Source: an optimization exercise on an open RTL-to-GDS flow (aim: a short achievable clock period and few clock cycles). Production flows keep margins and buffers that such runs may drop.
The RTL was checked by simulation tests, not by an equivalence proof against the original design.
Not every run is shown, and edits may drop behaviour that the tests do not exercise.
Power is estimated from default activity; no workload was simulated.

==> design/flow/design.v <==
`default_nettype none
module cpu_alu (
    input wire [31:0] src_a,
    input wire [31:0] src_b,
    input wire [ 3:0] control,
    output reg signed [31:0] result,
    output reg carry,
    output reg borrow,
    output wire zero,
    output reg overflow,
    output wire neg,
    output reg lt
);
  wire signed [31:0] src_a_signed = src_a;
  wire signed [31:0] src_b_signed = src_b;
  wire [4:0] shamt = src_b[4:0];
  always @(*) begin
    carry    = 0;
    borrow   = 0;
    overflow = 0;
    lt       = 0;
    casez (control)
      4'b0000: {carry, result} = {1'b0, src_a} + {1'b0, src_b};
      4'b1000: begin
        {carry, result} = {1'b1, src_a} - {1'b0, src_b};
        borrow = ~carry;
        overflow = (src_a[31] != src_b[31]) && (result[31] != src_a[31]);
        lt = (result[31] ^ overflow);
      end
      4'b0001: result = src_a << shamt;
      4'b0010: result = {31'b0, src_a_signed < src_b_signed};
      4'b0011: result = {31'b0, src_a < src_b};
      4'b0100: result = src_a ^ src_b;
      4'b0101: result = src_a >> shamt;
      4'b1101: result = src_a_signed >>> shamt;
      4'b0110: result = src_a | src_b;
      4'b0111: result = src_a & src_b;
      4'b1001: result = src_a;
      4'b1010: result = src_b;
      4'b1111: result = 32'b0;
      default: result = 32'b0;
    endcase
  end
  assign zero = (result == 0);
  assign neg  = result[31];
endmodule
`default_nettype none
module cpu_imm_extend (
    input  wire [24:0] data,
    input  wire [ 2:0] imm_src,
    output reg  [31:0] imm_ext
);
  wire [11:0] imm_i = data[24:13];
  wire [11:0] imm_s = {data[24:18], data[4:0]};
  wire [12:0] imm_b = {data[24], data[0], data[23:18], data[4:1], 1'b0};
  wire [31:0] imm_u = {data[24:5], {12{1'b0}}};
  wire [20:0] imm_j = {data[24], data[12:5], data[13], data[23:14], 1'b0};
  always @(*) begin
    case (imm_src)
      3'd0: imm_ext = {{20{imm_i[11]}}, imm_i};
      3'd1: imm_ext = {{20{imm_s[11]}}, imm_s};
      3'd2: imm_ext = {{19{imm_b[12]}}, imm_b};
      3'd3: imm_ext = imm_u;
      3'd4: imm_ext = {{11{imm_j[20]}}, imm_j};
      default: imm_ext = 32'b0;
    endcase
  end
endmodule
`default_nettype none
module cpu_register_file (
    input wire clk,
    input wire rst_n,
    input wire [4:0] a1,
    input wire [4:0] a2,
    input wire [4:0] a3,
    input wire [31:0] wd3,
    input wire we3,
    output wire [31:0] rd1,
    output wire [31:0] rd2
);
  localparam REGS_SIZE = 32;
  reg [31:0] regs[0:REGS_SIZE-1];
  integer i;
  always @(negedge clk or negedge rst_n) begin
    if (!rst_n) begin
      for (i = 0; i < REGS_SIZE; i = i + 1) begin
        regs[i] <= 0;
      end
    end else begin
      if (we3 && a3 != 0) begin
        regs[a3] <= wd3;
      end
    end
  end
  assign rd1 = (a1 == 0) ? 0 : regs[a1];
  assign rd2 = (a2 == 0) ? 0 : regs[a2];
  generate
    genvar idx;
    for (idx = 0; idx < 32; idx = idx + 1) begin : g_register
      wire [31:0] val = regs[idx];
    end
  endgenerate
endmodule
`default_nettype none
module cpu_data_extend (
    input  wire [31:0] data,
    input  wire [ 2:0] control,
    output reg  [31:0] data_ext
);
  always @(*) begin
    case (control)
      3'b000:  data_ext = {{24{data[7]}}, data[7:0]};
      3'b001:  data_ext = {{16{data[15]}}, data[15:0]};
      3'b010:  data_ext = data;
      3'b100:  data_ext = {{24{1'b0}}, data[7:0]};
      3'b101:  data_ext = {{16{1'b0}}, data[15:0]};
      default: data_ext = 32'b0;
    endcase
  end
endmodule
`default_nettype none
module pl_control (
    input wire [6:0] op,
    input wire [2:0] funct3,
    input wire [6:0] funct7,
    input wire alu_zero,
    input wire alu_lt,
    input wire alu_borrow,
    output reg [2:0] branch_type,
    output reg [1:0] result_src,
    output reg [2:0] data_ext_control,
    output reg [3:0] mem_write,
    output reg [3:0] alu_control,
    output reg alu_src,
    output reg [2:0] imm_src,
    output reg reg_write
);
  always @(*) begin
    branch_type = 3'd0;
    data_ext_control = 3'b000;
    result_src = 2'd0;
    mem_write = 4'b0000;
    alu_control = 4'b1111;
    alu_src = 1'b0;
    imm_src = 3'd0;
    reg_write = 0;
    case (op)
      7'b0000011: begin   
        imm_src = 3'd0;
        alu_src = 1'b1;
        alu_control = 4'b0000;
        result_src = 2'd1;
        reg_write = 1;
        data_ext_control = funct3;
      end
      7'b0010011: begin   
        imm_src = 3'd0;
        alu_src = 1'b1;
        alu_control = {(funct3 == 3'b101) ? funct7[5] : 1'b0, funct3};
        result_src = 2'd0;
        reg_write = 1;
      end
      7'b0010111: begin   
        imm_src = 3'd3;
        result_src = 2'd2;
        reg_write = 1;
      end
      7'b0100011: begin   
        imm_src = 3'd1;
        alu_src = 1'b1;
        alu_control = 4'b0000;
        result_src = 2'd0;
        case (funct3)
          3'b000:  mem_write = 4'b0001;
          3'b001:  mem_write = 4'b0011;
          3'b010:  mem_write = 4'b1111;
          default: mem_write = 4'b0000;
        endcase
      end
      7'b0110011: begin   
        alu_src = 1'b0;
        alu_control = {funct7[5], funct3};
        result_src = 2'd0;
        reg_write = 1;
      end
      7'b0110111: begin   
        imm_src = 3'd3;
        alu_src = 1'b1;
        alu_control = 4'b1010;
        result_src = 2'd0;
        reg_write = 1;
      end
      7'b1100011: begin   
        imm_src = 3'd2;
        alu_src = 1'b0;
        alu_control = 4'b1000;
        branch_type = 3'd4;
      end
      7'b1100111: begin   
        imm_src = 3'd0;
        alu_src = 1'b1;
        alu_control = 4'b0000;
        branch_type = 3'd1;
        result_src = 2'd3;
        reg_write = 1;
      end
      7'b1101111: begin   
        imm_src = 3'd4;
        branch_type = 3'd2;
        result_src = 2'd3;
        reg_write = 1;
      end
      default: begin
        branch_type = 3'd3;
      end
    endcase
  end
endmodule
module pl_branch_logic (
    input wire [2:0] branch_type,
    input wire [2:0] funct3,
    input wire alu_zero,
    input wire alu_lt,
    input wire alu_borrow,
    output reg [1:0] pc_src
);
  always @(*) begin
    case (branch_type)
      3'd0: pc_src = 2'd0;
      3'd1: pc_src = 2'd2;
      3'd2: pc_src = 2'd1;
      3'd3: pc_src = 2'd3;
      3'd4: begin
        pc_src = 2'd0;
        case (funct3)
          3'b000:  if (alu_zero) pc_src = 2'd1;   
          3'b001:  if (!alu_zero) pc_src = 2'd1;   
          3'b100:  if (alu_lt) pc_src = 2'd1;   
          3'b101:  if (!alu_lt) pc_src = 2'd1;   
          3'b110:  if (alu_borrow) pc_src = 2'd1;   
          3'b111:  if (!alu_borrow) pc_src = 2'd1;   
          default: pc_src = 2'd0;
        endcase
      end
      default: pc_src = 2'd0;
    endcase
  end
endmodule
module pl_hazard_unit (
    input wire [4:0] rs1_e,
    input wire [4:0] rs2_e,
    input wire [4:0] rd_m,
    input wire [4:0] rd_w,
    input wire reg_write_m,
    input wire reg_write_w,
    output reg [1:0] forward_a_e,
    output reg [1:0] forward_b_e,
    input wire [4:0] rs1_d,
    input wire [4:0] rs2_d,
    input wire [4:0] rd_e,
    input wire [1:0] result_src_e,
    output wire stall_f,
    output wire stall_d,
    output wire flush_e,
    input wire [1:0] pc_src_e,
    output wire flush_d
);
  wire lw_stall = result_src_e == 2'd1 && (rs1_d == rd_e || rs2_d == rd_e);
  always @(*) begin
    forward_a_e = 2'd0;
    forward_b_e = 2'd0;
    if (rs1_e == rd_m && reg_write_m && rs1_e != 0) begin
      forward_a_e = 2'd2;
    end else if (rs1_e == rd_w && reg_write_w && rs1_e != 0) begin
      forward_a_e = 2'd1;
    end
    if (rs2_e == rd_m && reg_write_m && rs2_e != 0) begin
      forward_b_e = 2'd2;
    end else if (rs2_e == rd_w && reg_write_w && rs2_e != 0) begin
      forward_b_e = 2'd1;
    end
  end
  assign stall_f = lw_stall;
  assign stall_d = lw_stall;
  assign flush_d = pc_src_e != 2'd0;
  assign flush_e = lw_stall || pc_src_e != 2'd0;
endmodule
module pipelined_cpu (
    input wire clk,
    input wire rst_n,
    output wire [31:0] instr_addr,
    input  wire [31:0] instr_data,
    output wire [31:0] data_addr,
    output wire [31:0] data_wdata,
    output wire [ 3:0] data_wenable,
    input  wire [31:0] data_rdata
);
  wire [1:0] forward_a_e;
  wire [1:0] forward_b_e;
  wire stall_f;
  wire stall_d;
  wire flush_e;
  wire flush_d;
  pl_hazard_unit hazard_unit (
      .rs1_e(rs1_e),
      .rs2_e(rs2_e),
      .rd_m(rd_m),
      .rd_w(rd_w),
      .reg_write_m(reg_write_m),
      .reg_write_w(reg_write_w),
      .forward_a_e(forward_a_e),
      .forward_b_e(forward_b_e),
      .rs1_d(rs1_d),
      .rs2_d(rs2_d),
      .rd_e(rd_e),
      .result_src_e(result_src_e),
      .stall_f(stall_f),
      .stall_d(stall_d),
      .flush_e(flush_e),
      .pc_src_e(pc_src_e),
      .flush_d (flush_d)
  );
  reg [31:0] pc_f;
  always @(posedge clk or negedge rst_n) begin
    if (!rst_n) begin
      pc_f <= 0;
    end else if (!stall_f) begin
      pc_f <= pc_next;
    end
  end
  reg [31:0] pc_next;
  always @(*) begin
    case (pc_src_e)
      2'd0:    pc_next = pc_plus_4_f;
      2'd1:    pc_next = pc_target_e;
      2'd2:     pc_next = alu_result_e & ~1;
      2'd3: pc_next = pc_f;
      default:         pc_next = 32'b0;
    endcase
  end
  assign instr_addr = pc_f;
  wire [31:0] pc_plus_4_f = pc_f + 4;
  reg  [31:0] instr_d;
  reg  [31:0] pc_d;
  reg  [31:0] pc_plus_4_d;
  always @(posedge clk or negedge rst_n) begin
    if (!rst_n) begin
      instr_d <= 32'h00000013;   
      pc_d <= 32'b0;
      pc_plus_4_d <= 32'b0;
    end else if (flush_d) begin
      instr_d <= 32'h00000013;   
      pc_d <= 32'b0;
      pc_plus_4_d <= 32'b0;
    end else if (!stall_d) begin
      instr_d <= instr_data;
      pc_d <= pc_f;
      pc_plus_4_d <= pc_plus_4_f;
    end
  end
  wire [2:0] funct3_d = instr_d[14:12];
  wire [1:0] pc_src_d;
  wire [2:0] branch_type_d;
  wire [1:0] result_src_d;
  wire [3:0] mem_write_d;
  wire [2:0] data_ext_control_d;
  wire [3:0] alu_control_d;
  wire alu_src_d;
  wire [2:0] imm_src_d;
  wire reg_write_d;
  wire [4:0] rs1_d = instr_d[19:15];
  wire [4:0] rs2_d = instr_d[24:20];
  wire [4:0] rd_d = instr_d[11:7];
  wire [31:0] imm_ext_d;
  wire [31:0] rd1_d;
  wire [31:0] rd2_d;
  pl_control control (
      .op(instr_d[6:0]),
      .funct3(funct3_d),
      .funct7(instr_d[31:25]),
      .branch_type(branch_type_d),
      .result_src(result_src_d),
      .mem_write(mem_write_d),
      .data_ext_control(data_ext_control_d),
      .alu_control(alu_control_d),
      .alu_src(alu_src_d),
      .imm_src(imm_src_d),
      .reg_write(reg_write_d)
  );
  cpu_register_file register_file (
      .clk(clk),
      .rst_n(rst_n),
      .a1(rs1_d),
      .a2(rs2_d),
      .a3(rd_w),
      .we3(reg_write_w),
      .wd3(result_w),
      .rd1(rd1_d),
      .rd2(rd2_d)
  );
  cpu_imm_extend imm_extend (
      .data(instr_d[31:7]),
      .imm_src(imm_src_d),
      .imm_ext(imm_ext_d)
  );
  reg reg_write_e;
  reg [1:0] result_src_e;
  reg [3:0] mem_write_e;
  reg [2:0] data_ext_control_e;
  reg [3:0] alu_control_e;
  reg alu_src_e;
  reg [31:0] rd1_e;
  reg [31:0] rd2_e;
  reg [31:0] pc_e;
  reg [4:0] rs1_e;
  reg [4:0] rs2_e;
  reg [4:0] rd_e;
  reg [31:0] imm_ext_e;
  reg [31:0] pc_plus_4_e;
  reg [2:0] branch_type_e;
  reg [2:0] funct3_e;
  always @(posedge clk or negedge rst_n) begin
    if (!rst_n) begin
      reg_write_e <= 0;
      result_src_e <= 2'd0;
      mem_write_e <= 0;
      data_ext_control_e <= 4'b0000;
      alu_control_e <= 4'b0000;
      alu_src_e <= 1'b0;
      rd1_e <= 5'b0;
      rd2_e <= 5'b0;
      pc_e <= 32'b0;
      rs1_e <= 32'b0;
      rs2_e <= 32'b0;
      rd_e <= 5'b0;
      imm_ext_e <= 32'b0;
      pc_plus_4_e <= 32'b0;
      branch_type_e <= 3'd0;
      funct3_e <= 3'b000;
    end else if (flush_e) begin
      reg_write_e <= 0;
      result_src_e <= 2'd0;
      mem_write_e <= 0;
      data_ext_control_e <= 4'b0000;
      alu_control_e <= 4'b0000;
      alu_src_e <= 1'b0;
      rd1_e <= 5'b0;
      rd2_e <= 5'b0;
      pc_e <= 32'b0;
      rs1_e <= 32'b0;
      rs2_e <= 32'b0;
      rd_e <= 5'b0;
      imm_ext_e <= 32'b0;
      pc_plus_4_e <= 32'b0;
      branch_type_e <= 3'd0;
      funct3_e <= 3'b000;
    end else begin
      reg_write_e <= reg_write_d;
      result_src_e <= result_src_d;
      mem_write_e <= mem_write_d;
      data_ext_control_e <= data_ext_control_d;
      alu_control_e <= alu_control_d;
      alu_src_e <= alu_src_d;
      rd1_e <= rd1_d;
      rd2_e <= rd2_d;
      pc_e <= pc_d;
      rs1_e <= rs1_d;
      rs2_e <= rs2_d;
      rd_e <= rd_d;
      imm_ext_e <= imm_ext_d;
      pc_plus_4_e <= pc_plus_4_d;
      branch_type_e <= branch_type_d;
      funct3_e <= funct3_d;
    end
  end
  wire [31:0] pc_target_e = pc_e + imm_ext_e;
  wire [31:0] alu_result_e;
  wire alu_zero_e;
  wire alu_borrow_e;
  wire alu_lt_e;
  wire [1:0] pc_src_e;
  pl_branch_logic branch_logic (
      .branch_type(branch_type_e),
      .funct3(funct3_e),
      .alu_zero(alu_zero_e),
      .alu_borrow(alu_borrow_e),
      .alu_lt(alu_lt_e),
      .pc_src(pc_src_e)
  );
  reg [31:0] alu_src_a_e;
  reg [31:0] write_data_e;
  always @(*) begin
    case (forward_a_e)
      2'd0:      alu_src_a_e = rd1_e;
      2'd1: alu_src_a_e = result_w;
      2'd2: begin
        case (result_src_m)
          2'd0:       alu_src_a_e = alu_result_m;
          2'd2: alu_src_a_e = pc_target_m;
          2'd3:   alu_src_a_e = pc_plus_4_m;
          default:               alu_src_a_e = 32'b0;
        endcase
      end
      default:            alu_src_a_e = 32'b0;
    endcase
    case (forward_b_e)
      2'd0:      write_data_e = rd2_e;
      2'd1: write_data_e = result_w;
      2'd2: begin
        case (result_src_m)
          2'd0:       write_data_e = alu_result_m;
          2'd2: write_data_e = pc_target_m;
          2'd3:   write_data_e = pc_plus_4_m;
          default:               write_data_e = 32'b0;
        endcase
      end
      default:            write_data_e = 32'b0;
    endcase
  end
  wire [31:0] alu_src_b_e = alu_src_e == 1'b1 ? imm_ext_e : write_data_e;
  cpu_alu alu (
      .src_a  (alu_src_a_e),
      .src_b  (alu_src_b_e),
      .control(alu_control_e),
      .result(alu_result_e),
      .zero(alu_zero_e),
      .borrow(alu_borrow_e),
      .lt(alu_lt_e)
  );
  reg reg_write_m;
  reg [1:0] result_src_m;
  reg [3:0] mem_write_m;
  reg [2:0] data_ext_control_m;
  reg [31:0] alu_result_m;
  reg [31:0] write_data_m;
  reg [4:0] rd_m;
  reg [31:0] pc_target_m;
  reg [31:0] pc_plus_4_m;
  always @(posedge clk or negedge rst_n) begin
    if (!rst_n) begin
      reg_write_m <= 0;
      result_src_m <= 2'd0;
      mem_write_m <= 4'b0000;
      data_ext_control_m <= 4'b0000;
      alu_result_m <= 32'b0;
      write_data_m <= 32'b0;
      rd_m <= 5'b0;
      pc_target_m <= 32'b0;
      pc_plus_4_m <= 32'b0;
    end else begin
      reg_write_m <= reg_write_e;
      result_src_m <= result_src_e;
      mem_write_m <= mem_write_e;
      data_ext_control_m <= data_ext_control_e;
      alu_result_m <= alu_result_e;
      write_data_m <= write_data_e;
      rd_m <= rd_e;
      pc_target_m <= pc_target_e;
      pc_plus_4_m <= pc_plus_4_e;
    end
  end
  wire [31:0] read_data_m;
  assign data_addr = alu_result_m;
  assign data_wdata = write_data_m;
  assign data_wenable = mem_write_m;
  cpu_data_extend data_extend (
      .data(data_rdata),
      .control(data_ext_control_m),
      .data_ext(read_data_m)
  );
  reg reg_write_w;
  reg [1:0] result_src_w;
  reg [31:0] alu_result_w;
  reg [31:0] read_data_w;
  reg [4:0] rd_w;
  reg [31:0] pc_target_w;
  reg [31:0] pc_plus_4_w;
  always @(posedge clk or negedge rst_n) begin
    if (!rst_n) begin
      reg_write_w <= 0;
      result_src_w <= 2'd0;
      alu_result_w <= 32'b0;
      read_data_w <= 32'b0;
      rd_w <= 5'b0;
      pc_target_w <= 32'b0;
      pc_plus_4_w <= 32'b0;
    end else begin
      reg_write_w <= reg_write_m;
      result_src_w <= result_src_m;
      alu_result_w <= alu_result_m;
      read_data_w <= read_data_m;
      rd_w <= rd_m;
      pc_target_w <= pc_target_m;
      pc_plus_4_w <= pc_plus_4_m;
    end
  end
  reg [31:0] result_w;
  always @(*) begin
    case (result_src_w)
      2'd0:       result_w = alu_result_w;
      2'd1:      result_w = read_data_w;
      2'd2: result_w = pc_target_w;
      2'd3:   result_w = pc_plus_4_w;
      default:               result_w = 32'b0;
    endcase
  end
endmodule
==> design/flow/run.sh <==
#!/bin/bash
# synth_recipe.tcl (not shown) runs the flow's synth.tcl, then flattens the netlist and writes it again
# the make line also repeats each setting of config.mk as NAME=value (left out here)
make -C /OpenROAD-flow-scripts/flow DESIGN_CONFIG=/design/flow/config.mk WORK_HOME=/design/flow/orfs CLKGATE_MAP_FILE= SYNTH_SCRIPT=/design/flow/synth_recipe.tcl finish
==> design/flow/config.mk <==
export PLATFORM = sky130hd
export DESIGN_NAME = pipelined_cpu
export DESIGN_NICKNAME = pipelined_cpu
export VERILOG_FILES = /design/flow/design.v
export SDC_FILE = /design/flow/constraint.sdc
export NUM_CORES = 4
export LEC_CHECK = 0
export CAP_MARGIN = 20
export CORE_MARGIN = 2
export CORE_UTILIZATION = 40
export PLACE_DENSITY = 0.6
export SLEW_MARGIN = 20
==> design/flow/constraint.sdc <==
create_clock -name core_clock -period 11.0 [get_ports {clk}]
set_input_delay 2.2000 -clock core_clock [delete_from_list [all_inputs] [get_ports {clk}]]
set_output_delay 2.2000 -clock core_clock [all_outputs]
set_load 0.01 [all_outputs]
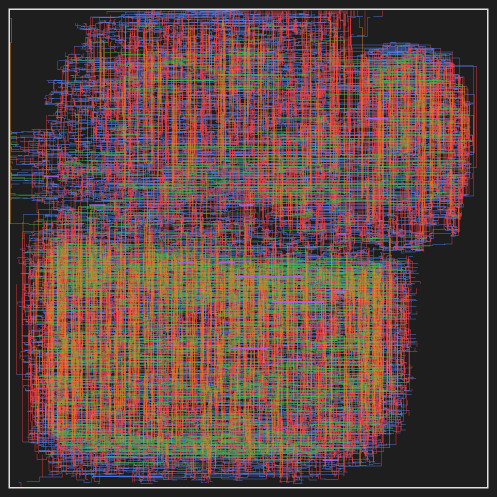
run_1/wires.png
- metal 1: blue (wire length 156 mm)
- metal 4: orange (wire length 35.3 mm)
- metal 5: purple (wire length 281 µm)
- metal 2: red (wire length 162 mm)
- metal 3: green (wire length 56.5 mm)
via count: 78147
Routed wire per std cell: 36.4 µm
WL final: 411000 µm
global-route usage over all layers: 39.2%

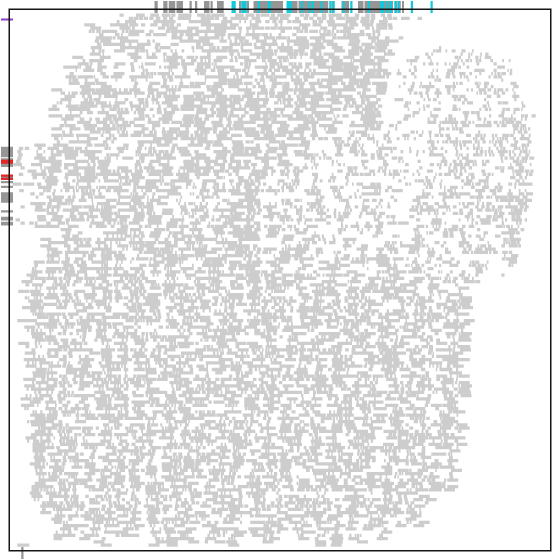
run_1/io_placement.png
Pins as bars across the die edge, other pins in gray.
- data_addr: cyan (pins 32; direction output; edge north)
- clk: purple (pins 1; direction input; edge west)
- data_wenable: red (pins 4; direction output; edge west)

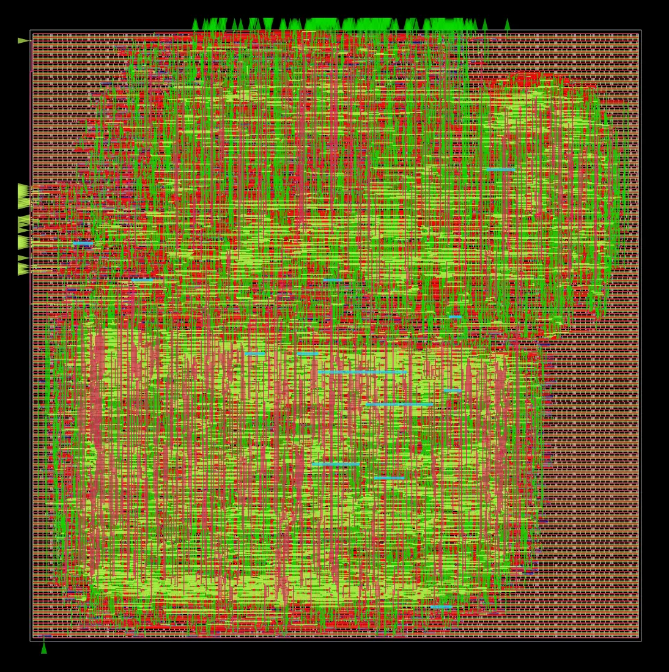
run_1/routing.png
WL met3: 56500 µm
Top Layer Used: met5

==> impl_metrics.ini, run 1 <==
[synthesis]
synthFlopType = dfrtn_1
synth.distinct_cells = 99
ys_ff_latch = 1589
syn_avg_cell_area_um2 = 9.29
yosysSeqAreaShare_pct = 49.6
synthArstFlopShare_pct = 100
synth-edff-count = 0
ys_warn_count = 9
synth_area_mm2 = 0.0801
syn_inst = 8630

[finish]
multi_input_area_mm2 = 0.0378
synthToLayoutAreaGrowth_pct = 13.5
bufAreaShareNonClock_pct = 4.22
instances_no_fill = 11286
clk_share_pct = 6.26
multi_input_area_share_pct = 41.6
seqCellArea_mm2 = 0.0398
nNonClkInverters = 121
fin_area_mm2 = 0.0910
drive_gt1_share_pct = 8.84
buffers = 429
post-route-util_pct = 45.6
seq_cells = 1589
nNetsFinal = 8662
antenna_cells = 30
largestClassByArea = registers
multi_input_cells = 6151
fillers = 19021
clkbuf_count = 237
seq_share_pct = 43.7

[cts]
htree_levels = 4
postCtsSetupBuffers = 0
cts_buffer_depth = 3
cts.sinks = 1589
cts_resized = 0
clk_transition_reported_paths_ns = 0.06
ctsHoldBuffers = 0
clock_latency_ns = 0.86
cts_tree = built
cts-root-buf = clkbuf_16
cts_buffers = 167

[floorplan]
die_y_um = 452
initial_core_util_pct = 40.2
row_count = 164
dieArea_mm2 = 0.204
n_tap_cell = 2656
ios = 166
core_area_mm2 = 0.199
die_w_um = 452

[grt]
grt_pass1_vias = 72447
grt_pass1_wl_um = 569000
grt_max_degree = 179
grt_antenna_before_repair = 28
overflow = 0

[timing]
layout_setup_ws_ns = 0.386
max_freq_ghz = 0.0942
worstMarginPinSlew_ns = 1.37
slew_headroom_pct = 8.77
finClkSkew_ns = 0.121
post-route-min-period_ns = 10.61
hold_ws_ns = 0.346
maxSlewViolCount = 0
tns_ns = 0
fin_crit_sh_pct = 96.5
rsz0062_at_grt = no
setup_viol = 0
hold_viol = 0

[hold_path]
hold_path.class = flop to flop

[drt]
drtPass1Iterations = 14
ant_nets = 0
drt_drc_violations_left = 0
drt_iter0_drc = 14794
via_per_inst = 6.92

[place]
dp_cells = 10942
gp_congestion = 0.992
dp_worst_setup_slack_ns = 0.641
place_area_mm2 = 0.0851
dp_hpwl_um = 260000
port_buffers = 165

[power]
vdd_drop_max_v = 0.000179
power.density_mw_per_mm2 = 259
p_leak_nw = 39.3
power_mw = 23.6

[setup_path]
max_stage_delay_ns = 0.59
cp.required_ns = 11.70
path_max_fanout = 41
path_class = flop to flop
crit_path_end_kind = flop
crit_buf_inv = 3
arrival_ns = 11.32
worstSetupStartpointType = flop
cp_common_cell = a21oi_1
crit_family = compound AO/OA/AOI/OAI gates
critPathSlowestCell = or4_4

[flow_run]
cap_violations = 0

[run_status]
status = complete, no violations
Testbench counts for the RTL of run 1, summed over its fixed seeds: cycles 586,315.
==> run 1: routing by layer <==
metal	wire length (µm)	vias up	GRT usage, %
li1	-	31387	-
met1	156000	38103	51.1
met3	56500	1976	14.8
met5	281	-	0.396
met2	162000	6655	53.3
met4	35300	26	27.1
==> run 1: where the power goes <==
group | total (mW) | switching, mW | internal [mW]
Combinational | 9.83 | 7.24 | 2.59
Clock | 5.94 | 2.53 | 3.41
Sequential | 7.82 | 1.03 | 6.78
==> run 1: Yosys cell counts, types with 51 or more instances <==
| cell type | number | area share [%] |
|---|---|---|
| nor2b_1 | 99 | 0.77 |
| and3_1 | 116 | 0.91 |
| or3_1 | 51 | 0.40 |
| a22o_1 | 257 | 2.8 |
| nor2_1 | 444 | 2.1 |
| a21oi_1 | 303 | 1.9 |
| a22oi_1 | 367 | 3.4 |
| a31oi_1 | 61 | 0.48 |
| o21ai_0 | 1212 | 7.6 |
| xnor2_1 | 80 | 0.87 |
| ha_1 | 133 | 2.1 |
| dfrtp_1 | 594 | 19 |
| inv_1 | 115 | 0.54 |
| a222oi_1 | 80 | 1.0 |
| nor3_1 | 159 | 0.99 |
| nand2_1 | 1296 | 6.1 |
| clkbuf_1 | 680 | 3.2 |
| dfrtn_1 | 992 | 31 |
| mux2i_1 | 191 | 2.4 |
| nand3_1 | 202 | 1.3 |
| a221oi_1 | 288 | 3.1 |
| nand4_1 | 164 | 1.3 |
==> run 1: cell families after synthesis <==
kind of cell	share of synthesized area [%]
XOR/XNOR	1.13
AND/OR/NAND/NOR	14.8
multiplexers	3.02
buffers and inverters	4.28
AO/OA/AOI/OAI	25.0
flip-flops	49.6
adder cells (fa/ha/maj)	2.18
==> run 1: worst paths after layout <==
kind / startpoint / end / slack, ns / cells after the start
max in group asynchronous: rst_n / register_file.regs[1][23]$_DFFE_NN0P_ / 2.83 / 2
max reg2reg: rs2_e[1]$_DFF_PN0_ / pc_f[12]$_DFFE_PN0P_ / 0.39 / 38
min: pc_plus_4_e[25]$_DFF_PN0_ / pc_plus_4_m[25]$_DFF_PN0_ / 0.35 / 0
min reg2reg: pc_plus_4_e[25]$_DFF_PN0_ / pc_plus_4_m[25]$_DFF_PN0_ / 0.35 / 0
min in group asynchronous: rst_n / rd2_e[8]$_DFF_PN0_ / 2.04 / 2
max: rs2_e[1]$_DFF_PN0_ / pc_f[12]$_DFFE_PN0P_ / 0.39 / 38
==> run 1: placed cells by master (no fill, tap or decap), types with 23 or more instances in the layout <==
| cell type | netlist | routed |
|---|---|---|
| nand2_1 | 1296 | 1277 |
| o21ai_0 | 1212 | 1211 |
| dfrtn_1 | 992 | 992 |
| dfrtp_1 | 594 | 591 |
| nor2_1 | 444 | 378 |
| a22oi_1 | 367 | 367 |
| a21oi_1 | 303 | 303 |
| a221oi_1 | 288 | 288 |
| a22o_1 | 257 | 257 |
| buf_4 | 5 | 247 |
| nand3_1 | 202 | 191 |
| mux2i_1 | 191 | 190 |
| clkbuf_16 | 0 | 174 |
| nand4_1 | 164 | 164 |
| clkdlybuf4s50_1 | 0 | 164 |
| nor3_1 | 159 | 154 |
| ha_1 | 133 | 131 |
| inv_1 | 115 | 114 |
| and3_1 | 116 | 114 |
| nor2b_1 | 99 | 98 |
| xnor2_1 | 80 | 80 |
| a222oi_1 | 80 | 80 |
| nor2_4 | 0 | 66 |
| a31oi_1 | 61 | 58 |
| or3_1 | 51 | 51 |
| o211ai_1 | 47 | 47 |
| a211oi_1 | 44 | 44 |
| o22ai_1 | 44 | 44 |
| mux2_2 | 40 | 40 |
| o211a_1 | 37 | 37 |
| clkinv_2 | 0 | 37 |
| o2bb2ai_1 | 33 | 33 |
| clkbuf_8 | 0 | 32 |
| clkbuf_1 | 680 | 31 |
| diode_2 | 0 | 30 |
| nand2b_1 | 29 | 29 |
| o21ai_1 | 27 | 27 |
| o31ai_1 | 27 | 24 |
| xor2_1 | 23 | 23 |
==> run 1: registers in the layout, summed over array words and instances, names as in the netlist, 30 cells and up <==
register,flops
register_file.regs,992
alu_result_m,32
alu_result_w,32
imm_ext_e,32
instr_d,32
pc_f,32
pc_plus_4_d,32
pc_plus_4_e,32
pc_plus_4_m,32
pc_plus_4_w,32
pc_target_m,32
pc_target_w,32
rd1_e,32
rd2_e,32
read_data_w,32
write_data_m,32
pc_d,30
pc_e,30
run_1/flops_by_reg.png
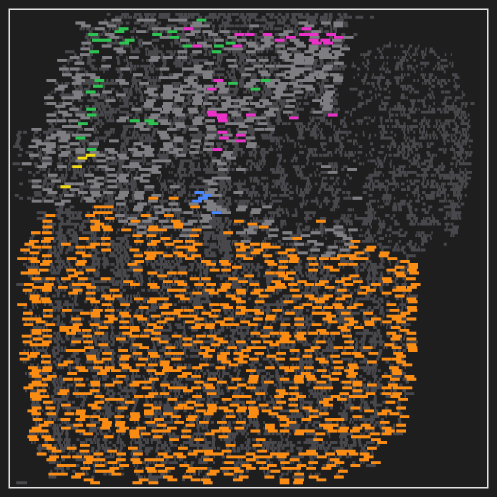

## Run 2: files that changed since run 1, shown whole
==> design/flow/design.v <==
`default_nettype none
module cpu_alu (
    input wire [31:0] src_a,
    input wire [31:0] src_b,
    input wire [ 3:0] control,
    output reg signed [31:0] result,
    output reg carry,
    output reg borrow,
    output wire zero,
    output reg overflow,
    output wire neg,
    output reg lt
);
  wire signed [31:0] src_a_signed = src_a;
  wire signed [31:0] src_b_signed = src_b;
  wire [4:0] shamt = src_b[4:0];
  always @(*) begin
    carry    = 0;
    borrow   = 0;
    overflow = 0;
    lt       = 0;
    casez (control)
      4'b0000: {carry, result} = {1'b0, src_a} + {1'b0, src_b};
      4'b1000: begin
        {carry, result} = {1'b1, src_a} - {1'b0, src_b};
        borrow = ~carry;
        overflow = (src_a[31] != src_b[31]) && (result[31] != src_a[31]);
        lt = (result[31] ^ overflow);
      end
      4'b0001: result = src_a << shamt;
      4'b0010: result = {31'b0, src_a_signed < src_b_signed};
      4'b0011: result = {31'b0, src_a < src_b};
      4'b0100: result = src_a ^ src_b;
      4'b0101: result = src_a >> shamt;
      4'b1101: result = src_a_signed >>> shamt;
      4'b0110: result = src_a | src_b;
      4'b0111: result = src_a & src_b;
      4'b1001: result = src_a;
      4'b1010: result = src_b;
      4'b1111: result = 32'b0;
      default: result = 32'b0;
    endcase
  end
  assign zero = (result == 0);
  assign neg  = result[31];
endmodule
`default_nettype none
module cpu_imm_extend (
    input  wire [24:0] data,
    input  wire [ 2:0] imm_src,
    output reg  [31:0] imm_ext
);
  wire [11:0] imm_i = data[24:13];
  wire [11:0] imm_s = {data[24:18], data[4:0]};
  wire [12:0] imm_b = {data[24], data[0], data[23:18], data[4:1], 1'b0};
  wire [31:0] imm_u = {data[24:5], {12{1'b0}}};
  wire [20:0] imm_j = {data[24], data[12:5], data[13], data[23:14], 1'b0};
  always @(*) begin
    case (imm_src)
      3'd0: imm_ext = {{20{imm_i[11]}}, imm_i};
      3'd1: imm_ext = {{20{imm_s[11]}}, imm_s};
      3'd2: imm_ext = {{19{imm_b[12]}}, imm_b};
      3'd3: imm_ext = imm_u;
      3'd4: imm_ext = {{11{imm_j[20]}}, imm_j};
      default: imm_ext = 32'b0;
    endcase
  end
endmodule
`default_nettype none
module cpu_register_file (
    input wire clk,
    input wire rst_n,
    input wire [4:0] a1,
    input wire [4:0] a2,
    input wire [4:0] a3,
    input wire [31:0] wd3,
    input wire we3,
    output wire [31:0] rd1,
    output wire [31:0] rd2
);
  localparam REGS_SIZE = 32;
  reg [31:0] regs[0:REGS_SIZE-1];
  integer i;
  always @(negedge clk or negedge rst_n) begin
    if (!rst_n) begin
      for (i = 0; i < REGS_SIZE; i = i + 1) begin
        regs[i] <= 0;
      end
    end else begin
      if (we3 && a3 != 0) begin
        regs[a3] <= wd3;
      end
    end
  end
  assign rd1 = (a1 == 0) ? 0 : regs[a1];
  assign rd2 = (a2 == 0) ? 0 : regs[a2];
  generate
    genvar idx;
    for (idx = 0; idx < 32; idx = idx + 1) begin : g_register
      wire [31:0] val = regs[idx];
    end
  endgenerate
endmodule
`default_nettype none
module cpu_data_extend (
    input  wire [31:0] data,
    input  wire [ 2:0] control,
    output reg  [31:0] data_ext
);
  always @(*) begin
    case (control)
      3'b000:  data_ext = {{24{data[7]}}, data[7:0]};
      3'b001:  data_ext = {{16{data[15]}}, data[15:0]};
      3'b010:  data_ext = data;
      3'b100:  data_ext = {{24{1'b0}}, data[7:0]};
      3'b101:  data_ext = {{16{1'b0}}, data[15:0]};
      default: data_ext = 32'b0;
    endcase
  end
endmodule
`default_nettype none
module pipelined_cpu (
    input wire clk,
    input wire rst_n,
    output wire [31:0] instr_addr,
    input  wire [31:0] instr_data,
    output wire [31:0] data_addr,
    output wire [31:0] data_wdata,
    output wire [ 3:0] data_wenable,
    input  wire [31:0] data_rdata
);
  localparam BTB_N = 16;
  localparam BTB_IW = 4;
  localparam BTB_TW = 8;
  reg  [29:0] pc_f;
  reg         v_d;
  reg  [31:0] instr_d;
  reg  [29:0] pc_d;
  reg         pt_d;
  reg  [29:0] ptgt_d;
  reg         v_e;
  reg  [31:0] a_e, b_e, sd_e;
  reg         fa_m_e, fa_w_e, fb_m_e, fb_w_e, fs_m_e, fs_w_e;
  reg         sub_e;
  reg         sel_add_e, sel_sll_e, sel_sr_e, sel_slt_e, sel_sltu_e;
  reg         sel_xor_e, sel_or_e, sel_and_e, sel_link_e;
  reg         sra_e;
  reg         br_e, jal_e, jalr_e;
  reg  [ 2:0] f3_e;
  reg         ld_e;
  reg  [ 3:0] st_e;
  reg  [ 4:0] rd_e;
  reg         wr_e;
  reg  [29:0] pc_e;
  reg  [29:0] link_e;
  reg  [29:0] tgt_e;
  reg         pt_e;
  reg  [29:0] ptgt_e;
  reg  [31:0] res_m;
  reg  [31:0] sd_m;
  reg  [ 3:0] wen_m;
  reg         ld_m;
  reg  [ 2:0] ldf_m;
  reg  [ 4:0] rd_m;
  reg         wr_m;
  reg         redir_m;
  reg         jalr_m;
  reg         taken_m;
  reg  [29:0] jt_m;
  reg  [29:0] tgt_m;
  reg  [29:0] link_m;
  reg         ctl_m;
  reg  [29:0] pc_m;
  reg  [31:0] res_w;
  reg  [ 4:0] rd_w;
  reg         wr_w;
  reg  [BTB_N-1:0] btb_v;
  reg  [BTB_TW-1:0] btb_tag[0:BTB_N-1];
  reg  [29:0] btb_tgt[0:BTB_N-1];
  reg  [ 1:0] btb_ctr[0:BTB_N-1];
  wire [BTB_IW-1:0] bi_f = pc_f[BTB_IW-1:0];
  wire [BTB_TW-1:0] bt_f = pc_f[BTB_IW+BTB_TW-1:BTB_IW];
  wire bhit_f = btb_v[bi_f] && btb_tag[bi_f] == bt_f && btb_ctr[bi_f][1];
  wire [29:0] btgt_f = btb_tgt[bi_f];
  wire [BTB_IW-1:0] bi_m = pc_m[BTB_IW-1:0];
  wire [BTB_TW-1:0] bt_m = pc_m[BTB_IW+BTB_TW-1:BTB_IW];
  wire bmatch_m = btb_v[bi_m] && btb_tag[bi_m] == bt_m;
  wire [1:0] bctr_m = btb_ctr[bi_m];
  genvar gi;
  generate
    for (gi = 0; gi < BTB_N; gi = gi + 1) begin : g_btb
      always @(posedge clk or negedge rst_n) begin
        if (!rst_n) begin
          btb_v[gi] <= 1'b0;
          btb_tag[gi] <= {BTB_TW{1'b0}};
          btb_tgt[gi] <= 30'b0;
          btb_ctr[gi] <= 2'b00;
        end else if (ctl_m && bi_m == gi) begin
          if (taken_m) begin
            btb_v[gi] <= 1'b1;
            btb_tag[gi] <= bt_m;
            btb_tgt[gi] <= tgt_m;
            if (bmatch_m) btb_ctr[gi] <= (bctr_m == 2'b11) ? 2'b11 : bctr_m + 2'b01;
            else btb_ctr[gi] <= 2'b10;
          end else if (bmatch_m) begin
            btb_ctr[gi] <= (bctr_m == 2'b00) ? 2'b00 : bctr_m - 2'b01;
          end
        end
      end
    end
  endgenerate
  wire stall_d;
  wire [29:0] pc4_f = pc_f + 30'd1;
  wire [29:0] pred_f = bhit_f ? btgt_f : pc4_f;
  wire [29:0] redir_pc = jalr_m ? jt_m : (taken_m ? tgt_m : link_m);
  always @(posedge clk or negedge rst_n) begin
    if (!rst_n) pc_f <= 30'b0;
    else if (redir_m) pc_f <= redir_pc;
    else if (!stall_d) pc_f <= pred_f;
  end
  assign instr_addr = {pc_f, 2'b00};
  always @(posedge clk or negedge rst_n) begin
    if (!rst_n) begin
      v_d <= 1'b0;
      instr_d <= 32'b0;
      pc_d <= 30'b0;
      pt_d <= 1'b0;
      ptgt_d <= 30'b0;
    end else if (redir_m) begin
      v_d <= 1'b0;
    end else if (!stall_d) begin
      v_d <= 1'b1;
      instr_d <= instr_data;
      pc_d <= pc_f;
      pt_d <= bhit_f;
      ptgt_d <= btgt_f;
    end
  end
  wire [6:0] op_d = instr_d[6:0];
  wire [2:0] f3_d = instr_d[14:12];
  wire       f7b_d = instr_d[30];
  wire [4:0] rs1_d = instr_d[19:15];
  wire [4:0] rs2_d = instr_d[24:20];
  wire [4:0] rd_d = instr_d[11:7];
  wire is_load = op_d == 7'b0000011;
  wire is_store = op_d == 7'b0100011;
  wire is_opimm = op_d == 7'b0010011;
  wire is_op = op_d == 7'b0110011;
  wire is_lui = op_d == 7'b0110111;
  wire is_auipc = op_d == 7'b0010111;
  wire is_br = op_d == 7'b1100011;
  wire is_jal = op_d == 7'b1101111;
  wire is_jalr = op_d == 7'b1100111;
  wire use1_d = is_load | is_store | is_opimm | is_op | is_br | is_jalr;
  wire use2_d = is_op | is_br | is_store;
  wire wr_d = v_d & (is_load | is_opimm | is_op | is_lui | is_auipc | is_jal | is_jalr) & (rd_d != 5'd0);
  wire [31:0] imm_i = {{20{instr_d[31]}}, instr_d[31:20]};
  wire [31:0] imm_s = {{20{instr_d[31]}}, instr_d[31:25], instr_d[11:7]};
  wire [31:0] imm_b = {{19{instr_d[31]}}, instr_d[31], instr_d[7], instr_d[30:25], instr_d[11:8], 1'b0};
  wire [31:0] imm_u = {instr_d[31:12], 12'b0};
  wire [31:0] imm_j = {{11{instr_d[31]}}, instr_d[31], instr_d[19:12], instr_d[20], instr_d[30:21], 1'b0};
  wire [31:0] imm_d = is_store ? imm_s : (is_lui | is_auipc) ? imm_u : imm_i;
  wire [31:0] boff_d = is_jal ? imm_j : imm_b;
  wire [31:0] tgt_d = {pc_d, 2'b00} + boff_d;
  reg [31:0] rf[1:31];
  generate
    for (gi = 1; gi < 32; gi = gi + 1) begin : g_rf
      always @(posedge clk or negedge rst_n) begin
        if (!rst_n) rf[gi] <= 32'b0;
        else if (wr_w && rd_w == gi) rf[gi] <= res_w;
      end
    end
  endgenerate
  wire [31:0] rf1 = (rs1_d == 5'd0) ? 32'b0 : rf[rs1_d];
  wire [31:0] rf2 = (rs2_d == 5'd0) ? 32'b0 : rf[rs2_d];
  wire [31:0] rv1_d = (wr_w && rd_w == rs1_d) ? res_w : rf1;
  wire [31:0] rv2_d = (wr_w && rd_w == rs2_d) ? res_w : rf2;
  wire m1_e = wr_e && rd_e == rs1_d;
  wire m2_e = wr_e && rd_e == rs2_d;
  wire m1_m = wr_m && rd_m == rs1_d;
  wire m2_m = wr_m && rd_m == rs2_d;
  assign stall_d = v_d && ld_e && ((use1_d && m1_e) || (use2_d && m2_e));
  wire a_rs1 = !(is_lui | is_auipc | is_jal);
  wire b_rs2 = is_op | is_br;
  wire alu_sub = is_br | (is_op & f7b_d & f3_d == 3'b000) | ((is_op | is_opimm) & (f3_d == 3'b010 || f3_d == 3'b011));
  wire alu_class = is_op | is_opimm;
  always @(posedge clk or negedge rst_n) begin
    if (!rst_n) begin
      v_e <= 1'b0;
      a_e <= 32'b0;
      b_e <= 32'b0;
      sd_e <= 32'b0;
      fa_m_e <= 1'b0;
      fa_w_e <= 1'b0;
      fb_m_e <= 1'b0;
      fb_w_e <= 1'b0;
      fs_m_e <= 1'b0;
      fs_w_e <= 1'b0;
      sub_e <= 1'b0;
      sel_add_e <= 1'b0;
      sel_sll_e <= 1'b0;
      sel_sr_e <= 1'b0;
      sel_slt_e <= 1'b0;
      sel_sltu_e <= 1'b0;
      sel_xor_e <= 1'b0;
      sel_or_e <= 1'b0;
      sel_and_e <= 1'b0;
      sel_link_e <= 1'b0;
      sra_e <= 1'b0;
      br_e <= 1'b0;
      jal_e <= 1'b0;
      jalr_e <= 1'b0;
      f3_e <= 3'b0;
      ld_e <= 1'b0;
      st_e <= 4'b0;
      rd_e <= 5'b0;
      wr_e <= 1'b0;
      pc_e <= 30'b0;
      link_e <= 30'b0;
      tgt_e <= 30'b0;
      pt_e <= 1'b0;
      ptgt_e <= 30'b0;
    end else begin
      a_e <= is_lui ? 32'b0 : (is_auipc | is_jal) ? {pc_d, 2'b00} : rv1_d;
      b_e <= b_rs2 ? rv2_d : imm_d;
      sd_e <= rv2_d;
      fa_m_e <= a_rs1 & m1_e;
      fa_w_e <= a_rs1 & !m1_e & m1_m;
      fb_m_e <= b_rs2 & m2_e;
      fb_w_e <= b_rs2 & !m2_e & m2_m;
      fs_m_e <= m2_e;
      fs_w_e <= !m2_e & m2_m;
      sub_e <= alu_sub;
      sel_add_e <= (!alu_class & !is_jal & !is_jalr) | (alu_class & f3_d == 3'b000);
      sel_sll_e <= alu_class & f3_d == 3'b001;
      sel_sr_e <= alu_class & f3_d == 3'b101;
      sel_slt_e <= alu_class & f3_d == 3'b010;
      sel_sltu_e <= alu_class & f3_d == 3'b011;
      sel_xor_e <= alu_class & f3_d == 3'b100;
      sel_or_e <= alu_class & f3_d == 3'b110;
      sel_and_e <= alu_class & f3_d == 3'b111;
      sel_link_e <= is_jal | is_jalr;
      sra_e <= f7b_d;
      f3_e <= f3_d;
      ld_e <= is_load;
      st_e <= !is_store ? 4'b0000 : f3_d[1] ? 4'b1111 : f3_d[0] ? 4'b0011 : 4'b0001;
      rd_e <= rd_d;
      pc_e <= pc_d;
      link_e <= pc_d + 30'd1;
      tgt_e <= tgt_d[31:2];
      ptgt_e <= ptgt_d;
      if (redir_m || stall_d || !v_d) begin
        v_e <= 1'b0;
        wr_e <= 1'b0;
        br_e <= 1'b0;
        jal_e <= 1'b0;
        jalr_e <= 1'b0;
        pt_e <= 1'b0;
        st_e <= 4'b0;
        ld_e <= 1'b0;
      end else begin
        v_e <= 1'b1;
        wr_e <= wr_d;
        br_e <= is_br;
        jal_e <= is_jal;
        jalr_e <= is_jalr;
        pt_e <= pt_d;
      end
    end
  end
  wire [31:0] opa = fa_m_e ? res_m : fa_w_e ? res_w : a_e;
  wire [31:0] opb = fb_m_e ? res_m : fb_w_e ? res_w : b_e;
  wire [31:0] opsd = fs_m_e ? res_m : fs_w_e ? res_w : sd_e;
  wire [31:0] opbx = opb ^ {32{sub_e}};
  wire [32:0] sum = {1'b0, opa} + {1'b0, opbx} + {32'b0, sub_e};
  wire ltu = !sum[32];
  wire lt = (opa[31] ^ opb[31]) ? opa[31] : ltu;
  wire eq = opa == opb;
  wire [4:0] shamt = opb[4:0];
  wire [31:0] sll = opa << shamt;
  wire signed [32:0] sr_in = {sra_e & opa[31], opa};
  wire [32:0] sr_out = sr_in >>> shamt;
  wire [31:0] sr = sr_out[31:0];
  wire [31:0] res_e =
      ({32{sel_add_e}} & sum[31:0]) |
      ({32{sel_sll_e}} & sll) |
      ({32{sel_sr_e}} & sr) |
      ({32{sel_slt_e}} & {31'b0, lt}) |
      ({32{sel_sltu_e}} & {31'b0, ltu}) |
      ({32{sel_xor_e}} & (opa ^ opb)) |
      ({32{sel_or_e}} & (opa | opb)) |
      ({32{sel_and_e}} & (opa & opb)) |
      ({32{sel_link_e}} & {link_e, 2'b00});
  reg cond_e;
  always @(*) begin
    case (f3_e)
      3'b000:  cond_e = eq;
      3'b001:  cond_e = !eq;
      3'b100:  cond_e = lt;
      3'b101:  cond_e = !lt;
      3'b110:  cond_e = ltu;
      3'b111:  cond_e = !ltu;
      default: cond_e = 1'b0;
    endcase
  end
  wire taken_e = jal_e | (br_e & cond_e);
  wire tgt_ok_e = ptgt_e == tgt_e;
  wire mis_e = v_e & (jalr_e | (taken_e ? !(pt_e & tgt_ok_e) : pt_e));
  always @(posedge clk or negedge rst_n) begin
    if (!rst_n) begin
      res_m <= 32'b0;
      sd_m <= 32'b0;
      wen_m <= 4'b0;
      ld_m <= 1'b0;
      ldf_m <= 3'b0;
      rd_m <= 5'b0;
      wr_m <= 1'b0;
      redir_m <= 1'b0;
      jalr_m <= 1'b0;
      taken_m <= 1'b0;
      jt_m <= 30'b0;
      tgt_m <= 30'b0;
      link_m <= 30'b0;
      ctl_m <= 1'b0;
      pc_m <= 30'b0;
    end else begin
      res_m <= res_e;
      sd_m <= opsd;
      ld_m <= ld_e;
      ldf_m <= f3_e;
      rd_m <= rd_e;
      jalr_m <= jalr_e;
      taken_m <= taken_e;
      jt_m <= sum[31:2];
      tgt_m <= tgt_e;
      link_m <= link_e;
      pc_m <= pc_e;
      if (redir_m) begin
        wen_m <= 4'b0;
        wr_m <= 1'b0;
        redir_m <= 1'b0;
        ctl_m <= 1'b0;
      end else begin
        wen_m <= st_e;
        wr_m <= wr_e;
        redir_m <= mis_e;
        ctl_m <= v_e & (br_e | jal_e);
      end
    end
  end
  assign data_addr = res_m;
  assign data_wdata = sd_m;
  assign data_wenable = wen_m;
  reg [31:0] ldv_m;
  always @(*) begin
    case (ldf_m)
      3'b000:  ldv_m = {{24{data_rdata[7]}}, data_rdata[7:0]};
      3'b001:  ldv_m = {{16{data_rdata[15]}}, data_rdata[15:0]};
      3'b100:  ldv_m = {24'b0, data_rdata[7:0]};
      3'b101:  ldv_m = {16'b0, data_rdata[15:0]};
      default: ldv_m = data_rdata;
    endcase
  end
  always @(posedge clk or negedge rst_n) begin
    if (!rst_n) begin
      res_w <= 32'b0;
      rd_w <= 5'b0;
      wr_w <= 1'b0;
    end else begin
      res_w <= ld_m ? ldv_m : res_m;
      rd_w <= rd_m;
      wr_w <= wr_m;
    end
  end
endmodule
==> design/flow/config.mk <==
export PLATFORM = sky130hd
export DESIGN_NAME = pipelined_cpu
export DESIGN_NICKNAME = pipelined_cpu
export VERILOG_FILES = /design/flow/design.v
export SDC_FILE = /design/flow/constraint.sdc
export NUM_CORES = 4
export LEC_CHECK = 0
export ABC_CLOCK_PERIOD_IN_PS = 3500
export CAP_MARGIN = 20
export CORE_MARGIN = 2
export CORE_UTILIZATION = 40
export PLACE_DENSITY = 0.6
export SETUP_SLACK_MARGIN = 5
export SLEW_MARGIN = 20
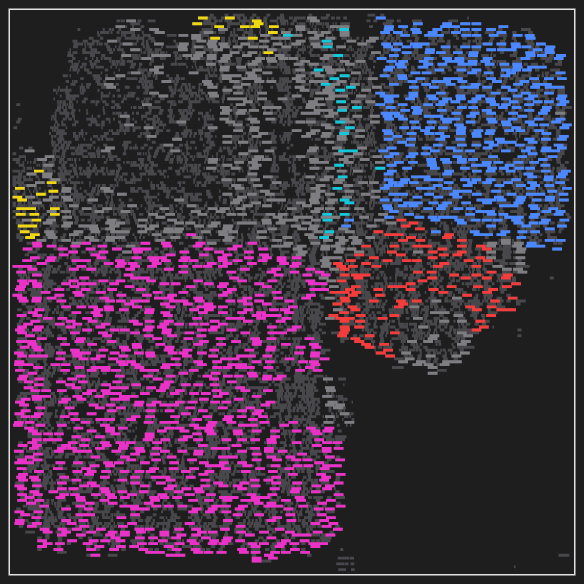
run_2/flops_by_reg.png
- btb_tgt: blue (sequential cells 480; where north-east)
- rf: magenta (sequential cells 992)
- ptgt_d: cyan (sequential cells 30; where north)
- btb_tag: red (sequential cells 128)
- sd_m: yellow (sequential cells 32)
- not colored: 564

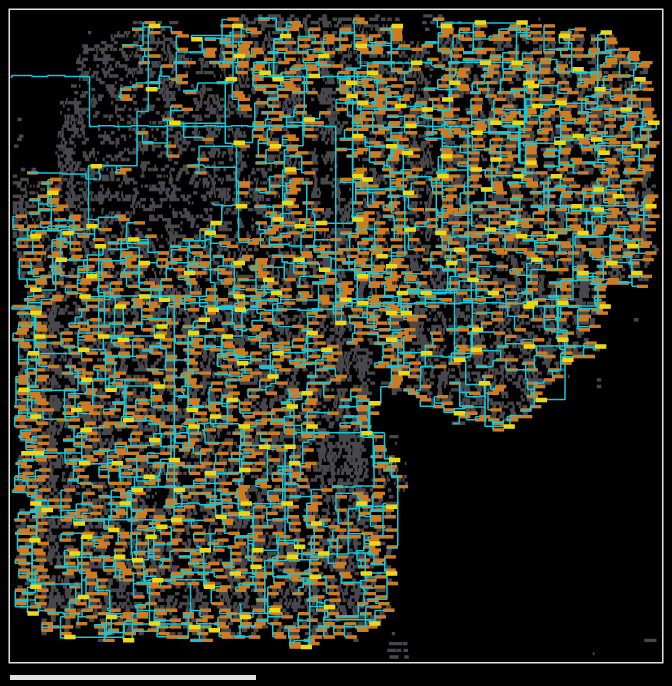
run_2/clk_routes.png
Bar = 200 µm.
- flip-flops: orange (count 2226)
- clock drivers: yellow (count 243)
- clock wires: cyan (length 29.1 mm)
- routed clock nets: 244

==> impl_metrics.ini, run 2 <==
[finish]
final_cell_mix = 2201 x dfrtp_1, 1677 x mux2_2, 753 x nand2_1, 559 x a22oi_1, 361 x a21oi_1
fin_area_mm2 = 0.125
synthToLayoutAreaGrowth_pct = 12.5
largestRegisters = rf x992, btb_tgt x480, btb_tag x128
nNetsFinal = 9711
drive_gt1_share_pct = 26.4

[timing]
maxSlewViolCount = 0
worstMarginPinSlew_ns = 1.34
max_freq_ghz = 0.197
tns_ns = 0
finClkSkew_ns = 0.108
hold_viol = 0
slew_headroom_pct = 10.7

[drt]
wl_per_cell_um = 37.6
via_per_inst = 6.89
drt_iter0_drc = 15704
ant_nets = 0
drtPass1Iterations = 10

[floorplan]
core_area_mm2 = 0.276
ios = 166
die_w_um = 531
dieArea_mm2 = 0.282
die_y_um = 531
row_count = 193

[setup_path]
crit_path_end_kind = flop
worstSetupStartpointType = flop
path_class = flop to flop
crit_start = instr_d[20]$_DFFE_PN0P_
r2r-start = instr_d[20]$_DFFE_PN0P_
arrival_ns = 5.89

[synthesis]
synthFlopType = dfrtp_1
synth.most_common_cell = dfrtp_1
ys_ff_latch = 2226
ys_warn_count = 37
synth_common_cells = 2226 x dfrtp_1, 1677 x mux2_2, 767 x nand2_1
yosysTopAreaCell = dfrtp_1
syn_inst = 9741
synth.distinct_cells = 97
syn_avg_cell_area_um2 = 11.4
synthArstFlopShare_pct = 100

[cts]
cts_buffers = 243
clk_transition_reported_paths_ns = 0.07
cts.sinks = 2226
cts_tree = built
ctsHoldBuffers = 0
clock_latency_ns = 0.97
cts-root-buf = clkbuf_16
cts_buffer_depth = 4
postCtsSetupBuffers = 0

[hold_path]
hp-start = pc_e[9]$_DFF_PN0_

[power]
power.density_mw_per_mm2 = 184
switching_share_pct = 34.6
switchingPower_mw = 7.97
p_leak_nw = 57.3
p_seq_share_pct = 43.7
power.internal_mw = 15.1
combPwrFrac_pct = 19.3
p_clk_share_pct = 37.0

[run_status]
status = complete, no violations

[place]
dp_hpwl_um = 295000
gp_congestion = 0.966
place_area_mm2 = 0.117

[grt]
overflow = 0
grt_pass1_wl_um = 701000
grt_antenna_before_repair = 26
grt_pass1_vias = 88930
Testbench counts for the RTL of run 2, summed over its fixed seeds: cycles 492,762.
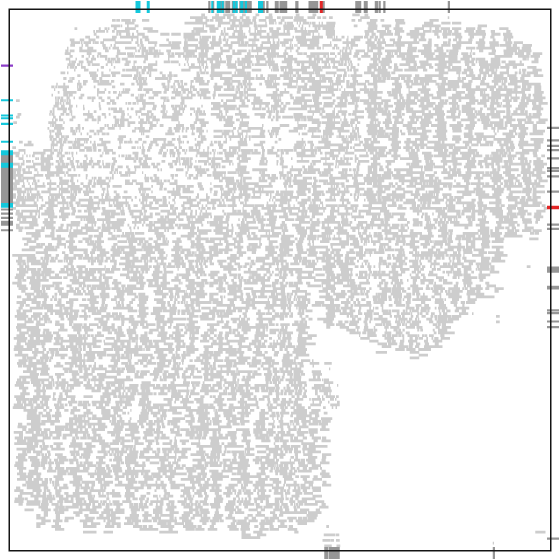
run_2/io_placement.png
Pins as bars across the die edge, other pins in gray.
- clk: purple (pins 1; direction input; edge west)
- data_addr: cyan (pins 32; direction output; edge 18 north, 14 west)
- data_wenable: red (pins 4; direction output; edge 2 north, 2 east)
- all pins by edge: 75 north, 54 west, 24 east, 13 south

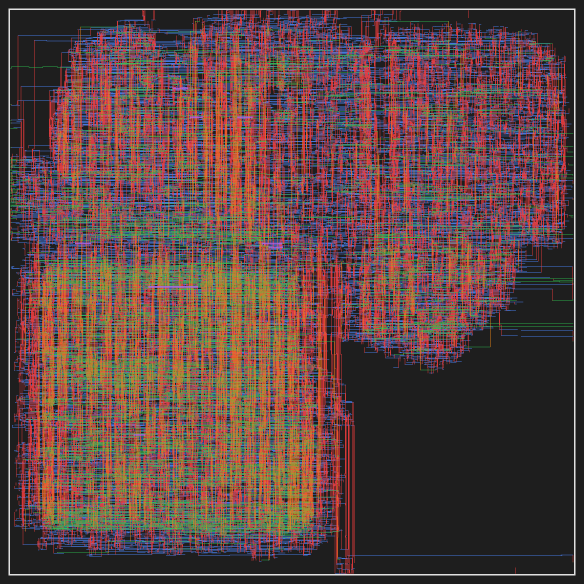
run_2/wires.png
- metal 2: red (wire length 206 mm)
- metal 4: orange (wire length 37.9 mm)
- metal 5: purple (wire length 134 µm)
- metal 3: green (wire length 66.8 mm)
- metal 1: blue (wire length 195 mm)

==> run 2: cell types whose count changed after synthesis, sizes merged, moves of 192 or more <==
cell	before	now
o21ai	1243	275
dfrtp	594	2226
dfrtn	992	0
mux2	40	1688
a22oi	367	559
nand2	1297	767
==> run 2: cells by family (layout without fill, tap and decap cells) <==
group	count (synthesis)	count (layout)	share of synthesized area, %
and+or+nand+nor	1840	1840	7.70
DFF	2226	2226	50.1
other	1	17	0.00337
AOI/OAI and AO/OA	2332	2332	15.4
xor gates and xnor gates	198	198	1.56
adders and majority gates	132	132	1.50
buffers and inverters	1005	965	3.56
muxes	2007	2007	20.2
==> run 2: area by class of cell <==
type	count	area, µm²
clock inverter	93	1230
timing repair buffer	418	3690
antenna	15	37.5
inverter	113	424
tap	3705	4640
sequential	2226	55700
fill	25377	151000
clock buffer	341	6950
multi-input combinational	6511	52300
==> run 2: metrics by stage <==
stage / instances / power, mW / util, % / setup slack, ns
2_1_floorplan: 9742 / 12.0 / - / 6.53
3_3_place_gp: 12972 / 14.4 / 42.2 / 6.04
3_5_place_dp: 12973 / 14.4 / 42.2 / 6.01
4_1_cts: 13407 / 22.9 / 45.2 / 5.96
5_1_grt: 13409 / 23.6 / 45.2 / 5.53
6_report: 13422 / 23.1 / 45.2 / 5.92
==> run 2: critical path, stage by stage (launching register included) <==
cell      delay [ns]
dfrtp_2         0.34
buf_4           0.43
nand2b_1        0.53
nor2_4          0.84
buf_4           0.76
a222oi_1        0.23
nand3_1         0.12
nor3_1          0.05
a21oi_1         0.94
mux2_2          0.46
nor2_1          0.07
a21oi_1         0.14
==> run 2: routing by layer <==
metal,global-route usage [%],share of wire [%]
met1,46.1,39
met2,48.9,41
met3,12.2,13
met4,21.0,7.5
met5,0.222,0.027
==> run 2: path summary, 6_finish.rpt <==
path | slack [ns] | to | depth (start not counted)
min | 0.35 | pc_m[9]$_DFF_PN0_ | 0
max in group asynchronous | 7.17 | res_w[28]$_DFF_PN0_ | 3
min reg2reg | 0.35 | pc_m[9]$_DFF_PN0_ | 0
min in group asynchronous | 1.23 | rf[30][14]$_DFFE_PN0P_ | 1
max | 5.92 | b_e[12]$_DFF_PN0_ | 11
max reg2reg | 5.92 | b_e[12]$_DFF_PN0_ | 11
==> run 2: power by group through the flow <==
stage,registers (mW),clock network (mW),logic [mW]
after floorplan,9.40,0,2.57
after detailed placement,10.1,0,4.28
after global routing,10.1,8.89,4.62
after CTS,10.0,8.55,4.29
after global placement,10.1,0,4.24
final,10.1,8.52,4.45
run_2/routing.png
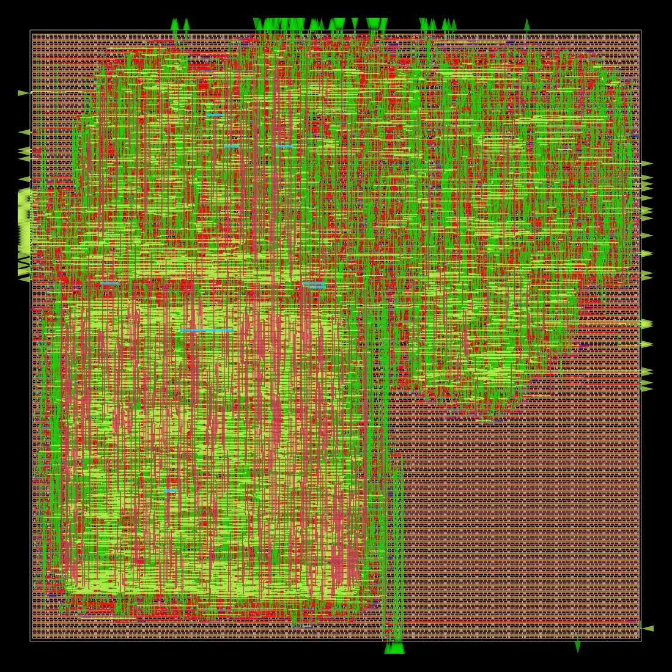

==> inputs of run 3 (changes only) <==
--- a/design/flow/design.v
+++ b/design/flow/design.v
@@ -135,12 +135,14 @@
   reg  [29:0] pc_f;
   reg         v_d;
   reg  [31:0] instr_d;
+  reg  [31:1] rs1oh_d, rs2oh_d;
   reg  [29:0] pc_d;
   reg         pt_d;
   reg  [29:0] ptgt_d;
   reg         v_e;
   reg  [31:0] a_e, b_e, sd_e;
-  reg         fa_m_e, fa_w_e, fb_m_e, fb_w_e, fs_m_e, fs_w_e;
+  reg  [31:0] sha_e;
+  reg  [ 4:0] shb_e;
   reg         sub_e;
   reg         sel_add_e, sel_sll_e, sel_sr_e, sel_slt_e, sel_sltu_e;
   reg         sel_xor_e, sel_or_e, sel_and_e, sel_link_e;
@@ -171,6 +173,8 @@
   reg  [29:0] link_m;
   reg         ctl_m;
   reg  [29:0] pc_m;
+  wire [31:0] res_e;
+  wire [31:0] wnext_m;
   reg  [31:0] res_w;
   reg  [ 4:0] rd_w;
   reg         wr_w;
@@ -219,10 +223,16 @@
     else if (!stall_d) pc_f <= pred_f;
   end
   assign instr_addr = {pc_f, 2'b00};
+  wire [31:0] rs1oh_full = 32'b1 << instr_data[19:15];
+  wire [31:0] rs2oh_full = 32'b1 << instr_data[24:20];
+  wire [31:1] rs1oh_f = rs1oh_full[31:1];
+  wire [31:1] rs2oh_f = rs2oh_full[31:1];
   always @(posedge clk or negedge rst_n) begin
     if (!rst_n) begin
       v_d <= 1'b0;
       instr_d <= 32'b0;
+      rs1oh_d <= 31'b0;
+      rs2oh_d <= 31'b0;
       pc_d <= 30'b0;
       pt_d <= 1'b0;
       ptgt_d <= 30'b0;
@@ -231,6 +241,8 @@
     end else if (!stall_d) begin
       v_d <= 1'b1;
       instr_d <= instr_data;
+      rs1oh_d <= rs1oh_f;
+      rs2oh_d <= rs2oh_f;
       pc_d <= pc_f;
       pt_d <= bhit_f;
       ptgt_d <= btgt_f;
@@ -260,8 +272,9 @@
   wire [31:0] imm_u = {instr_d[31:12], 12'b0};
   wire [31:0] imm_j = {{11{instr_d[31]}}, instr_d[31], instr_d[19:12], instr_d[20], instr_d[30:21], 1'b0};
   wire [31:0] imm_d = is_store ? imm_s : (is_lui | is_auipc) ? imm_u : imm_i;
-  wire [31:0] boff_d = is_jal ? imm_j : imm_b;
-  wire [31:0] tgt_d = {pc_d, 2'b00} + boff_d;
+  wire [31:0] tgtb_d = {pc_d, 2'b00} + imm_b;
+  wire [31:0] tgtj_d = {pc_d, 2'b00} + imm_j;
+  wire [31:0] tgt_d = is_jal ? tgtj_d : tgtb_d;
   reg [31:0] rf[1:31];
   generate
     for (gi = 1; gi < 32; gi = gi + 1) begin : g_rf
@@ -271,8 +284,16 @@
       end
     end
   endgenerate
-  wire [31:0] rf1 = (rs1_d == 5'd0) ? 32'b0 : rf[rs1_d];
-  wire [31:0] rf2 = (rs2_d == 5'd0) ? 32'b0 : rf[rs2_d];
+  reg [31:0] rf1, rf2;
+  integer ri;
+  always @(*) begin
+    rf1 = 32'b0;
+    rf2 = 32'b0;
+    for (ri = 1; ri < 32; ri = ri + 1) begin
+      rf1 = rf1 | ({32{rs1oh_d[ri]}} & rf[ri]);
+      rf2 = rf2 | ({32{rs2oh_d[ri]}} & rf[ri]);
+    end
+  end
   wire [31:0] rv1_d = (wr_w && rd_w == rs1_d) ? res_w : rf1;
   wire [31:0] rv2_d = (wr_w && rd_w == rs2_d) ? res_w : rf2;
   wire m1_e = wr_e && rd_e == rs1_d;
@@ -284,18 +305,15 @@
   wire b_rs2 = is_op | is_br;
   wire alu_sub = is_br | (is_op & f7b_d & f3_d == 3'b000) | ((is_op | is_opimm) & (f3_d == 3'b010 || f3_d == 3'b011));
   wire alu_class = is_op | is_opimm;
+  wire is_shift = alu_class & (f3_d == 3'b001 || f3_d == 3'b101);
   always @(posedge clk or negedge rst_n) begin
     if (!rst_n) begin
       v_e <= 1'b0;
       a_e <= 32'b0;
       b_e <= 32'b0;
       sd_e <= 32'b0;
-      fa_m_e <= 1'b0;
-      fa_w_e <= 1'b0;
-      fb_m_e <= 1'b0;
-      fb_w_e <= 1'b0;
-      fs_m_e <= 1'b0;
-      fs_w_e <= 1'b0;
+      sha_e <= 32'b0;
+      shb_e <= 5'b0;
       sub_e <= 1'b0;
       sel_add_e <= 1'b0;
       sel_sll_e <= 1'b0;
@@ -321,15 +339,11 @@
       pt_e <= 1'b0;
       ptgt_e <= 30'b0;
     end else begin
-      a_e <= is_lui ? 32'b0 : (is_auipc | is_jal) ? {pc_d, 2'b00} : rv1_d;
-      b_e <= b_rs2 ? rv2_d : imm_d;
-      sd_e <= rv2_d;
-      fa_m_e <= a_rs1 & m1_e;
-      fa_w_e <= a_rs1 & !m1_e & m1_m;
-      fb_m_e <= b_rs2 & m2_e;
-      fb_w_e <= b_rs2 & !m2_e & m2_m;
-      fs_m_e <= m2_e;
-      fs_w_e <= !m2_e & m2_m;
+      a_e <= (a_rs1 & m1_e) ? res_e : is_lui ? 32'b0 : (is_auipc | is_jal) ? {pc_d, 2'b00} : m1_m ? wnext_m : rv1_d;
+      b_e <= (b_rs2 & m2_e) ? res_e : !b_rs2 ? imm_d : m2_m ? wnext_m : rv2_d;
+      sd_e <= m2_e ? res_e : m2_m ? wnext_m : rv2_d;
+      sha_e <= !is_shift ? 32'b0 : m1_e ? res_e : m1_m ? wnext_m : rv1_d;
+      shb_e <= !is_shift ? 5'b0 : !b_rs2 ? imm_d[4:0] : m2_e ? res_e[4:0] : m2_m ? wnext_m[4:0] : rv2_d[4:0];
       sub_e <= alu_sub;
       sel_add_e <= (!alu_class & !is_jal & !is_jalr) | (alu_class & f3_d == 3'b000);
       sel_sll_e <= alu_class & f3_d == 3'b001;
@@ -368,20 +382,20 @@
       end
     end
   end
-  wire [31:0] opa = fa_m_e ? res_m : fa_w_e ? res_w : a_e;
-  wire [31:0] opb = fb_m_e ? res_m : fb_w_e ? res_w : b_e;
-  wire [31:0] opsd = fs_m_e ? res_m : fs_w_e ? res_w : sd_e;
+  wire [31:0] opa = a_e;
+  wire [31:0] opb = b_e;
+  wire [31:0] opsd = sd_e;
   wire [31:0] opbx = opb ^ {32{sub_e}};
   wire [32:0] sum = {1'b0, opa} + {1'b0, opbx} + {32'b0, sub_e};
   wire ltu = !sum[32];
   wire lt = (opa[31] ^ opb[31]) ? opa[31] : ltu;
   wire eq = opa == opb;
-  wire [4:0] shamt = opb[4:0];
-  wire [31:0] sll = opa << shamt;
-  wire signed [32:0] sr_in = {sra_e & opa[31], opa};
+  wire [4:0] shamt = shb_e;
+  wire [31:0] sll = sha_e << shamt;
+  wire signed [32:0] sr_in = {sra_e & sha_e[31], sha_e};
   wire [32:0] sr_out = sr_in >>> shamt;
   wire [31:0] sr = sr_out[31:0];
-  wire [31:0] res_e =
+  assign res_e =
       ({32{sel_add_e}} & sum[31:0]) |
       ({32{sel_sll_e}} & sll) |
       ({32{sel_sr_e}} & sr) |
@@ -461,13 +475,14 @@
       default: ldv_m = data_rdata;
     endcase
   end
+  assign wnext_m = ld_m ? ldv_m : res_m;
   always @(posedge clk or negedge rst_n) begin
     if (!rst_n) begin
       res_w <= 32'b0;
       rd_w <= 5'b0;
       wr_w <= 1'b0;
     end else begin
-      res_w <= ld_m ? ldv_m : res_m;
+      res_w <= wnext_m;
       rd_w <= rd_m;
       wr_w <= wr_m;
     end
==> design/flow/flow/run.sh (new file) <==
#!/bin/bash
set -euo pipefail
bash standard.sh SETUP_SLACK_MARGIN=7 finish > standard_flow.log 2>&1
==> design/flow/standard.sh (new file) <==
#!/bin/bash
# synth_recipe.tcl (not shown) runs the flow's synth.tcl, then flattens the netlist and writes it again
# the make line also repeats each setting of config.mk as NAME=value (left out here)
make -C /OpenROAD-flow-scripts/flow DESIGN_CONFIG=/design/flow/config.mk WORK_HOME=/design/flow/orfs CLKGATE_MAP_FILE= SYNTH_SCRIPT=/design/flow/synth_recipe.tcl "${@:-finish}"
--- a/design/flow/config.mk
+++ b/design/flow/config.mk
@@ -10,5 +10,4 @@
 export CORE_MARGIN = 2
 export CORE_UTILIZATION = 40
 export PLACE_DENSITY = 0.6
-export SETUP_SLACK_MARGIN = 5
 export SLEW_MARGIN = 20
removed: design/flow/run.sh
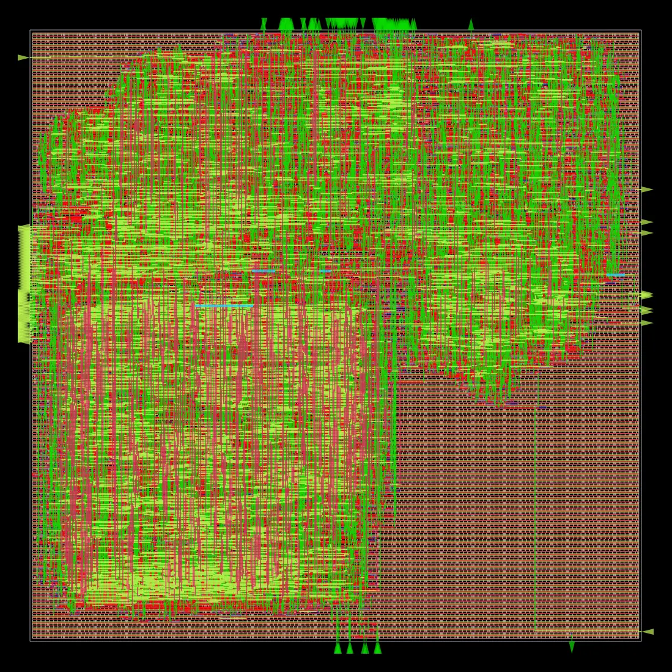
run_3/routing.png
via count: 93216
Routed wire per std cell: 37.8 µm
WL final: 508000 µm
met2 WL: 208000 µm

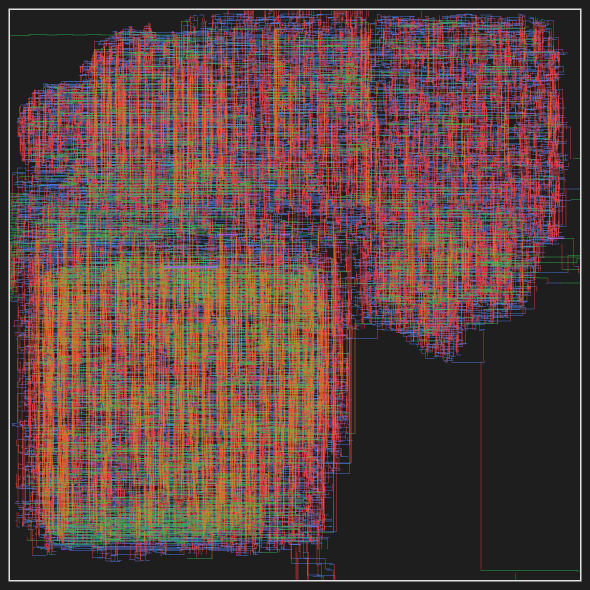
run_3/wires.png
- metal 3: green (wire length 67.9 mm)
- metal 4: orange (wire length 41.0 mm)
- metal 5: purple (wire length 88.3 µm)
- metal 1: blue (wire length 191 mm)
- metal 2: red (wire length 208 mm)
global-route usage over all layers: 34.5%

==> impl_metrics.ini, run 3 <==
[hold_path]
hold_path.class = flop to flop
whs_endpoint = sd_m[4]$_DFF_PN0_
hp-start = sd_e[4]$_DFF_PN0_
hold_path_depth = 0

[timing]
maxSlewViolCount = 0
post-route-min-period_ns = 4.24
max_freq_ghz = 0.236
rsz0062_at_grt = yes
tns_ns = 0
hold_viol = 0
worstMarginPinSlew_ns = 1.30
finClkSkew_ns = 0.0972

[drt]
drtPass1Iterations = 11
drt_drc_violations_left = 0
ant_nets = 0
via_per_inst = 6.93

[grt]
grt_antenna_before_repair = 27
grt_max_degree = 183
grt_pass1_vias = 90127
overflow = 0
grt_pass1_wl_um = 709000

[power]
power.density_mw_per_mm2 = 181
p_leak_nw = 59.0
power_mw = 23.3
vdd_drop_max_v = 0.000171

[floorplan]
row_count = 195
initial_core_util_pct = 40.2
ios = 166
dieArea_mm2 = 0.287
core_area_mm2 = 0.282

[synthesis]
synth-edff-count = 0
yosysSeqAreaShare_pct = 51.3
synth_top_area_share_pct = 51.3
synthArstFlopShare_pct = 100
syn_inst = 9673
ys_warn_count = 5
synth_common_cells = 2319 x dfrtp_1, 1669 x mux2_2, 660 x clkbuf_1
synth_area_mm2 = 0.113
synthAdderAreaFrac_pct = 1.46
synthFlopType = dfrtp_1
synth.most_common_cell = dfrtp_1
yosysTopAreaCell = dfrtp_1
synth.distinct_cells = 92
synth_xor_area_share_pct = 1.45
syn_avg_cell_area_um2 = 11.7
ys_ff_latch = 2319
synth.area.mux_share_pct = 19.2

[finish]
final_cell_mix = 2199 x dfrtp_1, 1669 x mux2_2, 627 x nand2_1, 451 x a221oi_1, 448 x a22o_1
final_common_cell = dfrtp_1
largest_reg_flops = 992
nNetsFinal = 9697
drive_gt1_share_pct = 28.4
largestRegisters = rf x992, btb_tgt x480, btb_tag x128
synthToLayoutAreaGrowth_pct = 13.4

[setup_path]
path_class = flop to flop
worstSetupStartpointType = flop
ff2ff_setup_slack_ns = 6.76
cp_common_cell = o21ai_0
cp.required_ns = 11.80
path_max_fanout = 35
path_cells = xor2_1 -> nor4_1 -> nand3_4 -> buf_4 -> buf_8 -> nand4_1 -> o22ai_4 -> nor2_1 -> a21oi_1 -> o21ai_0 -> o211ai_1 -> o21ai_0
r2r-end = b_e[16]$_DFF_PN0_
crit_start = instr_d[24]$_DFFE_PN0P_
crit_path_end_kind = flop
max_stage_delay_ns = 0.62
arrival_ns = 5.04
r2r-start = instr_d[24]$_DFFE_PN0P_
reg2reg_depth = 12

[flow_run]
cap_violations = 0

[cts]
htree_levels = 4
clk_transition_reported_paths_ns = 0.06
cts_buffers = 244
cts_buffer_depth = 4
clock_latency_ns = 0.98
cts-root-buf = clkbuf_16

[run_status]
status = complete, no violations

[place]
gp_congestion = 0.996
dp_hpwl_um = 294000
Testbench counts for the RTL of run 3, summed over its fixed seeds: cycles 492,762.
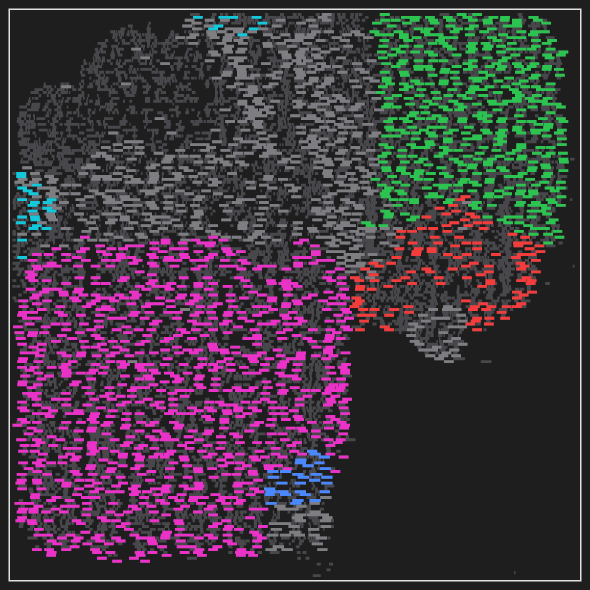
run_3/flops_by_reg.png
Final Util: 45.6%
Register Area: 0.0583 mm²
total sequential power: 10.5 mW
sequential share of cell area: 45.4%

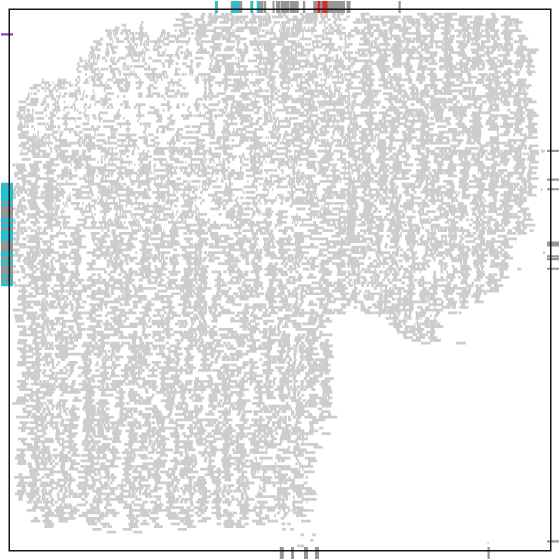
run_3/io_placement.png
Pins as bars across the die edge, other pins in gray.
DIE WIDTH: 536 µm
Die H: 536 µm
Port-buffer cells: 163

==> run 3: cell types whose count changed after synthesis, sizes merged, moves of 34 or more <==
cell and change:
a221oi +175, dfrtp +93, a21oi -92, mux2i -143, o21ai -34, a22o +197
mux4 +40, and3 +61, inv +38, nand2 -124, o22ai +80, a22oi -274
nor2 +44, o31ai +49
==> run 3: stage by stage <==
stage                     instance area [µm²]  cells  setup slack [ns]  hold slack (ns)
after detailed placement               118000  12905              5.44            0.335
after floorplan                        113000   9674              7.15            0.331
after global routing                   128000  13434              6.76            0.343
after global placement                 118000  12902              5.56            0.334
after CTS                              128000  13399              6.96            0.337
final                                  128000  13449              6.76            0.341
==> run 3: timing repair <==
| item | 4_1_cts | 5_1_grt |
|---|---|---|
| hold buffers | 0 | 0 |
| pin swaps | 10 | 11 |
| gates resized for setup | 280 | 87 |
| buffers inserted | 52 | 28 |
| setup endpoints to repair | 462 | 271 |
| cloned | 8 | 0 |
==> run 3: report_power, final <==
part | switching (mW) | internal (mW)
Combinational | 2.78 | 1.33
Sequential | 1.30 | 9.18
Clock | 3.73 | 4.94
Total | 7.81 | 15.4
==> run 3: cell type report <==
| type | count | area, µm² |
|---|---|---|
| fillers | 25539 | 153000 |
| flip-flops and latches | 2319 | 58300 |
| multi-input cells | 6331 | 52200 |
| clock buffers | 344 | 7140 |
| well taps | 3743 | 4680 |
| repair buffers | 453 | 4340 |
| clock inverters | 90 | 1140 |
| inverters | 151 | 569 |
| diodes | 18 | 45.0 |
==> run 3: per-layer routing <==
metal | track usage, % | wire, µm | up-vias
met3 | 11.5 | 67900 | 2109
li1 | - | - | 36081
met4 | 22.0 | 41000 | 8
met5 | 0.416 | 88 | -
met2 | 48.6 | 208000 | 7347
met1 | 45.5 | 191000 | 47671
==> run 3: cell families after synthesis <==
family                   Yosys count
flip-flops                      2319
AND/OR/NAND/NOR                 1792
adder cells (fa/ha/maj)          131
buffers and inverters           1027
other                              1
AO/OA/AOI/OAI                   2329
multiplexers                    1887
XOR/XNOR                         187
==> run 3: worst max path at each step <==
stage	end	depth (start not counted)
after CTS	instr_addr[5]	2
final	b_e[16]$_DFF_PN0_	12
after global routing	b_e[16]$_DFF_PN0_	10
after floorplan	tgt_e[28]$_DFF_PN0_	20
after global placement	rs1oh_d[27]$_DFFE_PN0P_	10
after detailed placement	rs1oh_d[18]$_DFFE_PN0P_	10
==> run 3: worst max-delay path: cells and delay by family (launching register included) <==
kind	cells	cell delay, ns
buffers and inverters	2	0.97
AO/OA/AOI/OAI	5	1.77
XOR/XNOR	1	0.18
AND/OR/NAND/NOR	4	0.50
flip-flops	1	0.62
run_3/clk_routes.png
Bar = 200 µm.
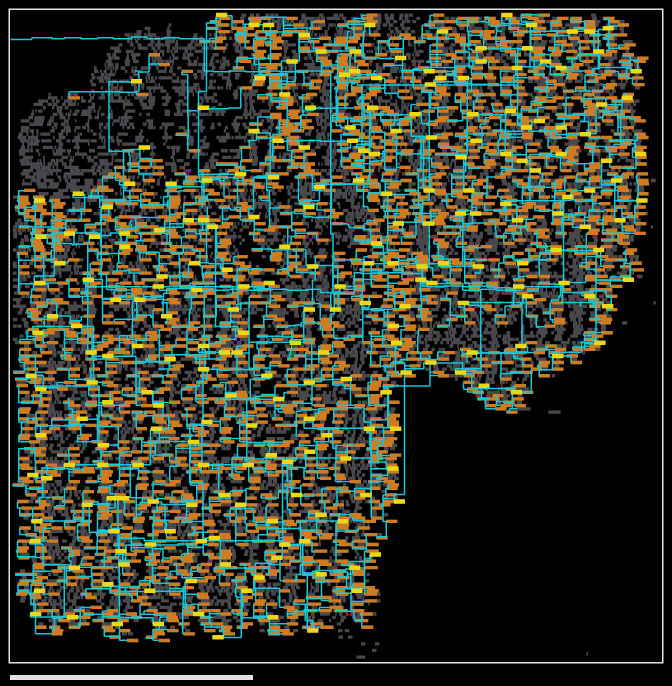

==> inputs of run 4 (changes only) <==
--- a/design/flow/design.v
+++ b/design/flow/design.v
@@ -135,6 +135,7 @@
   reg  [29:0] pc_f;
   reg         v_d;
   reg  [31:0] instr_d;
+  reg  [29:0] off_d;
   reg  [31:1] rs1oh_d, rs2oh_d;
   reg  [29:0] pc_d;
   reg         pt_d;
@@ -159,11 +160,13 @@
   reg         pt_e;
   reg  [29:0] ptgt_e;
   reg  [31:0] res_m;
+  reg  [31:0] addr_m;
   reg  [31:0] sd_m;
   reg  [ 3:0] wen_m;
   reg         ld_m;
   reg  [ 2:0] ldf_m;
   reg  [ 4:0] rd_m;
+  reg  [31:1] rdoh_m;
   reg         wr_m;
   reg         redir_m;
   reg         jalr_m;
@@ -175,17 +178,23 @@
   reg  [29:0] pc_m;
   wire [31:0] res_e;
   wire [31:0] wnext_m;
-  reg  [31:0] res_w;
-  reg  [ 4:0] rd_w;
-  reg         wr_w;
   reg  [BTB_N-1:0] btb_v;
   reg  [BTB_TW-1:0] btb_tag[0:BTB_N-1];
   reg  [29:0] btb_tgt[0:BTB_N-1];
   reg  [ 1:0] btb_ctr[0:BTB_N-1];
-  wire [BTB_IW-1:0] bi_f = pc_f[BTB_IW-1:0];
+  reg  [BTB_N-1:0] bsel_f;
   wire [BTB_TW-1:0] bt_f = pc_f[BTB_IW+BTB_TW-1:BTB_IW];
-  wire bhit_f = btb_v[bi_f] && btb_tag[bi_f] == bt_f && btb_ctr[bi_f][1];
-  wire [29:0] btgt_f = btb_tgt[bi_f];
+  reg  [BTB_N-1:0] bh_f;
+  reg  [29:0] btgt_f;
+  integer bj;
+  always @(*) begin
+    btgt_f = 30'b0;
+    for (bj = 0; bj < BTB_N; bj = bj + 1) begin
+      bh_f[bj] = bsel_f[bj] && btb_v[bj] && btb_ctr[bj][1] && btb_tag[bj] == bt_f;
+      btgt_f = btgt_f | ({30{bh_f[bj]}} & btb_tgt[bj]);
+    end
+  end
+  wire bhit_f = |bh_f;
   wire [BTB_IW-1:0] bi_m = pc_m[BTB_IW-1:0];
   wire [BTB_TW-1:0] bt_m = pc_m[BTB_IW+BTB_TW-1:BTB_IW];
   wire bmatch_m = btb_v[bi_m] && btb_tag[bi_m] == bt_m;
@@ -217,12 +226,27 @@
   wire [29:0] pc4_f = pc_f + 30'd1;
   wire [29:0] pred_f = bhit_f ? btgt_f : pc4_f;
   wire [29:0] redir_pc = jalr_m ? jt_m : (taken_m ? tgt_m : link_m);
+  wire [29:0] pc_next = redir_m ? redir_pc : pred_f;
+  wire [BTB_N-1:0] bsel_next = {{(BTB_N-1){1'b0}}, 1'b1} << pc_next[BTB_IW-1:0];
   always @(posedge clk or negedge rst_n) begin
-    if (!rst_n) pc_f <= 30'b0;
-    else if (redir_m) pc_f <= redir_pc;
-    else if (!stall_d) pc_f <= pred_f;
+    if (!rst_n) begin
+      pc_f <= 30'b0;
+      bsel_f <= {{(BTB_N-1){1'b0}}, 1'b1};
+    end else if (redir_m || !stall_d) begin
+      pc_f <= pc_next;
+      bsel_f <= bsel_next;
+    end
+  end
+  reg [29:0] iaddr_q;
+  always @(posedge clk) begin
+    if (!rst_n) iaddr_q <= 30'b0;
+    else if (redir_m || !stall_d) iaddr_q <= pc_next;
   end
-  assign instr_addr = {pc_f, 2'b00};
+  assign instr_addr = {iaddr_q, 2'b00};
+  wire [31:0] offb_f = {{19{instr_data[31]}}, instr_data[31], instr_data[7], instr_data[30:25], instr_data[11:8], 1'b0};
+  wire [31:0] offj_f = {{11{instr_data[31]}}, instr_data[31], instr_data[19:12], instr_data[20], instr_data[30:21], 1'b0};
+  wire [31:0] off_full_f = instr_data[3] ? offj_f : offb_f;
+  wire [29:0] off_f = off_full_f[31:2];
   wire [31:0] rs1oh_full = 32'b1 << instr_data[19:15];
   wire [31:0] rs2oh_full = 32'b1 << instr_data[24:20];
   wire [31:1] rs1oh_f = rs1oh_full[31:1];
@@ -231,6 +255,7 @@
     if (!rst_n) begin
       v_d <= 1'b0;
       instr_d <= 32'b0;
+      off_d <= 30'b0;
       rs1oh_d <= 31'b0;
       rs2oh_d <= 31'b0;
       pc_d <= 30'b0;
@@ -241,6 +266,7 @@
     end else if (!stall_d) begin
       v_d <= 1'b1;
       instr_d <= instr_data;
+      off_d <= off_f;
       rs1oh_d <= rs1oh_f;
       rs2oh_d <= rs2oh_f;
       pc_d <= pc_f;
@@ -272,15 +298,13 @@
   wire [31:0] imm_u = {instr_d[31:12], 12'b0};
   wire [31:0] imm_j = {{11{instr_d[31]}}, instr_d[31], instr_d[19:12], instr_d[20], instr_d[30:21], 1'b0};
   wire [31:0] imm_d = is_store ? imm_s : (is_lui | is_auipc) ? imm_u : imm_i;
-  wire [31:0] tgtb_d = {pc_d, 2'b00} + imm_b;
-  wire [31:0] tgtj_d = {pc_d, 2'b00} + imm_j;
-  wire [31:0] tgt_d = is_jal ? tgtj_d : tgtb_d;
+  wire [29:0] tgt_d = pc_d + off_d;
   reg [31:0] rf[1:31];
   generate
     for (gi = 1; gi < 32; gi = gi + 1) begin : g_rf
       always @(posedge clk or negedge rst_n) begin
         if (!rst_n) rf[gi] <= 32'b0;
-        else if (wr_w && rd_w == gi) rf[gi] <= res_w;
+        else if (wr_m && rdoh_m[gi]) rf[gi] <= wnext_m;
       end
     end
   endgenerate
@@ -294,8 +318,8 @@
       rf2 = rf2 | ({32{rs2oh_d[ri]}} & rf[ri]);
     end
   end
-  wire [31:0] rv1_d = (wr_w && rd_w == rs1_d) ? res_w : rf1;
-  wire [31:0] rv2_d = (wr_w && rd_w == rs2_d) ? res_w : rf2;
+  wire [31:0] rv1_d = rf1;
+  wire [31:0] rv2_d = rf2;
   wire m1_e = wr_e && rd_e == rs1_d;
   wire m2_e = wr_e && rd_e == rs2_d;
   wire m1_m = wr_m && rd_m == rs1_d;
@@ -340,7 +364,7 @@
       ptgt_e <= 30'b0;
     end else begin
       a_e <= (a_rs1 & m1_e) ? res_e : is_lui ? 32'b0 : (is_auipc | is_jal) ? {pc_d, 2'b00} : m1_m ? wnext_m : rv1_d;
-      b_e <= (b_rs2 & m2_e) ? res_e : !b_rs2 ? imm_d : m2_m ? wnext_m : rv2_d;
+      b_e <= (b_rs2 & m2_e) ? (res_e ^ {32{alu_sub}}) : (!b_rs2 ? imm_d : m2_m ? wnext_m : rv2_d) ^ {32{alu_sub}};
       sd_e <= m2_e ? res_e : m2_m ? wnext_m : rv2_d;
       sha_e <= !is_shift ? 32'b0 : m1_e ? res_e : m1_m ? wnext_m : rv1_d;
       shb_e <= !is_shift ? 5'b0 : !b_rs2 ? imm_d[4:0] : m2_e ? res_e[4:0] : m2_m ? wnext_m[4:0] : rv2_d[4:0];
@@ -361,7 +385,7 @@
       rd_e <= rd_d;
       pc_e <= pc_d;
       link_e <= pc_d + 30'd1;
-      tgt_e <= tgt_d[31:2];
+      tgt_e <= tgt_d;
       ptgt_e <= ptgt_d;
       if (redir_m || stall_d || !v_d) begin
         v_e <= 1'b0;
@@ -382,14 +406,14 @@
       end
     end
   end
+  wire [31:0] rdoh_e = 32'b1 << rd_e;
   wire [31:0] opa = a_e;
   wire [31:0] opb = b_e;
   wire [31:0] opsd = sd_e;
-  wire [31:0] opbx = opb ^ {32{sub_e}};
-  wire [32:0] sum = {1'b0, opa} + {1'b0, opbx} + {32'b0, sub_e};
+  wire [32:0] sum = {1'b0, opa} + {1'b0, opb} + {32'b0, sub_e};
   wire ltu = !sum[32];
-  wire lt = (opa[31] ^ opb[31]) ? opa[31] : ltu;
-  wire eq = opa == opb;
+  wire lt = (opa[31] ^ opb[31]) ? ltu : opa[31];
+  wire eq = &(opa ^ opb);
   wire [4:0] shamt = shb_e;
   wire [31:0] sll = sha_e << shamt;
   wire signed [32:0] sr_in = {sra_e & sha_e[31], sha_e};
@@ -423,11 +447,11 @@
   always @(posedge clk or negedge rst_n) begin
     if (!rst_n) begin
       res_m <= 32'b0;
-      sd_m <= 32'b0;
       wen_m <= 4'b0;
       ld_m <= 1'b0;
       ldf_m <= 3'b0;
       rd_m <= 5'b0;
+      rdoh_m <= 31'b0;
       wr_m <= 1'b0;
       redir_m <= 1'b0;
       jalr_m <= 1'b0;
@@ -439,10 +463,10 @@
       pc_m <= 30'b0;
     end else begin
       res_m <= res_e;
-      sd_m <= opsd;
       ld_m <= ld_e;
       ldf_m <= f3_e;
       rd_m <= rd_e;
+      rdoh_m <= rdoh_e[31:1];
       jalr_m <= jalr_e;
       taken_m <= taken_e;
       jt_m <= sum[31:2];
@@ -462,7 +486,11 @@
       end
     end
   end
-  assign data_addr = res_m;
+  always @(posedge clk) begin
+    if (ld_e || st_e != 4'b0) addr_m <= sum[31:0];
+    sd_m <= opsd;
+  end
+  assign data_addr = addr_m;
   assign data_wdata = sd_m;
   assign data_wenable = wen_m;
   reg [31:0] ldv_m;
@@ -476,15 +504,4 @@
     endcase
   end
   assign wnext_m = ld_m ? ldv_m : res_m;
-  always @(posedge clk or negedge rst_n) begin
-    if (!rst_n) begin
-      res_w <= 32'b0;
-      rd_w <= 5'b0;
-      wr_w <= 1'b0;
-    end else begin
-      res_w <= wnext_m;
-      rd_w <= rd_m;
-      wr_w <= wr_m;
-    end
-  end
 endmodule
==> design/flow/flow/run.sh (replaced) <==
#!/bin/bash
set -euo pipefail
bash standard.sh SETUP_SLACK_MARGIN=7.3 finish > standard_flow.log 2>&1
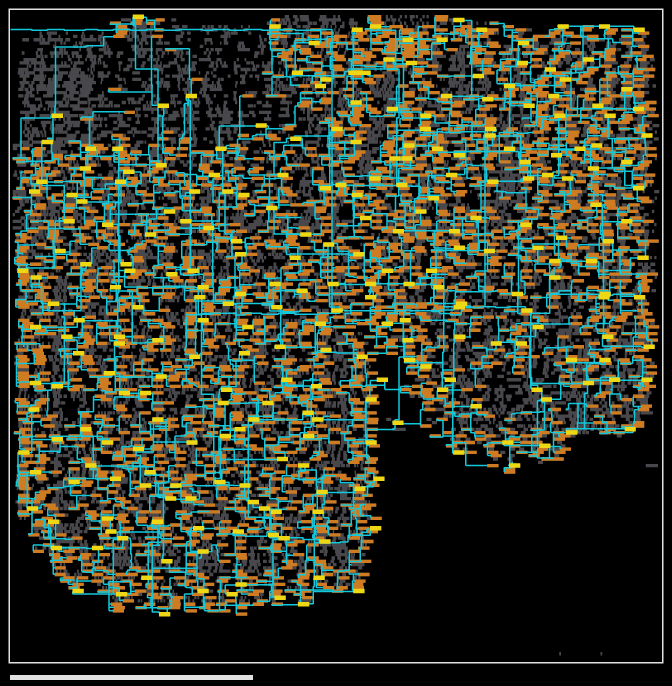
run_4/clk_routes.png
Bar = 200 µm.
power share of the clock group: 29.2%
clk pwr: 9.37 mW
Layout Skew: 0.107 ns
clk latency of the worst-skew pair: 0.91 ns

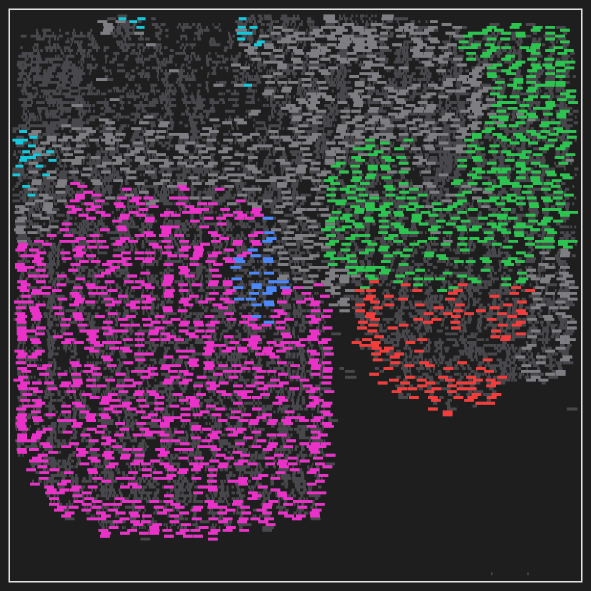
run_4/flops_by_reg.png
- rs2oh_d: blue (sequential cells 31; where center)
- btb_tgt: green (sequential cells 480)
- btb_tag: red (sequential cells 128; where east)
- sd_m: cyan (sequential cells 32)
- rf: magenta (sequential cells 992)

==> impl_metrics.ini, run 4 <==
[cts]
cts_tree = built
cts_buffers = 271
htree_levels = 5
cts-root-buf = clkbuf_16
cts_buffer_depth = 4
cts.sinks = 2402
clk_transition_reported_paths_ns = 0.06

[synthesis]
yosysTopAreaCell = dfrtp_1
synth_compound_area_share_pct = 18.9
syn_inst = 10798
synthArstFlopShare_pct = 96.1
synthSimpleGateAreaFrac_pct = 11.1
synth_top_family_by_area = compound AO/OA/AOI/OAI gates
syn_avg_cell_area_um2 = 10.5
synth_xor_area_share_pct = 2.48
synth_area_mm2 = 0.114
ys_warn_count = 5
synth.most_common_cell = dfrtp_1
synth.distinct_cells = 100
ys_ff_latch = 2402
synthAdderAreaFrac_pct = 1.10
yosys-top-cells-area = dfrtp_1 51%, mux2_2 6.6%, nand2_1 5.5%, o21ai_0 5.4%, a22oi_1 3.1%
synth-edff-count = 32
synth_common_cells = 2307 x dfrtp_1, 1654 x nand2_1, 1226 x o21ai_0
synthFlopType = dfrtp_1
synth_top_area_share_pct = 50.8
yosysSeqAreaShare_pct = 52.7
synth.area.mux_share_pct = 10.0

[setup_path]
crit_buf_inv = 2
r2r-start = rs2oh_d[5]$_DFFE_PN0P_
crit_family = simple AND/OR/NAND/NOR gates
crit_end = b_e[9]$_DFF_PN0_
path_max_fanout = 14
r2r-end = b_e[9]$_DFF_PN0_
ff2ff_setup_slack_ns = 7.14
worstSetupStartpointType = flop
cp.required_ns = 11.70
worst-path-stages = 11
max_stage_delay_ns = 0.80
path_class = flop to flop
reg2reg_depth = 11
arrival_ns = 4.56
critPathSlowestCell = nor3_1
crit_path_end_kind = flop
crit_start = rs2oh_d[5]$_DFFE_PN0P_
path_cells = buf_4 -> buf_4 -> a22o_1 -> a221oi_1 -> nand3_1 -> nor3_1 -> mux2i_1 -> nand2_1 -> nor3_1 -> a211oi_1 -> nand2_1

[drt]
drt_iter0_drc = 16368
via_per_inst = 6.78
ant_nets = 0
wl_per_cell_um = 36.8
drt_drc_violations_left = 0
drtPass1Iterations = 15

[finish]
largest_reg_flops = 992
synthToLayoutAreaGrowth_pct = 15.1
largest-register = rf
final_cell_mix = 2227 x dfrtp_1, 1614 x nand2_1, 1186 x o21ai_0, 668 x mux2_2, 469 x a22oi_1
fillers = 25816
drive_gt1_share_pct = 19.0
largestRegisters = rf x992, btb_tgt x480, btb_tag x128
final_common_cell = dfrtp_1
nNetsFinal = 10858

[hold_path]
hold_path.class = flop to flop

[place]
gp_congestion = 1.01
dp_hpwl_um = 333000
port_buffers = 163

[run_status]
status = complete, no violations

[grt]
grt_antenna_before_repair = 44
overflow = 0
grt_pass1_wl_um = 746000
grt_usage_pct = 36.5
grt_pass1_vias = 94870
grt_max_degree = 188

[timing]
maxSlewViolCount = 0
setup_viol = 0
tns_ns = 0
hold_viol = 0
fin_crit_sh_pct = 35.1
post-route-min-period_ns = 3.86
slew_headroom_pct = 10.2
worstMarginPinSlew_ns = 1.34
rsz0062_at_grt = yes
max_freq_ghz = 0.259

[power]
vdd_drop_max_v = 0.000151
power_mw = 32.1
power.density_mw_per_mm2 = 245
p_leak_nw = 60.0

[floorplan]
dieArea_mm2 = 0.289
initial_core_util_pct = 40.3
ios = 166
row_count = 195
core_area_mm2 = 0.283

[flow_run]
cap_violations = 0
Testbench counts for the RTL of run 4, summed over its fixed seeds: cycles 492,762.
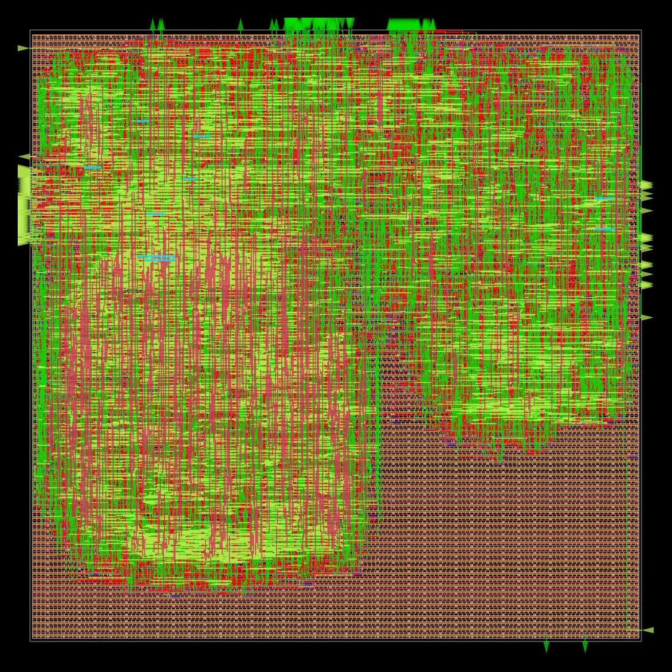
run_4/routing.png
met2 WL: 220000 µm
DRT met1 WL: 200000 µm
WL met3: 76800 µm
via count: 99381
WL final: 539000 µm

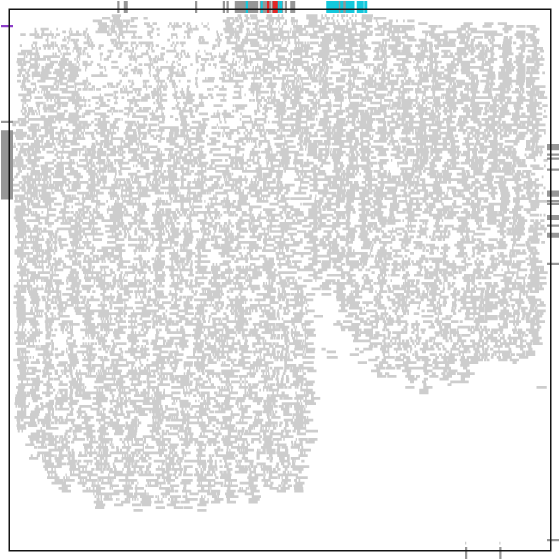
run_4/io_placement.png
Pins as bars across the die edge, other pins in gray.
DIE WIDTH: 537 µm
Die H: 537 µm

run 4: cell types whose count changed in the layout (fill, tap and decap cells not counted), moves of 94 or more:
cell	previous run	this run
nor2_1	388	236
nand2_1	627	1614
mux2_2	1669	668
a22oi_1	285	469
o21ai_0	230	1186
a21oi_1	261	167
run 4: what timing repair did:
item | in CTS | in global routing
setup buffers | 30 | 35
hold endpoints to repair | 0 | 0
setup endpoints to repair | 862 | 1017
hold buffers | 0 | 0
pin swaps | 15 | 20
gates resized for setup | 510 | 163
cloned | 8 | 6
run 4: layout make-up:
| type | instances | area, µm² | area share (%) |
|---|---|---|---|
| diodes | 30 | 75.1 | 0.0573 |
| repair inverters | 1 | 5.00 | 0.00382 |
| repair buffers | 539 | 5010 | 3.83 |
| multi-input cells | 7337 | 51500 | 39.3 |
| clock buffers | 389 | 7990 | 6.10 |
| well taps | 3743 | 4680 | 3.58 |
| flip-flops and latches | 2402 | 60100 | 45.9 |
| clock inverters | 80 | 1000 | 0.766 |
| inverters | 142 | 546 | 0.417 |
run 4: kinds of logic after synthesis:
| kind of cell | after synthesis |
|---|---|
| flops | 2402 |
| mux | 951 |
| compound gates | 3156 |
| fa+ha+maj | 98 |
| xor+xnor | 322 |
| simple gates | 2803 |
| buf+inv | 1065 |
| other cells | 1 |
run 4: worst reg2reg max path: cells and delay by family, from the launching register on:
family / cells / cell delay, ns
DFF: 1 / 0.70
AOI/OAI and AO/OA: 3 / 0.82
buffers and inverters: 2 / 0.69
muxes: 1 / 0.27
and+or+nand+nor: 5 / 1.25
run 4: power breakdown:
group	internal, mW	total (mW)	leakage (nW)	switching, mW
logic	2.82	8.94	28.3	6.12
registers	11.0	13.8	27.3	2.76
clock network	5.51	9.37	4.43	3.86
run 4: how the worst min path moves through the flow:
stage | startpoint | cells past startpoint | slack [ns] | to
floorplan | sd_e[0]$_DFF_PN0_ | 0 | 0.32 | sd_m[0]$_DFF_P_
global placement | sd_e[0]$_DFF_PN0_ | 0 | 0.33 | sd_m[0]$_DFF_P_
detailed placement | sd_e[2]$_DFF_PN0_ | 0 | 0.33 | sd_m[2]$_DFF_P_
CTS | sd_e[7]$_DFF_PN0_ | 0 | 0.34 | sd_m[7]$_DFF_P_
global route | sd_e[7]$_DFF_PN0_ | 0 | 0.35 | sd_m[7]$_DFF_P_
finish | sd_e[7]$_DFF_PN0_ | 0 | 0.34 | sd_m[7]$_DFF_P_
run 4: per-layer routing:
metal  global-route usage [%]  vias to the layer above  share of wire, %
li1                         -                    39404                 -
met5                    0.987                        -             0.026
met4                     22.7                       18               7.8
met2                     51.3                     8000                41
met1                     46.9                    49707                37
met3                     14.1                     2252                14
run 4: through the flow:
stage	hold WS (ns)	worst slack (ns)	util (%)	cells	area, µm²
final	0.344	7.14	46.4	14663	131000
after global routing	0.349	7.19	46.3	14639	131000
after CTS	0.344	7.19	45.9	14585	130000
after detailed placement	0.327	5.98	42.3	14078	119000
after global placement	0.331	6.00	42.2	14077	119000
after floorplan	0.324	7.13	-	10799	114000
run_4/wires.png
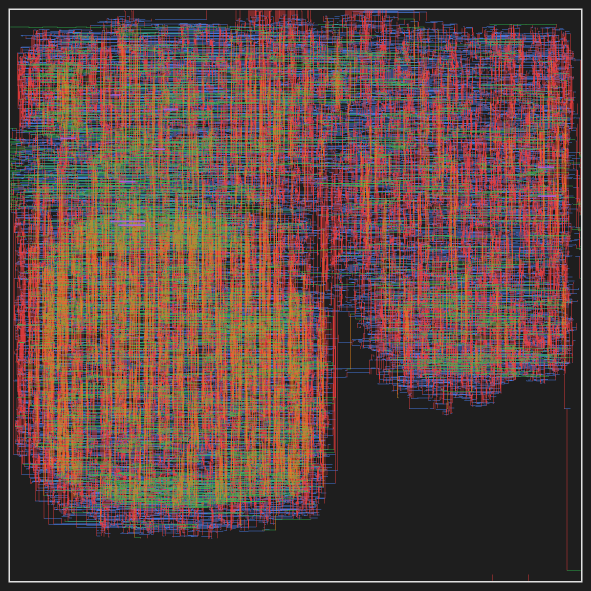

==> inputs of run 5 (changes only) <==
--- a/design/flow/design.v
+++ b/design/flow/design.v
@@ -132,11 +132,13 @@
   localparam BTB_N = 16;
   localparam BTB_IW = 4;
   localparam BTB_TW = 8;
+  localparam BTB_GW = 12;   
   reg  [29:0] pc_f;
   reg         v_d;
   reg  [31:0] instr_d;
   reg  [29:0] off_d;
   reg  [31:1] rs1oh_d, rs2oh_d;
+  reg  [31:1] rs1oh_hi_d, rs2oh_hi_d;
   reg  [29:0] pc_d;
   reg         pt_d;
   reg  [29:0] ptgt_d;
@@ -180,25 +182,51 @@
   wire [31:0] wnext_m;
   reg  [BTB_N-1:0] btb_v;
   reg  [BTB_TW-1:0] btb_tag[0:BTB_N-1];
-  reg  [29:0] btb_tgt[0:BTB_N-1];
+  reg  [BTB_GW-1:0] btb_tgt[0:BTB_N-1];
   reg  [ 1:0] btb_ctr[0:BTB_N-1];
+  reg  [ 4:0] btb_cur[0:BTB_N-1];
+  reg  [ 4:0] btb_trip[0:BTB_N-1];
+  reg  [BTB_N-1:0] btb_conf;
   reg  [BTB_N-1:0] bsel_f;
   wire [BTB_TW-1:0] bt_f = pc_f[BTB_IW+BTB_TW-1:BTB_IW];
   reg  [BTB_N-1:0] bh_f;
-  reg  [29:0] btgt_f;
+  reg  [BTB_GW-1:0] btgt_lo_f;
+  reg  [BTB_N-1:0] bsel_tgt_f;
   integer bj;
   always @(*) begin
-    btgt_f = 30'b0;
+    btgt_lo_f = {BTB_GW{1'b0}};
+    bsel_tgt_f = {BTB_N{1'b0}};
     for (bj = 0; bj < BTB_N; bj = bj + 1) begin
-      bh_f[bj] = bsel_f[bj] && btb_v[bj] && btb_ctr[bj][1] && btb_tag[bj] == bt_f;
-      btgt_f = btgt_f | ({30{bh_f[bj]}} & btb_tgt[bj]);
+      bh_f[bj] = bsel_f[bj] && btb_v[bj] && btb_ctr[bj][1] &&
+                 !(btb_conf[bj] && btb_cur[bj] == btb_trip[bj]) && btb_tag[bj] == bt_f;
+      btgt_lo_f = btgt_lo_f | ({BTB_GW{bh_f[bj]}} & btb_tgt[bj]);
+      bsel_tgt_f = bsel_tgt_f | ({BTB_N{bh_f[bj]}} & ({{(BTB_N-1){1'b0}}, 1'b1} << btb_tgt[bj][BTB_IW-1:0]));
     end
   end
   wire bhit_f = |bh_f;
+  wire [29:0] btgt_f = {pc_f[29:BTB_GW], btgt_lo_f};
   wire [BTB_IW-1:0] bi_m = pc_m[BTB_IW-1:0];
   wire [BTB_TW-1:0] bt_m = pc_m[BTB_IW+BTB_TW-1:BTB_IW];
-  wire bmatch_m = btb_v[bi_m] && btb_tag[bi_m] == bt_m;
-  wire [1:0] bctr_m = btb_ctr[bi_m];
+  wire [BTB_IW-1:0] bi_e = pc_e[BTB_IW-1:0];
+  wire [BTB_TW-1:0] bt_e = pc_e[BTB_IW+BTB_TW-1:BTB_IW];
+  wire bmatch_e = btb_v[bi_e] && btb_tag[bi_e] == bt_e;
+  wire [1:0] bctr_e = btb_ctr[bi_e];
+  reg bmatch_m;
+  reg [1:0] bctr_m;
+  reg [4:0] bcur_m, btrip_m;
+  always @(posedge clk or negedge rst_n) begin
+    if (!rst_n) begin
+      bmatch_m <= 1'b0;
+      bctr_m <= 2'b00;
+      bcur_m <= 5'b0;
+      btrip_m <= 5'b0;
+    end else begin
+      bmatch_m <= bmatch_e;
+      bctr_m <= bctr_e;
+      bcur_m <= btb_cur[bi_e];
+      btrip_m <= btb_trip[bi_e];
+    end
+  end
   genvar gi;
   generate
     for (gi = 0; gi < BTB_N; gi = gi + 1) begin : g_btb
@@ -206,17 +234,30 @@
         if (!rst_n) begin
           btb_v[gi] <= 1'b0;
           btb_tag[gi] <= {BTB_TW{1'b0}};
-          btb_tgt[gi] <= 30'b0;
+          btb_tgt[gi] <= {BTB_GW{1'b0}};
           btb_ctr[gi] <= 2'b00;
+          btb_cur[gi] <= 5'b0;
+          btb_trip[gi] <= 5'b0;
+          btb_conf[gi] <= 1'b0;
         end else if (ctl_m && bi_m == gi) begin
           if (taken_m) begin
             btb_v[gi] <= 1'b1;
             btb_tag[gi] <= bt_m;
-            btb_tgt[gi] <= tgt_m;
-            if (bmatch_m) btb_ctr[gi] <= (bctr_m == 2'b11) ? 2'b11 : bctr_m + 2'b01;
-            else btb_ctr[gi] <= 2'b10;
+            btb_tgt[gi] <= tgt_m[BTB_GW-1:0];
+            if (bmatch_m) begin
+              btb_ctr[gi] <= (bctr_m == 2'b11) ? 2'b11 : bctr_m + 2'b01;
+              btb_cur[gi] <= (bcur_m == 5'd31) ? 5'd31 : bcur_m + 5'd1;
+            end else begin
+              btb_ctr[gi] <= 2'b10;
+              btb_cur[gi] <= 5'd1;
+              btb_trip[gi] <= 5'd0;
+              btb_conf[gi] <= 1'b0;
+            end
           end else if (bmatch_m) begin
             btb_ctr[gi] <= (bctr_m == 2'b00) ? 2'b00 : bctr_m - 2'b01;
+            btb_cur[gi] <= 5'd0;
+            btb_trip[gi] <= bcur_m;
+            btb_conf[gi] <= bcur_m == btrip_m;
           end
         end
       end
@@ -226,13 +267,19 @@
   wire [29:0] pc4_f = pc_f + 30'd1;
   wire [29:0] pred_f = bhit_f ? btgt_f : pc4_f;
   wire [29:0] redir_pc = jalr_m ? jt_m : (taken_m ? tgt_m : link_m);
-  wire [29:0] pc_next = redir_m ? redir_pc : pred_f;
-  wire [BTB_N-1:0] bsel_next = {{(BTB_N-1){1'b0}}, 1'b1} << pc_next[BTB_IW-1:0];
+  wire flush_f;
+  wire mis_fast;
+  wire [29:0] fast_pc;
+  wire [BTB_N-1:0] bsel_fast;
+  wire [29:0] pc_next = redir_m ? redir_pc : mis_fast ? fast_pc : pred_f;
+  wire [BTB_N-1:0] bsel_redir = {{(BTB_N-1){1'b0}}, 1'b1} << redir_pc[BTB_IW-1:0];
+  wire [BTB_N-1:0] bsel_step = {bsel_f[BTB_N-2:0], bsel_f[BTB_N-1]};
+  wire [BTB_N-1:0] bsel_next = redir_m ? bsel_redir : mis_fast ? bsel_fast : bhit_f ? bsel_tgt_f : bsel_step;
   always @(posedge clk or negedge rst_n) begin
     if (!rst_n) begin
       pc_f <= 30'b0;
       bsel_f <= {{(BTB_N-1){1'b0}}, 1'b1};
-    end else if (redir_m || !stall_d) begin
+    end else if (flush_f || !stall_d) begin
       pc_f <= pc_next;
       bsel_f <= bsel_next;
     end
@@ -240,7 +287,7 @@
   reg [29:0] iaddr_q;
   always @(posedge clk) begin
     if (!rst_n) iaddr_q <= 30'b0;
-    else if (redir_m || !stall_d) iaddr_q <= pc_next;
+    else if (flush_f || !stall_d) iaddr_q <= pc_next;
   end
   assign instr_addr = {iaddr_q, 2'b00};
   wire [31:0] offb_f = {{19{instr_data[31]}}, instr_data[31], instr_data[7], instr_data[30:25], instr_data[11:8], 1'b0};
@@ -251,6 +298,12 @@
   wire [31:0] rs2oh_full = 32'b1 << instr_data[24:20];
   wire [31:1] rs1oh_f = rs1oh_full[31:1];
   wire [31:1] rs2oh_f = rs2oh_full[31:1];
+  always @(posedge clk) begin
+    if (!stall_d) begin
+      rs1oh_hi_d <= rs1oh_f;
+      rs2oh_hi_d <= rs2oh_f;
+    end
+  end
   always @(posedge clk or negedge rst_n) begin
     if (!rst_n) begin
       v_d <= 1'b0;
@@ -261,17 +314,18 @@
       pc_d <= 30'b0;
       pt_d <= 1'b0;
       ptgt_d <= 30'b0;
-    end else if (redir_m) begin
-      v_d <= 1'b0;
-    end else if (!stall_d) begin
-      v_d <= 1'b1;
-      instr_d <= instr_data;
-      off_d <= off_f;
-      rs1oh_d <= rs1oh_f;
-      rs2oh_d <= rs2oh_f;
-      pc_d <= pc_f;
-      pt_d <= bhit_f;
-      ptgt_d <= btgt_f;
+    end else begin
+      if (flush_f) v_d <= 1'b0;
+      else if (!stall_d) v_d <= 1'b1;
+      if (!stall_d) begin
+        instr_d <= instr_data;
+        off_d <= off_f;
+        rs1oh_d <= rs1oh_f;
+        rs2oh_d <= rs2oh_f;
+        pc_d <= pc_f;
+        pt_d <= bhit_f;
+        ptgt_d <= btgt_f;
+      end
     end
   end
   wire [6:0] op_d = instr_d[6:0];
@@ -314,17 +368,41 @@
     rf1 = 32'b0;
     rf2 = 32'b0;
     for (ri = 1; ri < 32; ri = ri + 1) begin
-      rf1 = rf1 | ({32{rs1oh_d[ri]}} & rf[ri]);
-      rf2 = rf2 | ({32{rs2oh_d[ri]}} & rf[ri]);
+      rf1 = rf1 | ({{16{rs1oh_hi_d[ri]}}, {16{rs1oh_d[ri]}}} & rf[ri]);
+      rf2 = rf2 | ({{16{rs2oh_hi_d[ri]}}, {16{rs2oh_d[ri]}}} & rf[ri]);
     end
   end
   wire [31:0] rv1_d = rf1;
   wire [31:0] rv2_d = rf2;
-  wire m1_e = wr_e && rd_e == rs1_d;
-  wire m2_e = wr_e && rd_e == rs2_d;
-  wire m1_m = wr_m && rd_m == rs1_d;
-  wire m2_m = wr_m && rd_m == rs2_d;
-  assign stall_d = v_d && ld_e && ((use1_d && m1_e) || (use2_d && m2_e));
+  reg m1_e, m2_e, m1_m, m2_m, stall_q;
+  wire [6:0] op_f = instr_data[6:0];
+  wire [4:0] rs1_f = instr_data[19:15];
+  wire [4:0] rs2_f = instr_data[24:20];
+  wire use1_f = op_f == 7'b0000011 || op_f == 7'b0100011 || op_f == 7'b0010011 ||
+                op_f == 7'b0110011 || op_f == 7'b1100011 || op_f == 7'b1100111;
+  wire use2_f = op_f == 7'b0110011 || op_f == 7'b1100011 || op_f == 7'b0100011;
+  always @(posedge clk or negedge rst_n) begin
+    if (!rst_n) begin
+      m1_e <= 1'b0;
+      m2_e <= 1'b0;
+      m1_m <= 1'b0;
+      m2_m <= 1'b0;
+      stall_q <= 1'b0;
+    end else if (stall_d) begin
+      m1_e <= 1'b0;
+      m2_e <= 1'b0;
+      m1_m <= wr_e && rd_e == rs1_d;
+      m2_m <= wr_e && rd_e == rs2_d;
+      stall_q <= 1'b0;
+    end else begin
+      m1_e <= wr_d && rd_d == rs1_f;
+      m2_e <= wr_d && rd_d == rs2_f;
+      m1_m <= wr_e && rd_e == rs1_f;
+      m2_m <= wr_e && rd_e == rs2_f;
+      stall_q <= wr_d && is_load && ((use1_f && rd_d == rs1_f) || (use2_f && rd_d == rs2_f));
+    end
+  end
+  assign stall_d = stall_q && v_d;
   wire a_rs1 = !(is_lui | is_auipc | is_jal);
   wire b_rs2 = is_op | is_br;
   wire alu_sub = is_br | (is_op & f7b_d & f3_d == 3'b000) | ((is_op | is_opimm) & (f3_d == 3'b010 || f3_d == 3'b011));
@@ -387,7 +465,7 @@
       link_e <= pc_d + 30'd1;
       tgt_e <= tgt_d;
       ptgt_e <= ptgt_d;
-      if (redir_m || stall_d || !v_d) begin
+      if (flush_f || stall_d || !v_d) begin
         v_e <= 1'b0;
         wr_e <= 1'b0;
         br_e <= 1'b0;
@@ -444,6 +522,14 @@
   wire taken_e = jal_e | (br_e & cond_e);
   wire tgt_ok_e = ptgt_e == tgt_e;
   wire mis_e = v_e & (jalr_e | (taken_e ? !(pt_e & tgt_ok_e) : pt_e));
+  wire late_e = jalr_e | (br_e & f3_e[2]);
+  wire taken_fast = jal_e | (br_e & (eq ^ f3_e[0]));
+  assign mis_fast = !redir_m & v_e & !late_e & (taken_fast ? !(pt_e & tgt_ok_e) : pt_e);
+  assign flush_f = redir_m | mis_fast;
+  assign fast_pc = taken_fast ? tgt_e : link_e;
+  wire [BTB_N-1:0] bsel_ftgt = {{(BTB_N-1){1'b0}}, 1'b1} << tgt_e[BTB_IW-1:0];
+  wire [BTB_N-1:0] bsel_flink = {{(BTB_N-1){1'b0}}, 1'b1} << link_e[BTB_IW-1:0];
+  assign bsel_fast = taken_fast ? bsel_ftgt : bsel_flink;
   always @(posedge clk or negedge rst_n) begin
     if (!rst_n) begin
       res_m <= 32'b0;
@@ -481,13 +567,13 @@
       end else begin
         wen_m <= st_e;
         wr_m <= wr_e;
-        redir_m <= mis_e;
+        redir_m <= mis_e & late_e;
         ctl_m <= v_e & (br_e | jal_e);
       end
     end
   end
   always @(posedge clk) begin
-    if (ld_e || st_e != 4'b0) addr_m <= sum[31:0];
+    addr_m <= sum[31:0];
     sd_m <= opsd;
   end
   assign data_addr = addr_m;
==> design/flow/flow/run.sh (replaced) <==
#!/bin/bash
set -euo pipefail
bash standard.sh SETUP_SLACK_MARGIN=7.4 finish > standard_flow.log 2>&1
==> design/flow/config.mk (replaced) <==
export PLATFORM = sky130hd
export DESIGN_NAME = pipelined_cpu
export DESIGN_NICKNAME = pipelined_cpu
export VERILOG_FILES = /design/flow/design.v
export SDC_FILE = /design/flow/constraint.sdc
export NUM_CORES = 4
export LEC_CHECK = 0
export CAP_MARGIN = 20
export CORE_MARGIN = 2
export CORE_UTILIZATION = 45
export PLACE_DENSITY = 0.65
export SLEW_MARGIN = 20
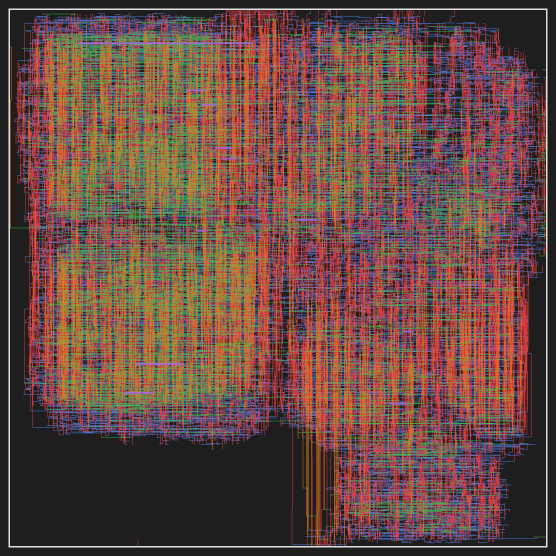
run_5/wires.png
- metal 2: red (wire length 220 mm)
- metal 3: green (wire length 75.2 mm)
- metal 5: purple (wire length 340 µm)
- metal 1: blue (wire length 188 mm)
- metal 4: orange (wire length 49.3 mm)
Routed wire per std cell: 36.2 µm
via count: 102616

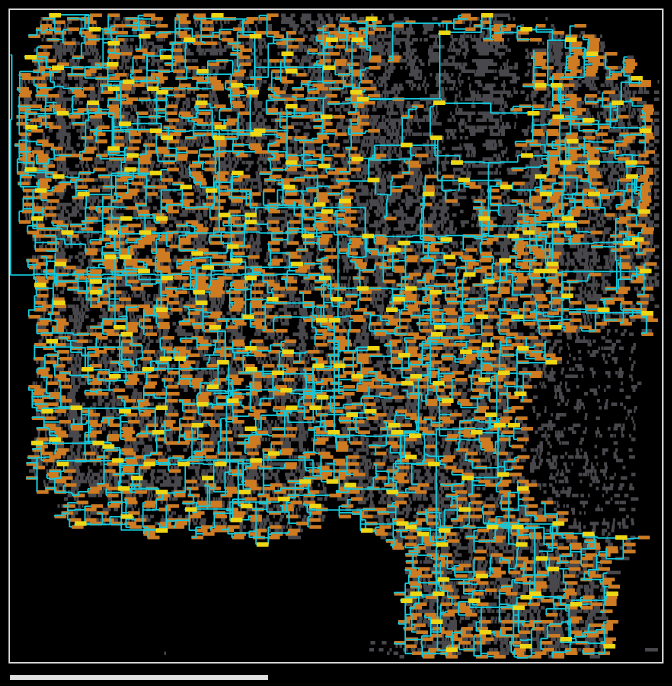
run_5/clk_routes.png
Bar = 200 µm.
- clock wires: cyan (length 29.8 mm)
- flip-flops: orange (count 2347)
- clock drivers: yellow (count 275)
- routed clock nets: 276
- flops lie: widely spread
power share of the clock group: 36.5%
clk pwr: 9.10 mW
clk latency of the worst-skew pair: 0.98 ns
Layout Skew: 0.0790 ns

==> impl_metrics.ini, run 5 <==
[synthesis]
ys_warn_count = 7
yosysSeqAreaShare_pct = 51.7
syn_avg_cell_area_um2 = 10.1
synth.distinct_cells = 98
yosysTopAreaCell = dfrtp_1
synth.most_common_cell = dfrtp_1
syn_inst = 11242
synth_area_mm2 = 0.113
synth_top_area_share_pct = 48.4
yosys-top-cells-area = dfrtp_1 48%, o21ai_0 5.9%, nand2_1 5.4%, mux2_2 5.1%, a22oi_1 3.3%
synthArstFlopShare_pct = 93.4
synth_common_cells = 2190 x dfrtp_1, 1635 x nand2_1, 1347 x o21ai_0
synthFlopType = dfrtp_1
ys_ff_latch = 2347
synth-edff-count = 62

[flow_run]
cap_violations = 0

[run_status]
status = complete, no violations

[floorplan]
ios = 166
row_count = 184
initial_core_util_pct = 45.2
core_area_mm2 = 0.251

[place]
dp_worst_setup_slack_ns = 5.56
port_buffers = 163
gp_congestion = 1.04
dp_cells = 14087
dp_hpwl_um = 341000
place_area_mm2 = 0.118

[timing]
max_freq_ghz = 0.265
layout_setup_ws_ns = 7.22
tns_ns = 0
worstMarginPinSlew_ns = 1.36
maxSlewViolCount = 0
hold_ws_ns = 0.341
slew_headroom_pct = 8.64
hold_viol = 0
post-route-min-period_ns = 3.78
setup_viol = 0
rsz0062_at_grt = yes
fin_crit_sh_pct = 34.3

[setup_path]
worstSetupStartpointType = flop
path_class = flop to flop
cp.required_ns = 11.88
critPathSlowestCell = nor2_2
crit_path_end_kind = flop
path_max_fanout = 21
path_cells = buf_6 -> xnor2_1 -> nand4_1 -> or2_2 -> nor3_4 -> buf_4 -> nand2_1 -> nor2_2 -> a32oi_1 -> nand3_1 -> nor3_1 -> o21ai_0
arrival_ns = 4.66

[cts]
htree_levels = 5
clk_transition_reported_paths_ns = 0.06
ctsHoldBuffers = 0
cts-root-buf = clkbuf_16
cts.sinks = 2347
cts_buffer_depth = 4
cts_buffers = 275

[drt]
via_per_inst = 6.98
drtPass1Iterations = 10
drt_iter0_drc = 17701
ant_nets = 0
drt_drc_violations_left = 0

[grt]
grt_pass1_vias = 97937
grt_max_degree = 176
grt_pass1_wl_um = 743000
overflow = 0

[finish]
final_common_cell = dfrtp_1
nNetsFinal = 11275
fin_area_mm2 = 0.130
drive_gt1_share_pct = 17.4
largest-register = rf
largestRegisters = rf x992, btb_tgt x192, btb_tag x128
post-route-util_pct = 51.7
largest_reg_flops = 992

[power]
power_mw = 24.9
p_leak_nw = 57.9
vdd_drop_max_v = 0.000169
Testbench counts for the RTL of run 5, summed over its fixed seeds: cycles 478,929.
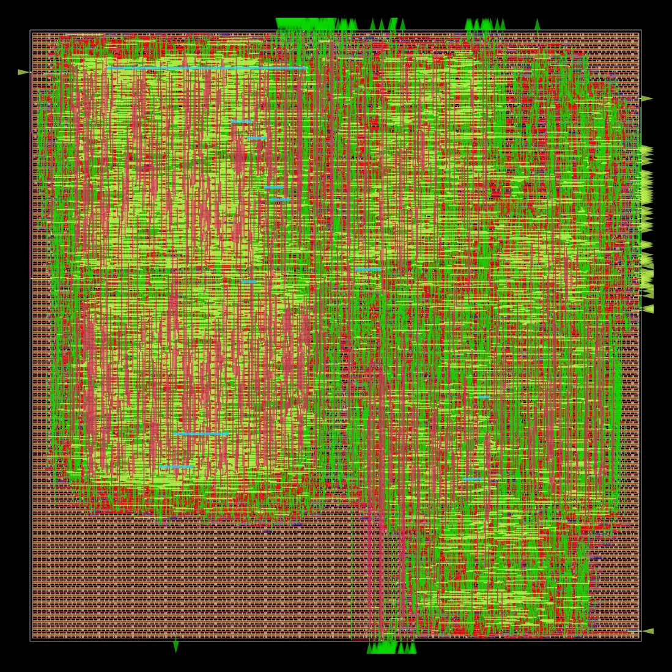
run_5/routing.png
met2 WL: 220000 µm
WL final: 533000 µm
WL met3: 75200 µm
global-route usage over all layers: 40.4%

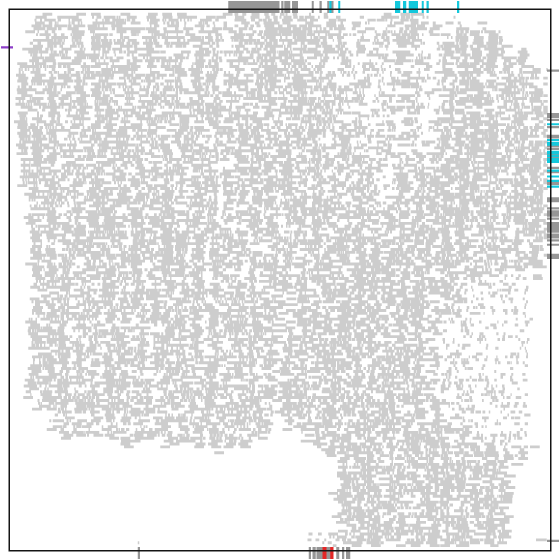
run_5/io_placement.png
Pins as bars across the die edge, other pins in gray.
- clk: purple (pins 1; direction input; edge west)
- data_addr: cyan (pins 32; direction output; edge 18 north, 14 east)
- data_wenable: red (pins 4; direction output; edge south)
Die H: 506 µm
DIE WIDTH: 506 µm

-- run 5: area by class of cell --
| cell class | instances | area [µm²] |
|---|---|---|
| diodes | 54 | 135 |
| clock buffers | 390 | 7820 |
| clock inverters | 79 | 927 |
| fillers | 22232 | 121000 |
| inverters | 140 | 538 |
| multi-input cells | 7779 | 52300 |
| flip-flops and latches | 2347 | 58700 |
| well taps | 3348 | 4190 |
| repair buffers | 566 | 5130 |
-- run 5: routing by layer --
layer | vias to the layer above | wire length (µm) | track usage, %
li1 | 40744 | - | -
met1 | 50550 | 188000 | 50.0
met2 | 8580 | 220000 | 57.0
met3 | 2720 | 75200 | 15.9
met4 | 22 | 49300 | 29.1
met5 | - | 339 | 0.926
-- run 5: cell families (layout without fill, tap and decap cells) --
logic type / Yosys count / count (layout) / share of synthesized area [%]
XOR/XNOR: 411 / 411 / 3.18
buffers and inverters: 1125 / 1175 / 3.92
AO/OA/AOI/OAI: 3416 / 3421 / 19.9
flip-flops: 2347 / 2347 / 51.7
other: 1 / 56 / 0.00331
multiplexers: 732 / 733 / 7.87
AND/OR/NAND/NOR: 3110 / 3112 / 12.3
adder cells (fa/ha/maj): 100 / 100 / 1.12
-- run 5: what timing repair did --
action	4_1_cts	5_1_grt
gates cloned	4	10
gates resized for setup	686	197
pin swaps	19	43
buffers inserted	39	38
setup endpoints to repair	525	1290
-- run 5: worst max-delay path, delay by kind of cell (launching register included) --
kind / cells / cell delay [ns]
and+or+nand+nor: 7 / 2.02
buffers and inverters: 2 / 0.57
AOI/OAI and AO/OA: 2 / 0.39
DFF: 1 / 0.37
xor gates and xnor gates: 1 / 0.32
-- run 5: path summary, 6_finish.rpt --
kind	start	endpoint	slack (ns)	depth (start not counted)
setup reg to reg	pc_f[9]$_DFFE_PN0P_	bsel_f[6]$_DFFE_PN0P_	7.22	12
min in group asynchronous	rst_n	btb_trip[5][4]$_DFFE_PN0P_	1.16	1
max in group asynchronous	rst_n	rf[9][28]$_DFFE_PN0P_	7.63	3
hold / removal	sd_e[10]$_DFF_PN0_	sd_m[10]$_DFF_P_	0.34	0
hold reg to reg	sd_e[10]$_DFF_PN0_	sd_m[10]$_DFF_P_	0.34	0
setup / recovery	pc_f[9]$_DFFE_PN0P_	bsel_f[6]$_DFFE_PN0P_	7.22	12
-- run 5: power breakdown --
group	total [mW]	leakage (nW)	internal (mW)	switching, mW
logic	4.93	27.2	1.57	3.36
clock network	9.10	4.29	5.36	3.73
registers	10.9	26.4	9.61	1.26

[separate check: timing with driven ports]
The flow's constraints put no driver on any port. The routed layouts listed below were extracted and timed again, unchanged, in two steps.
Step 1 (the two cells are an assumption about what drives the block):
set clk [get_ports {clk}]
set_driving_cell -lib_cell sky130_fd_sc_hd__clkbuf_16 $clk
set_driving_cell -lib_cell sky130_fd_sc_hd__buf_2 [delete_from_list [all_inputs] $clk]
Step 2, shift: input delay + t, output delay - t, t = (earliest + latest rising clock arrival at the registers) / 2. This alone moves slack from input paths to output paths.
Three values: ideal, step 1, step 2; two values: the first two.
run	t, ns	setup WS [ns]	slew at the worst register clock pin (ns)	worst slew at a driven data input, ns
run 2	1.016	5.918 / 5.918 / 5.918	0.07 / 0.07	0.11
run 3	1.040	6.764 / 6.764 / 5.817	0.07 / 0.07	0.21
run 4	0.968	7.142 / 7.142 / 6.463	0.07 / 0.07	0.15
run 5	1.028	7.222 / 7.222 / 6.372	0.07 / 0.07	0.26
After both steps every run listed still meets setup and hold. The setup slack of run 3, which loses most, moves by 0.000 ns with the drivers and by -0.947 ns with both steps.
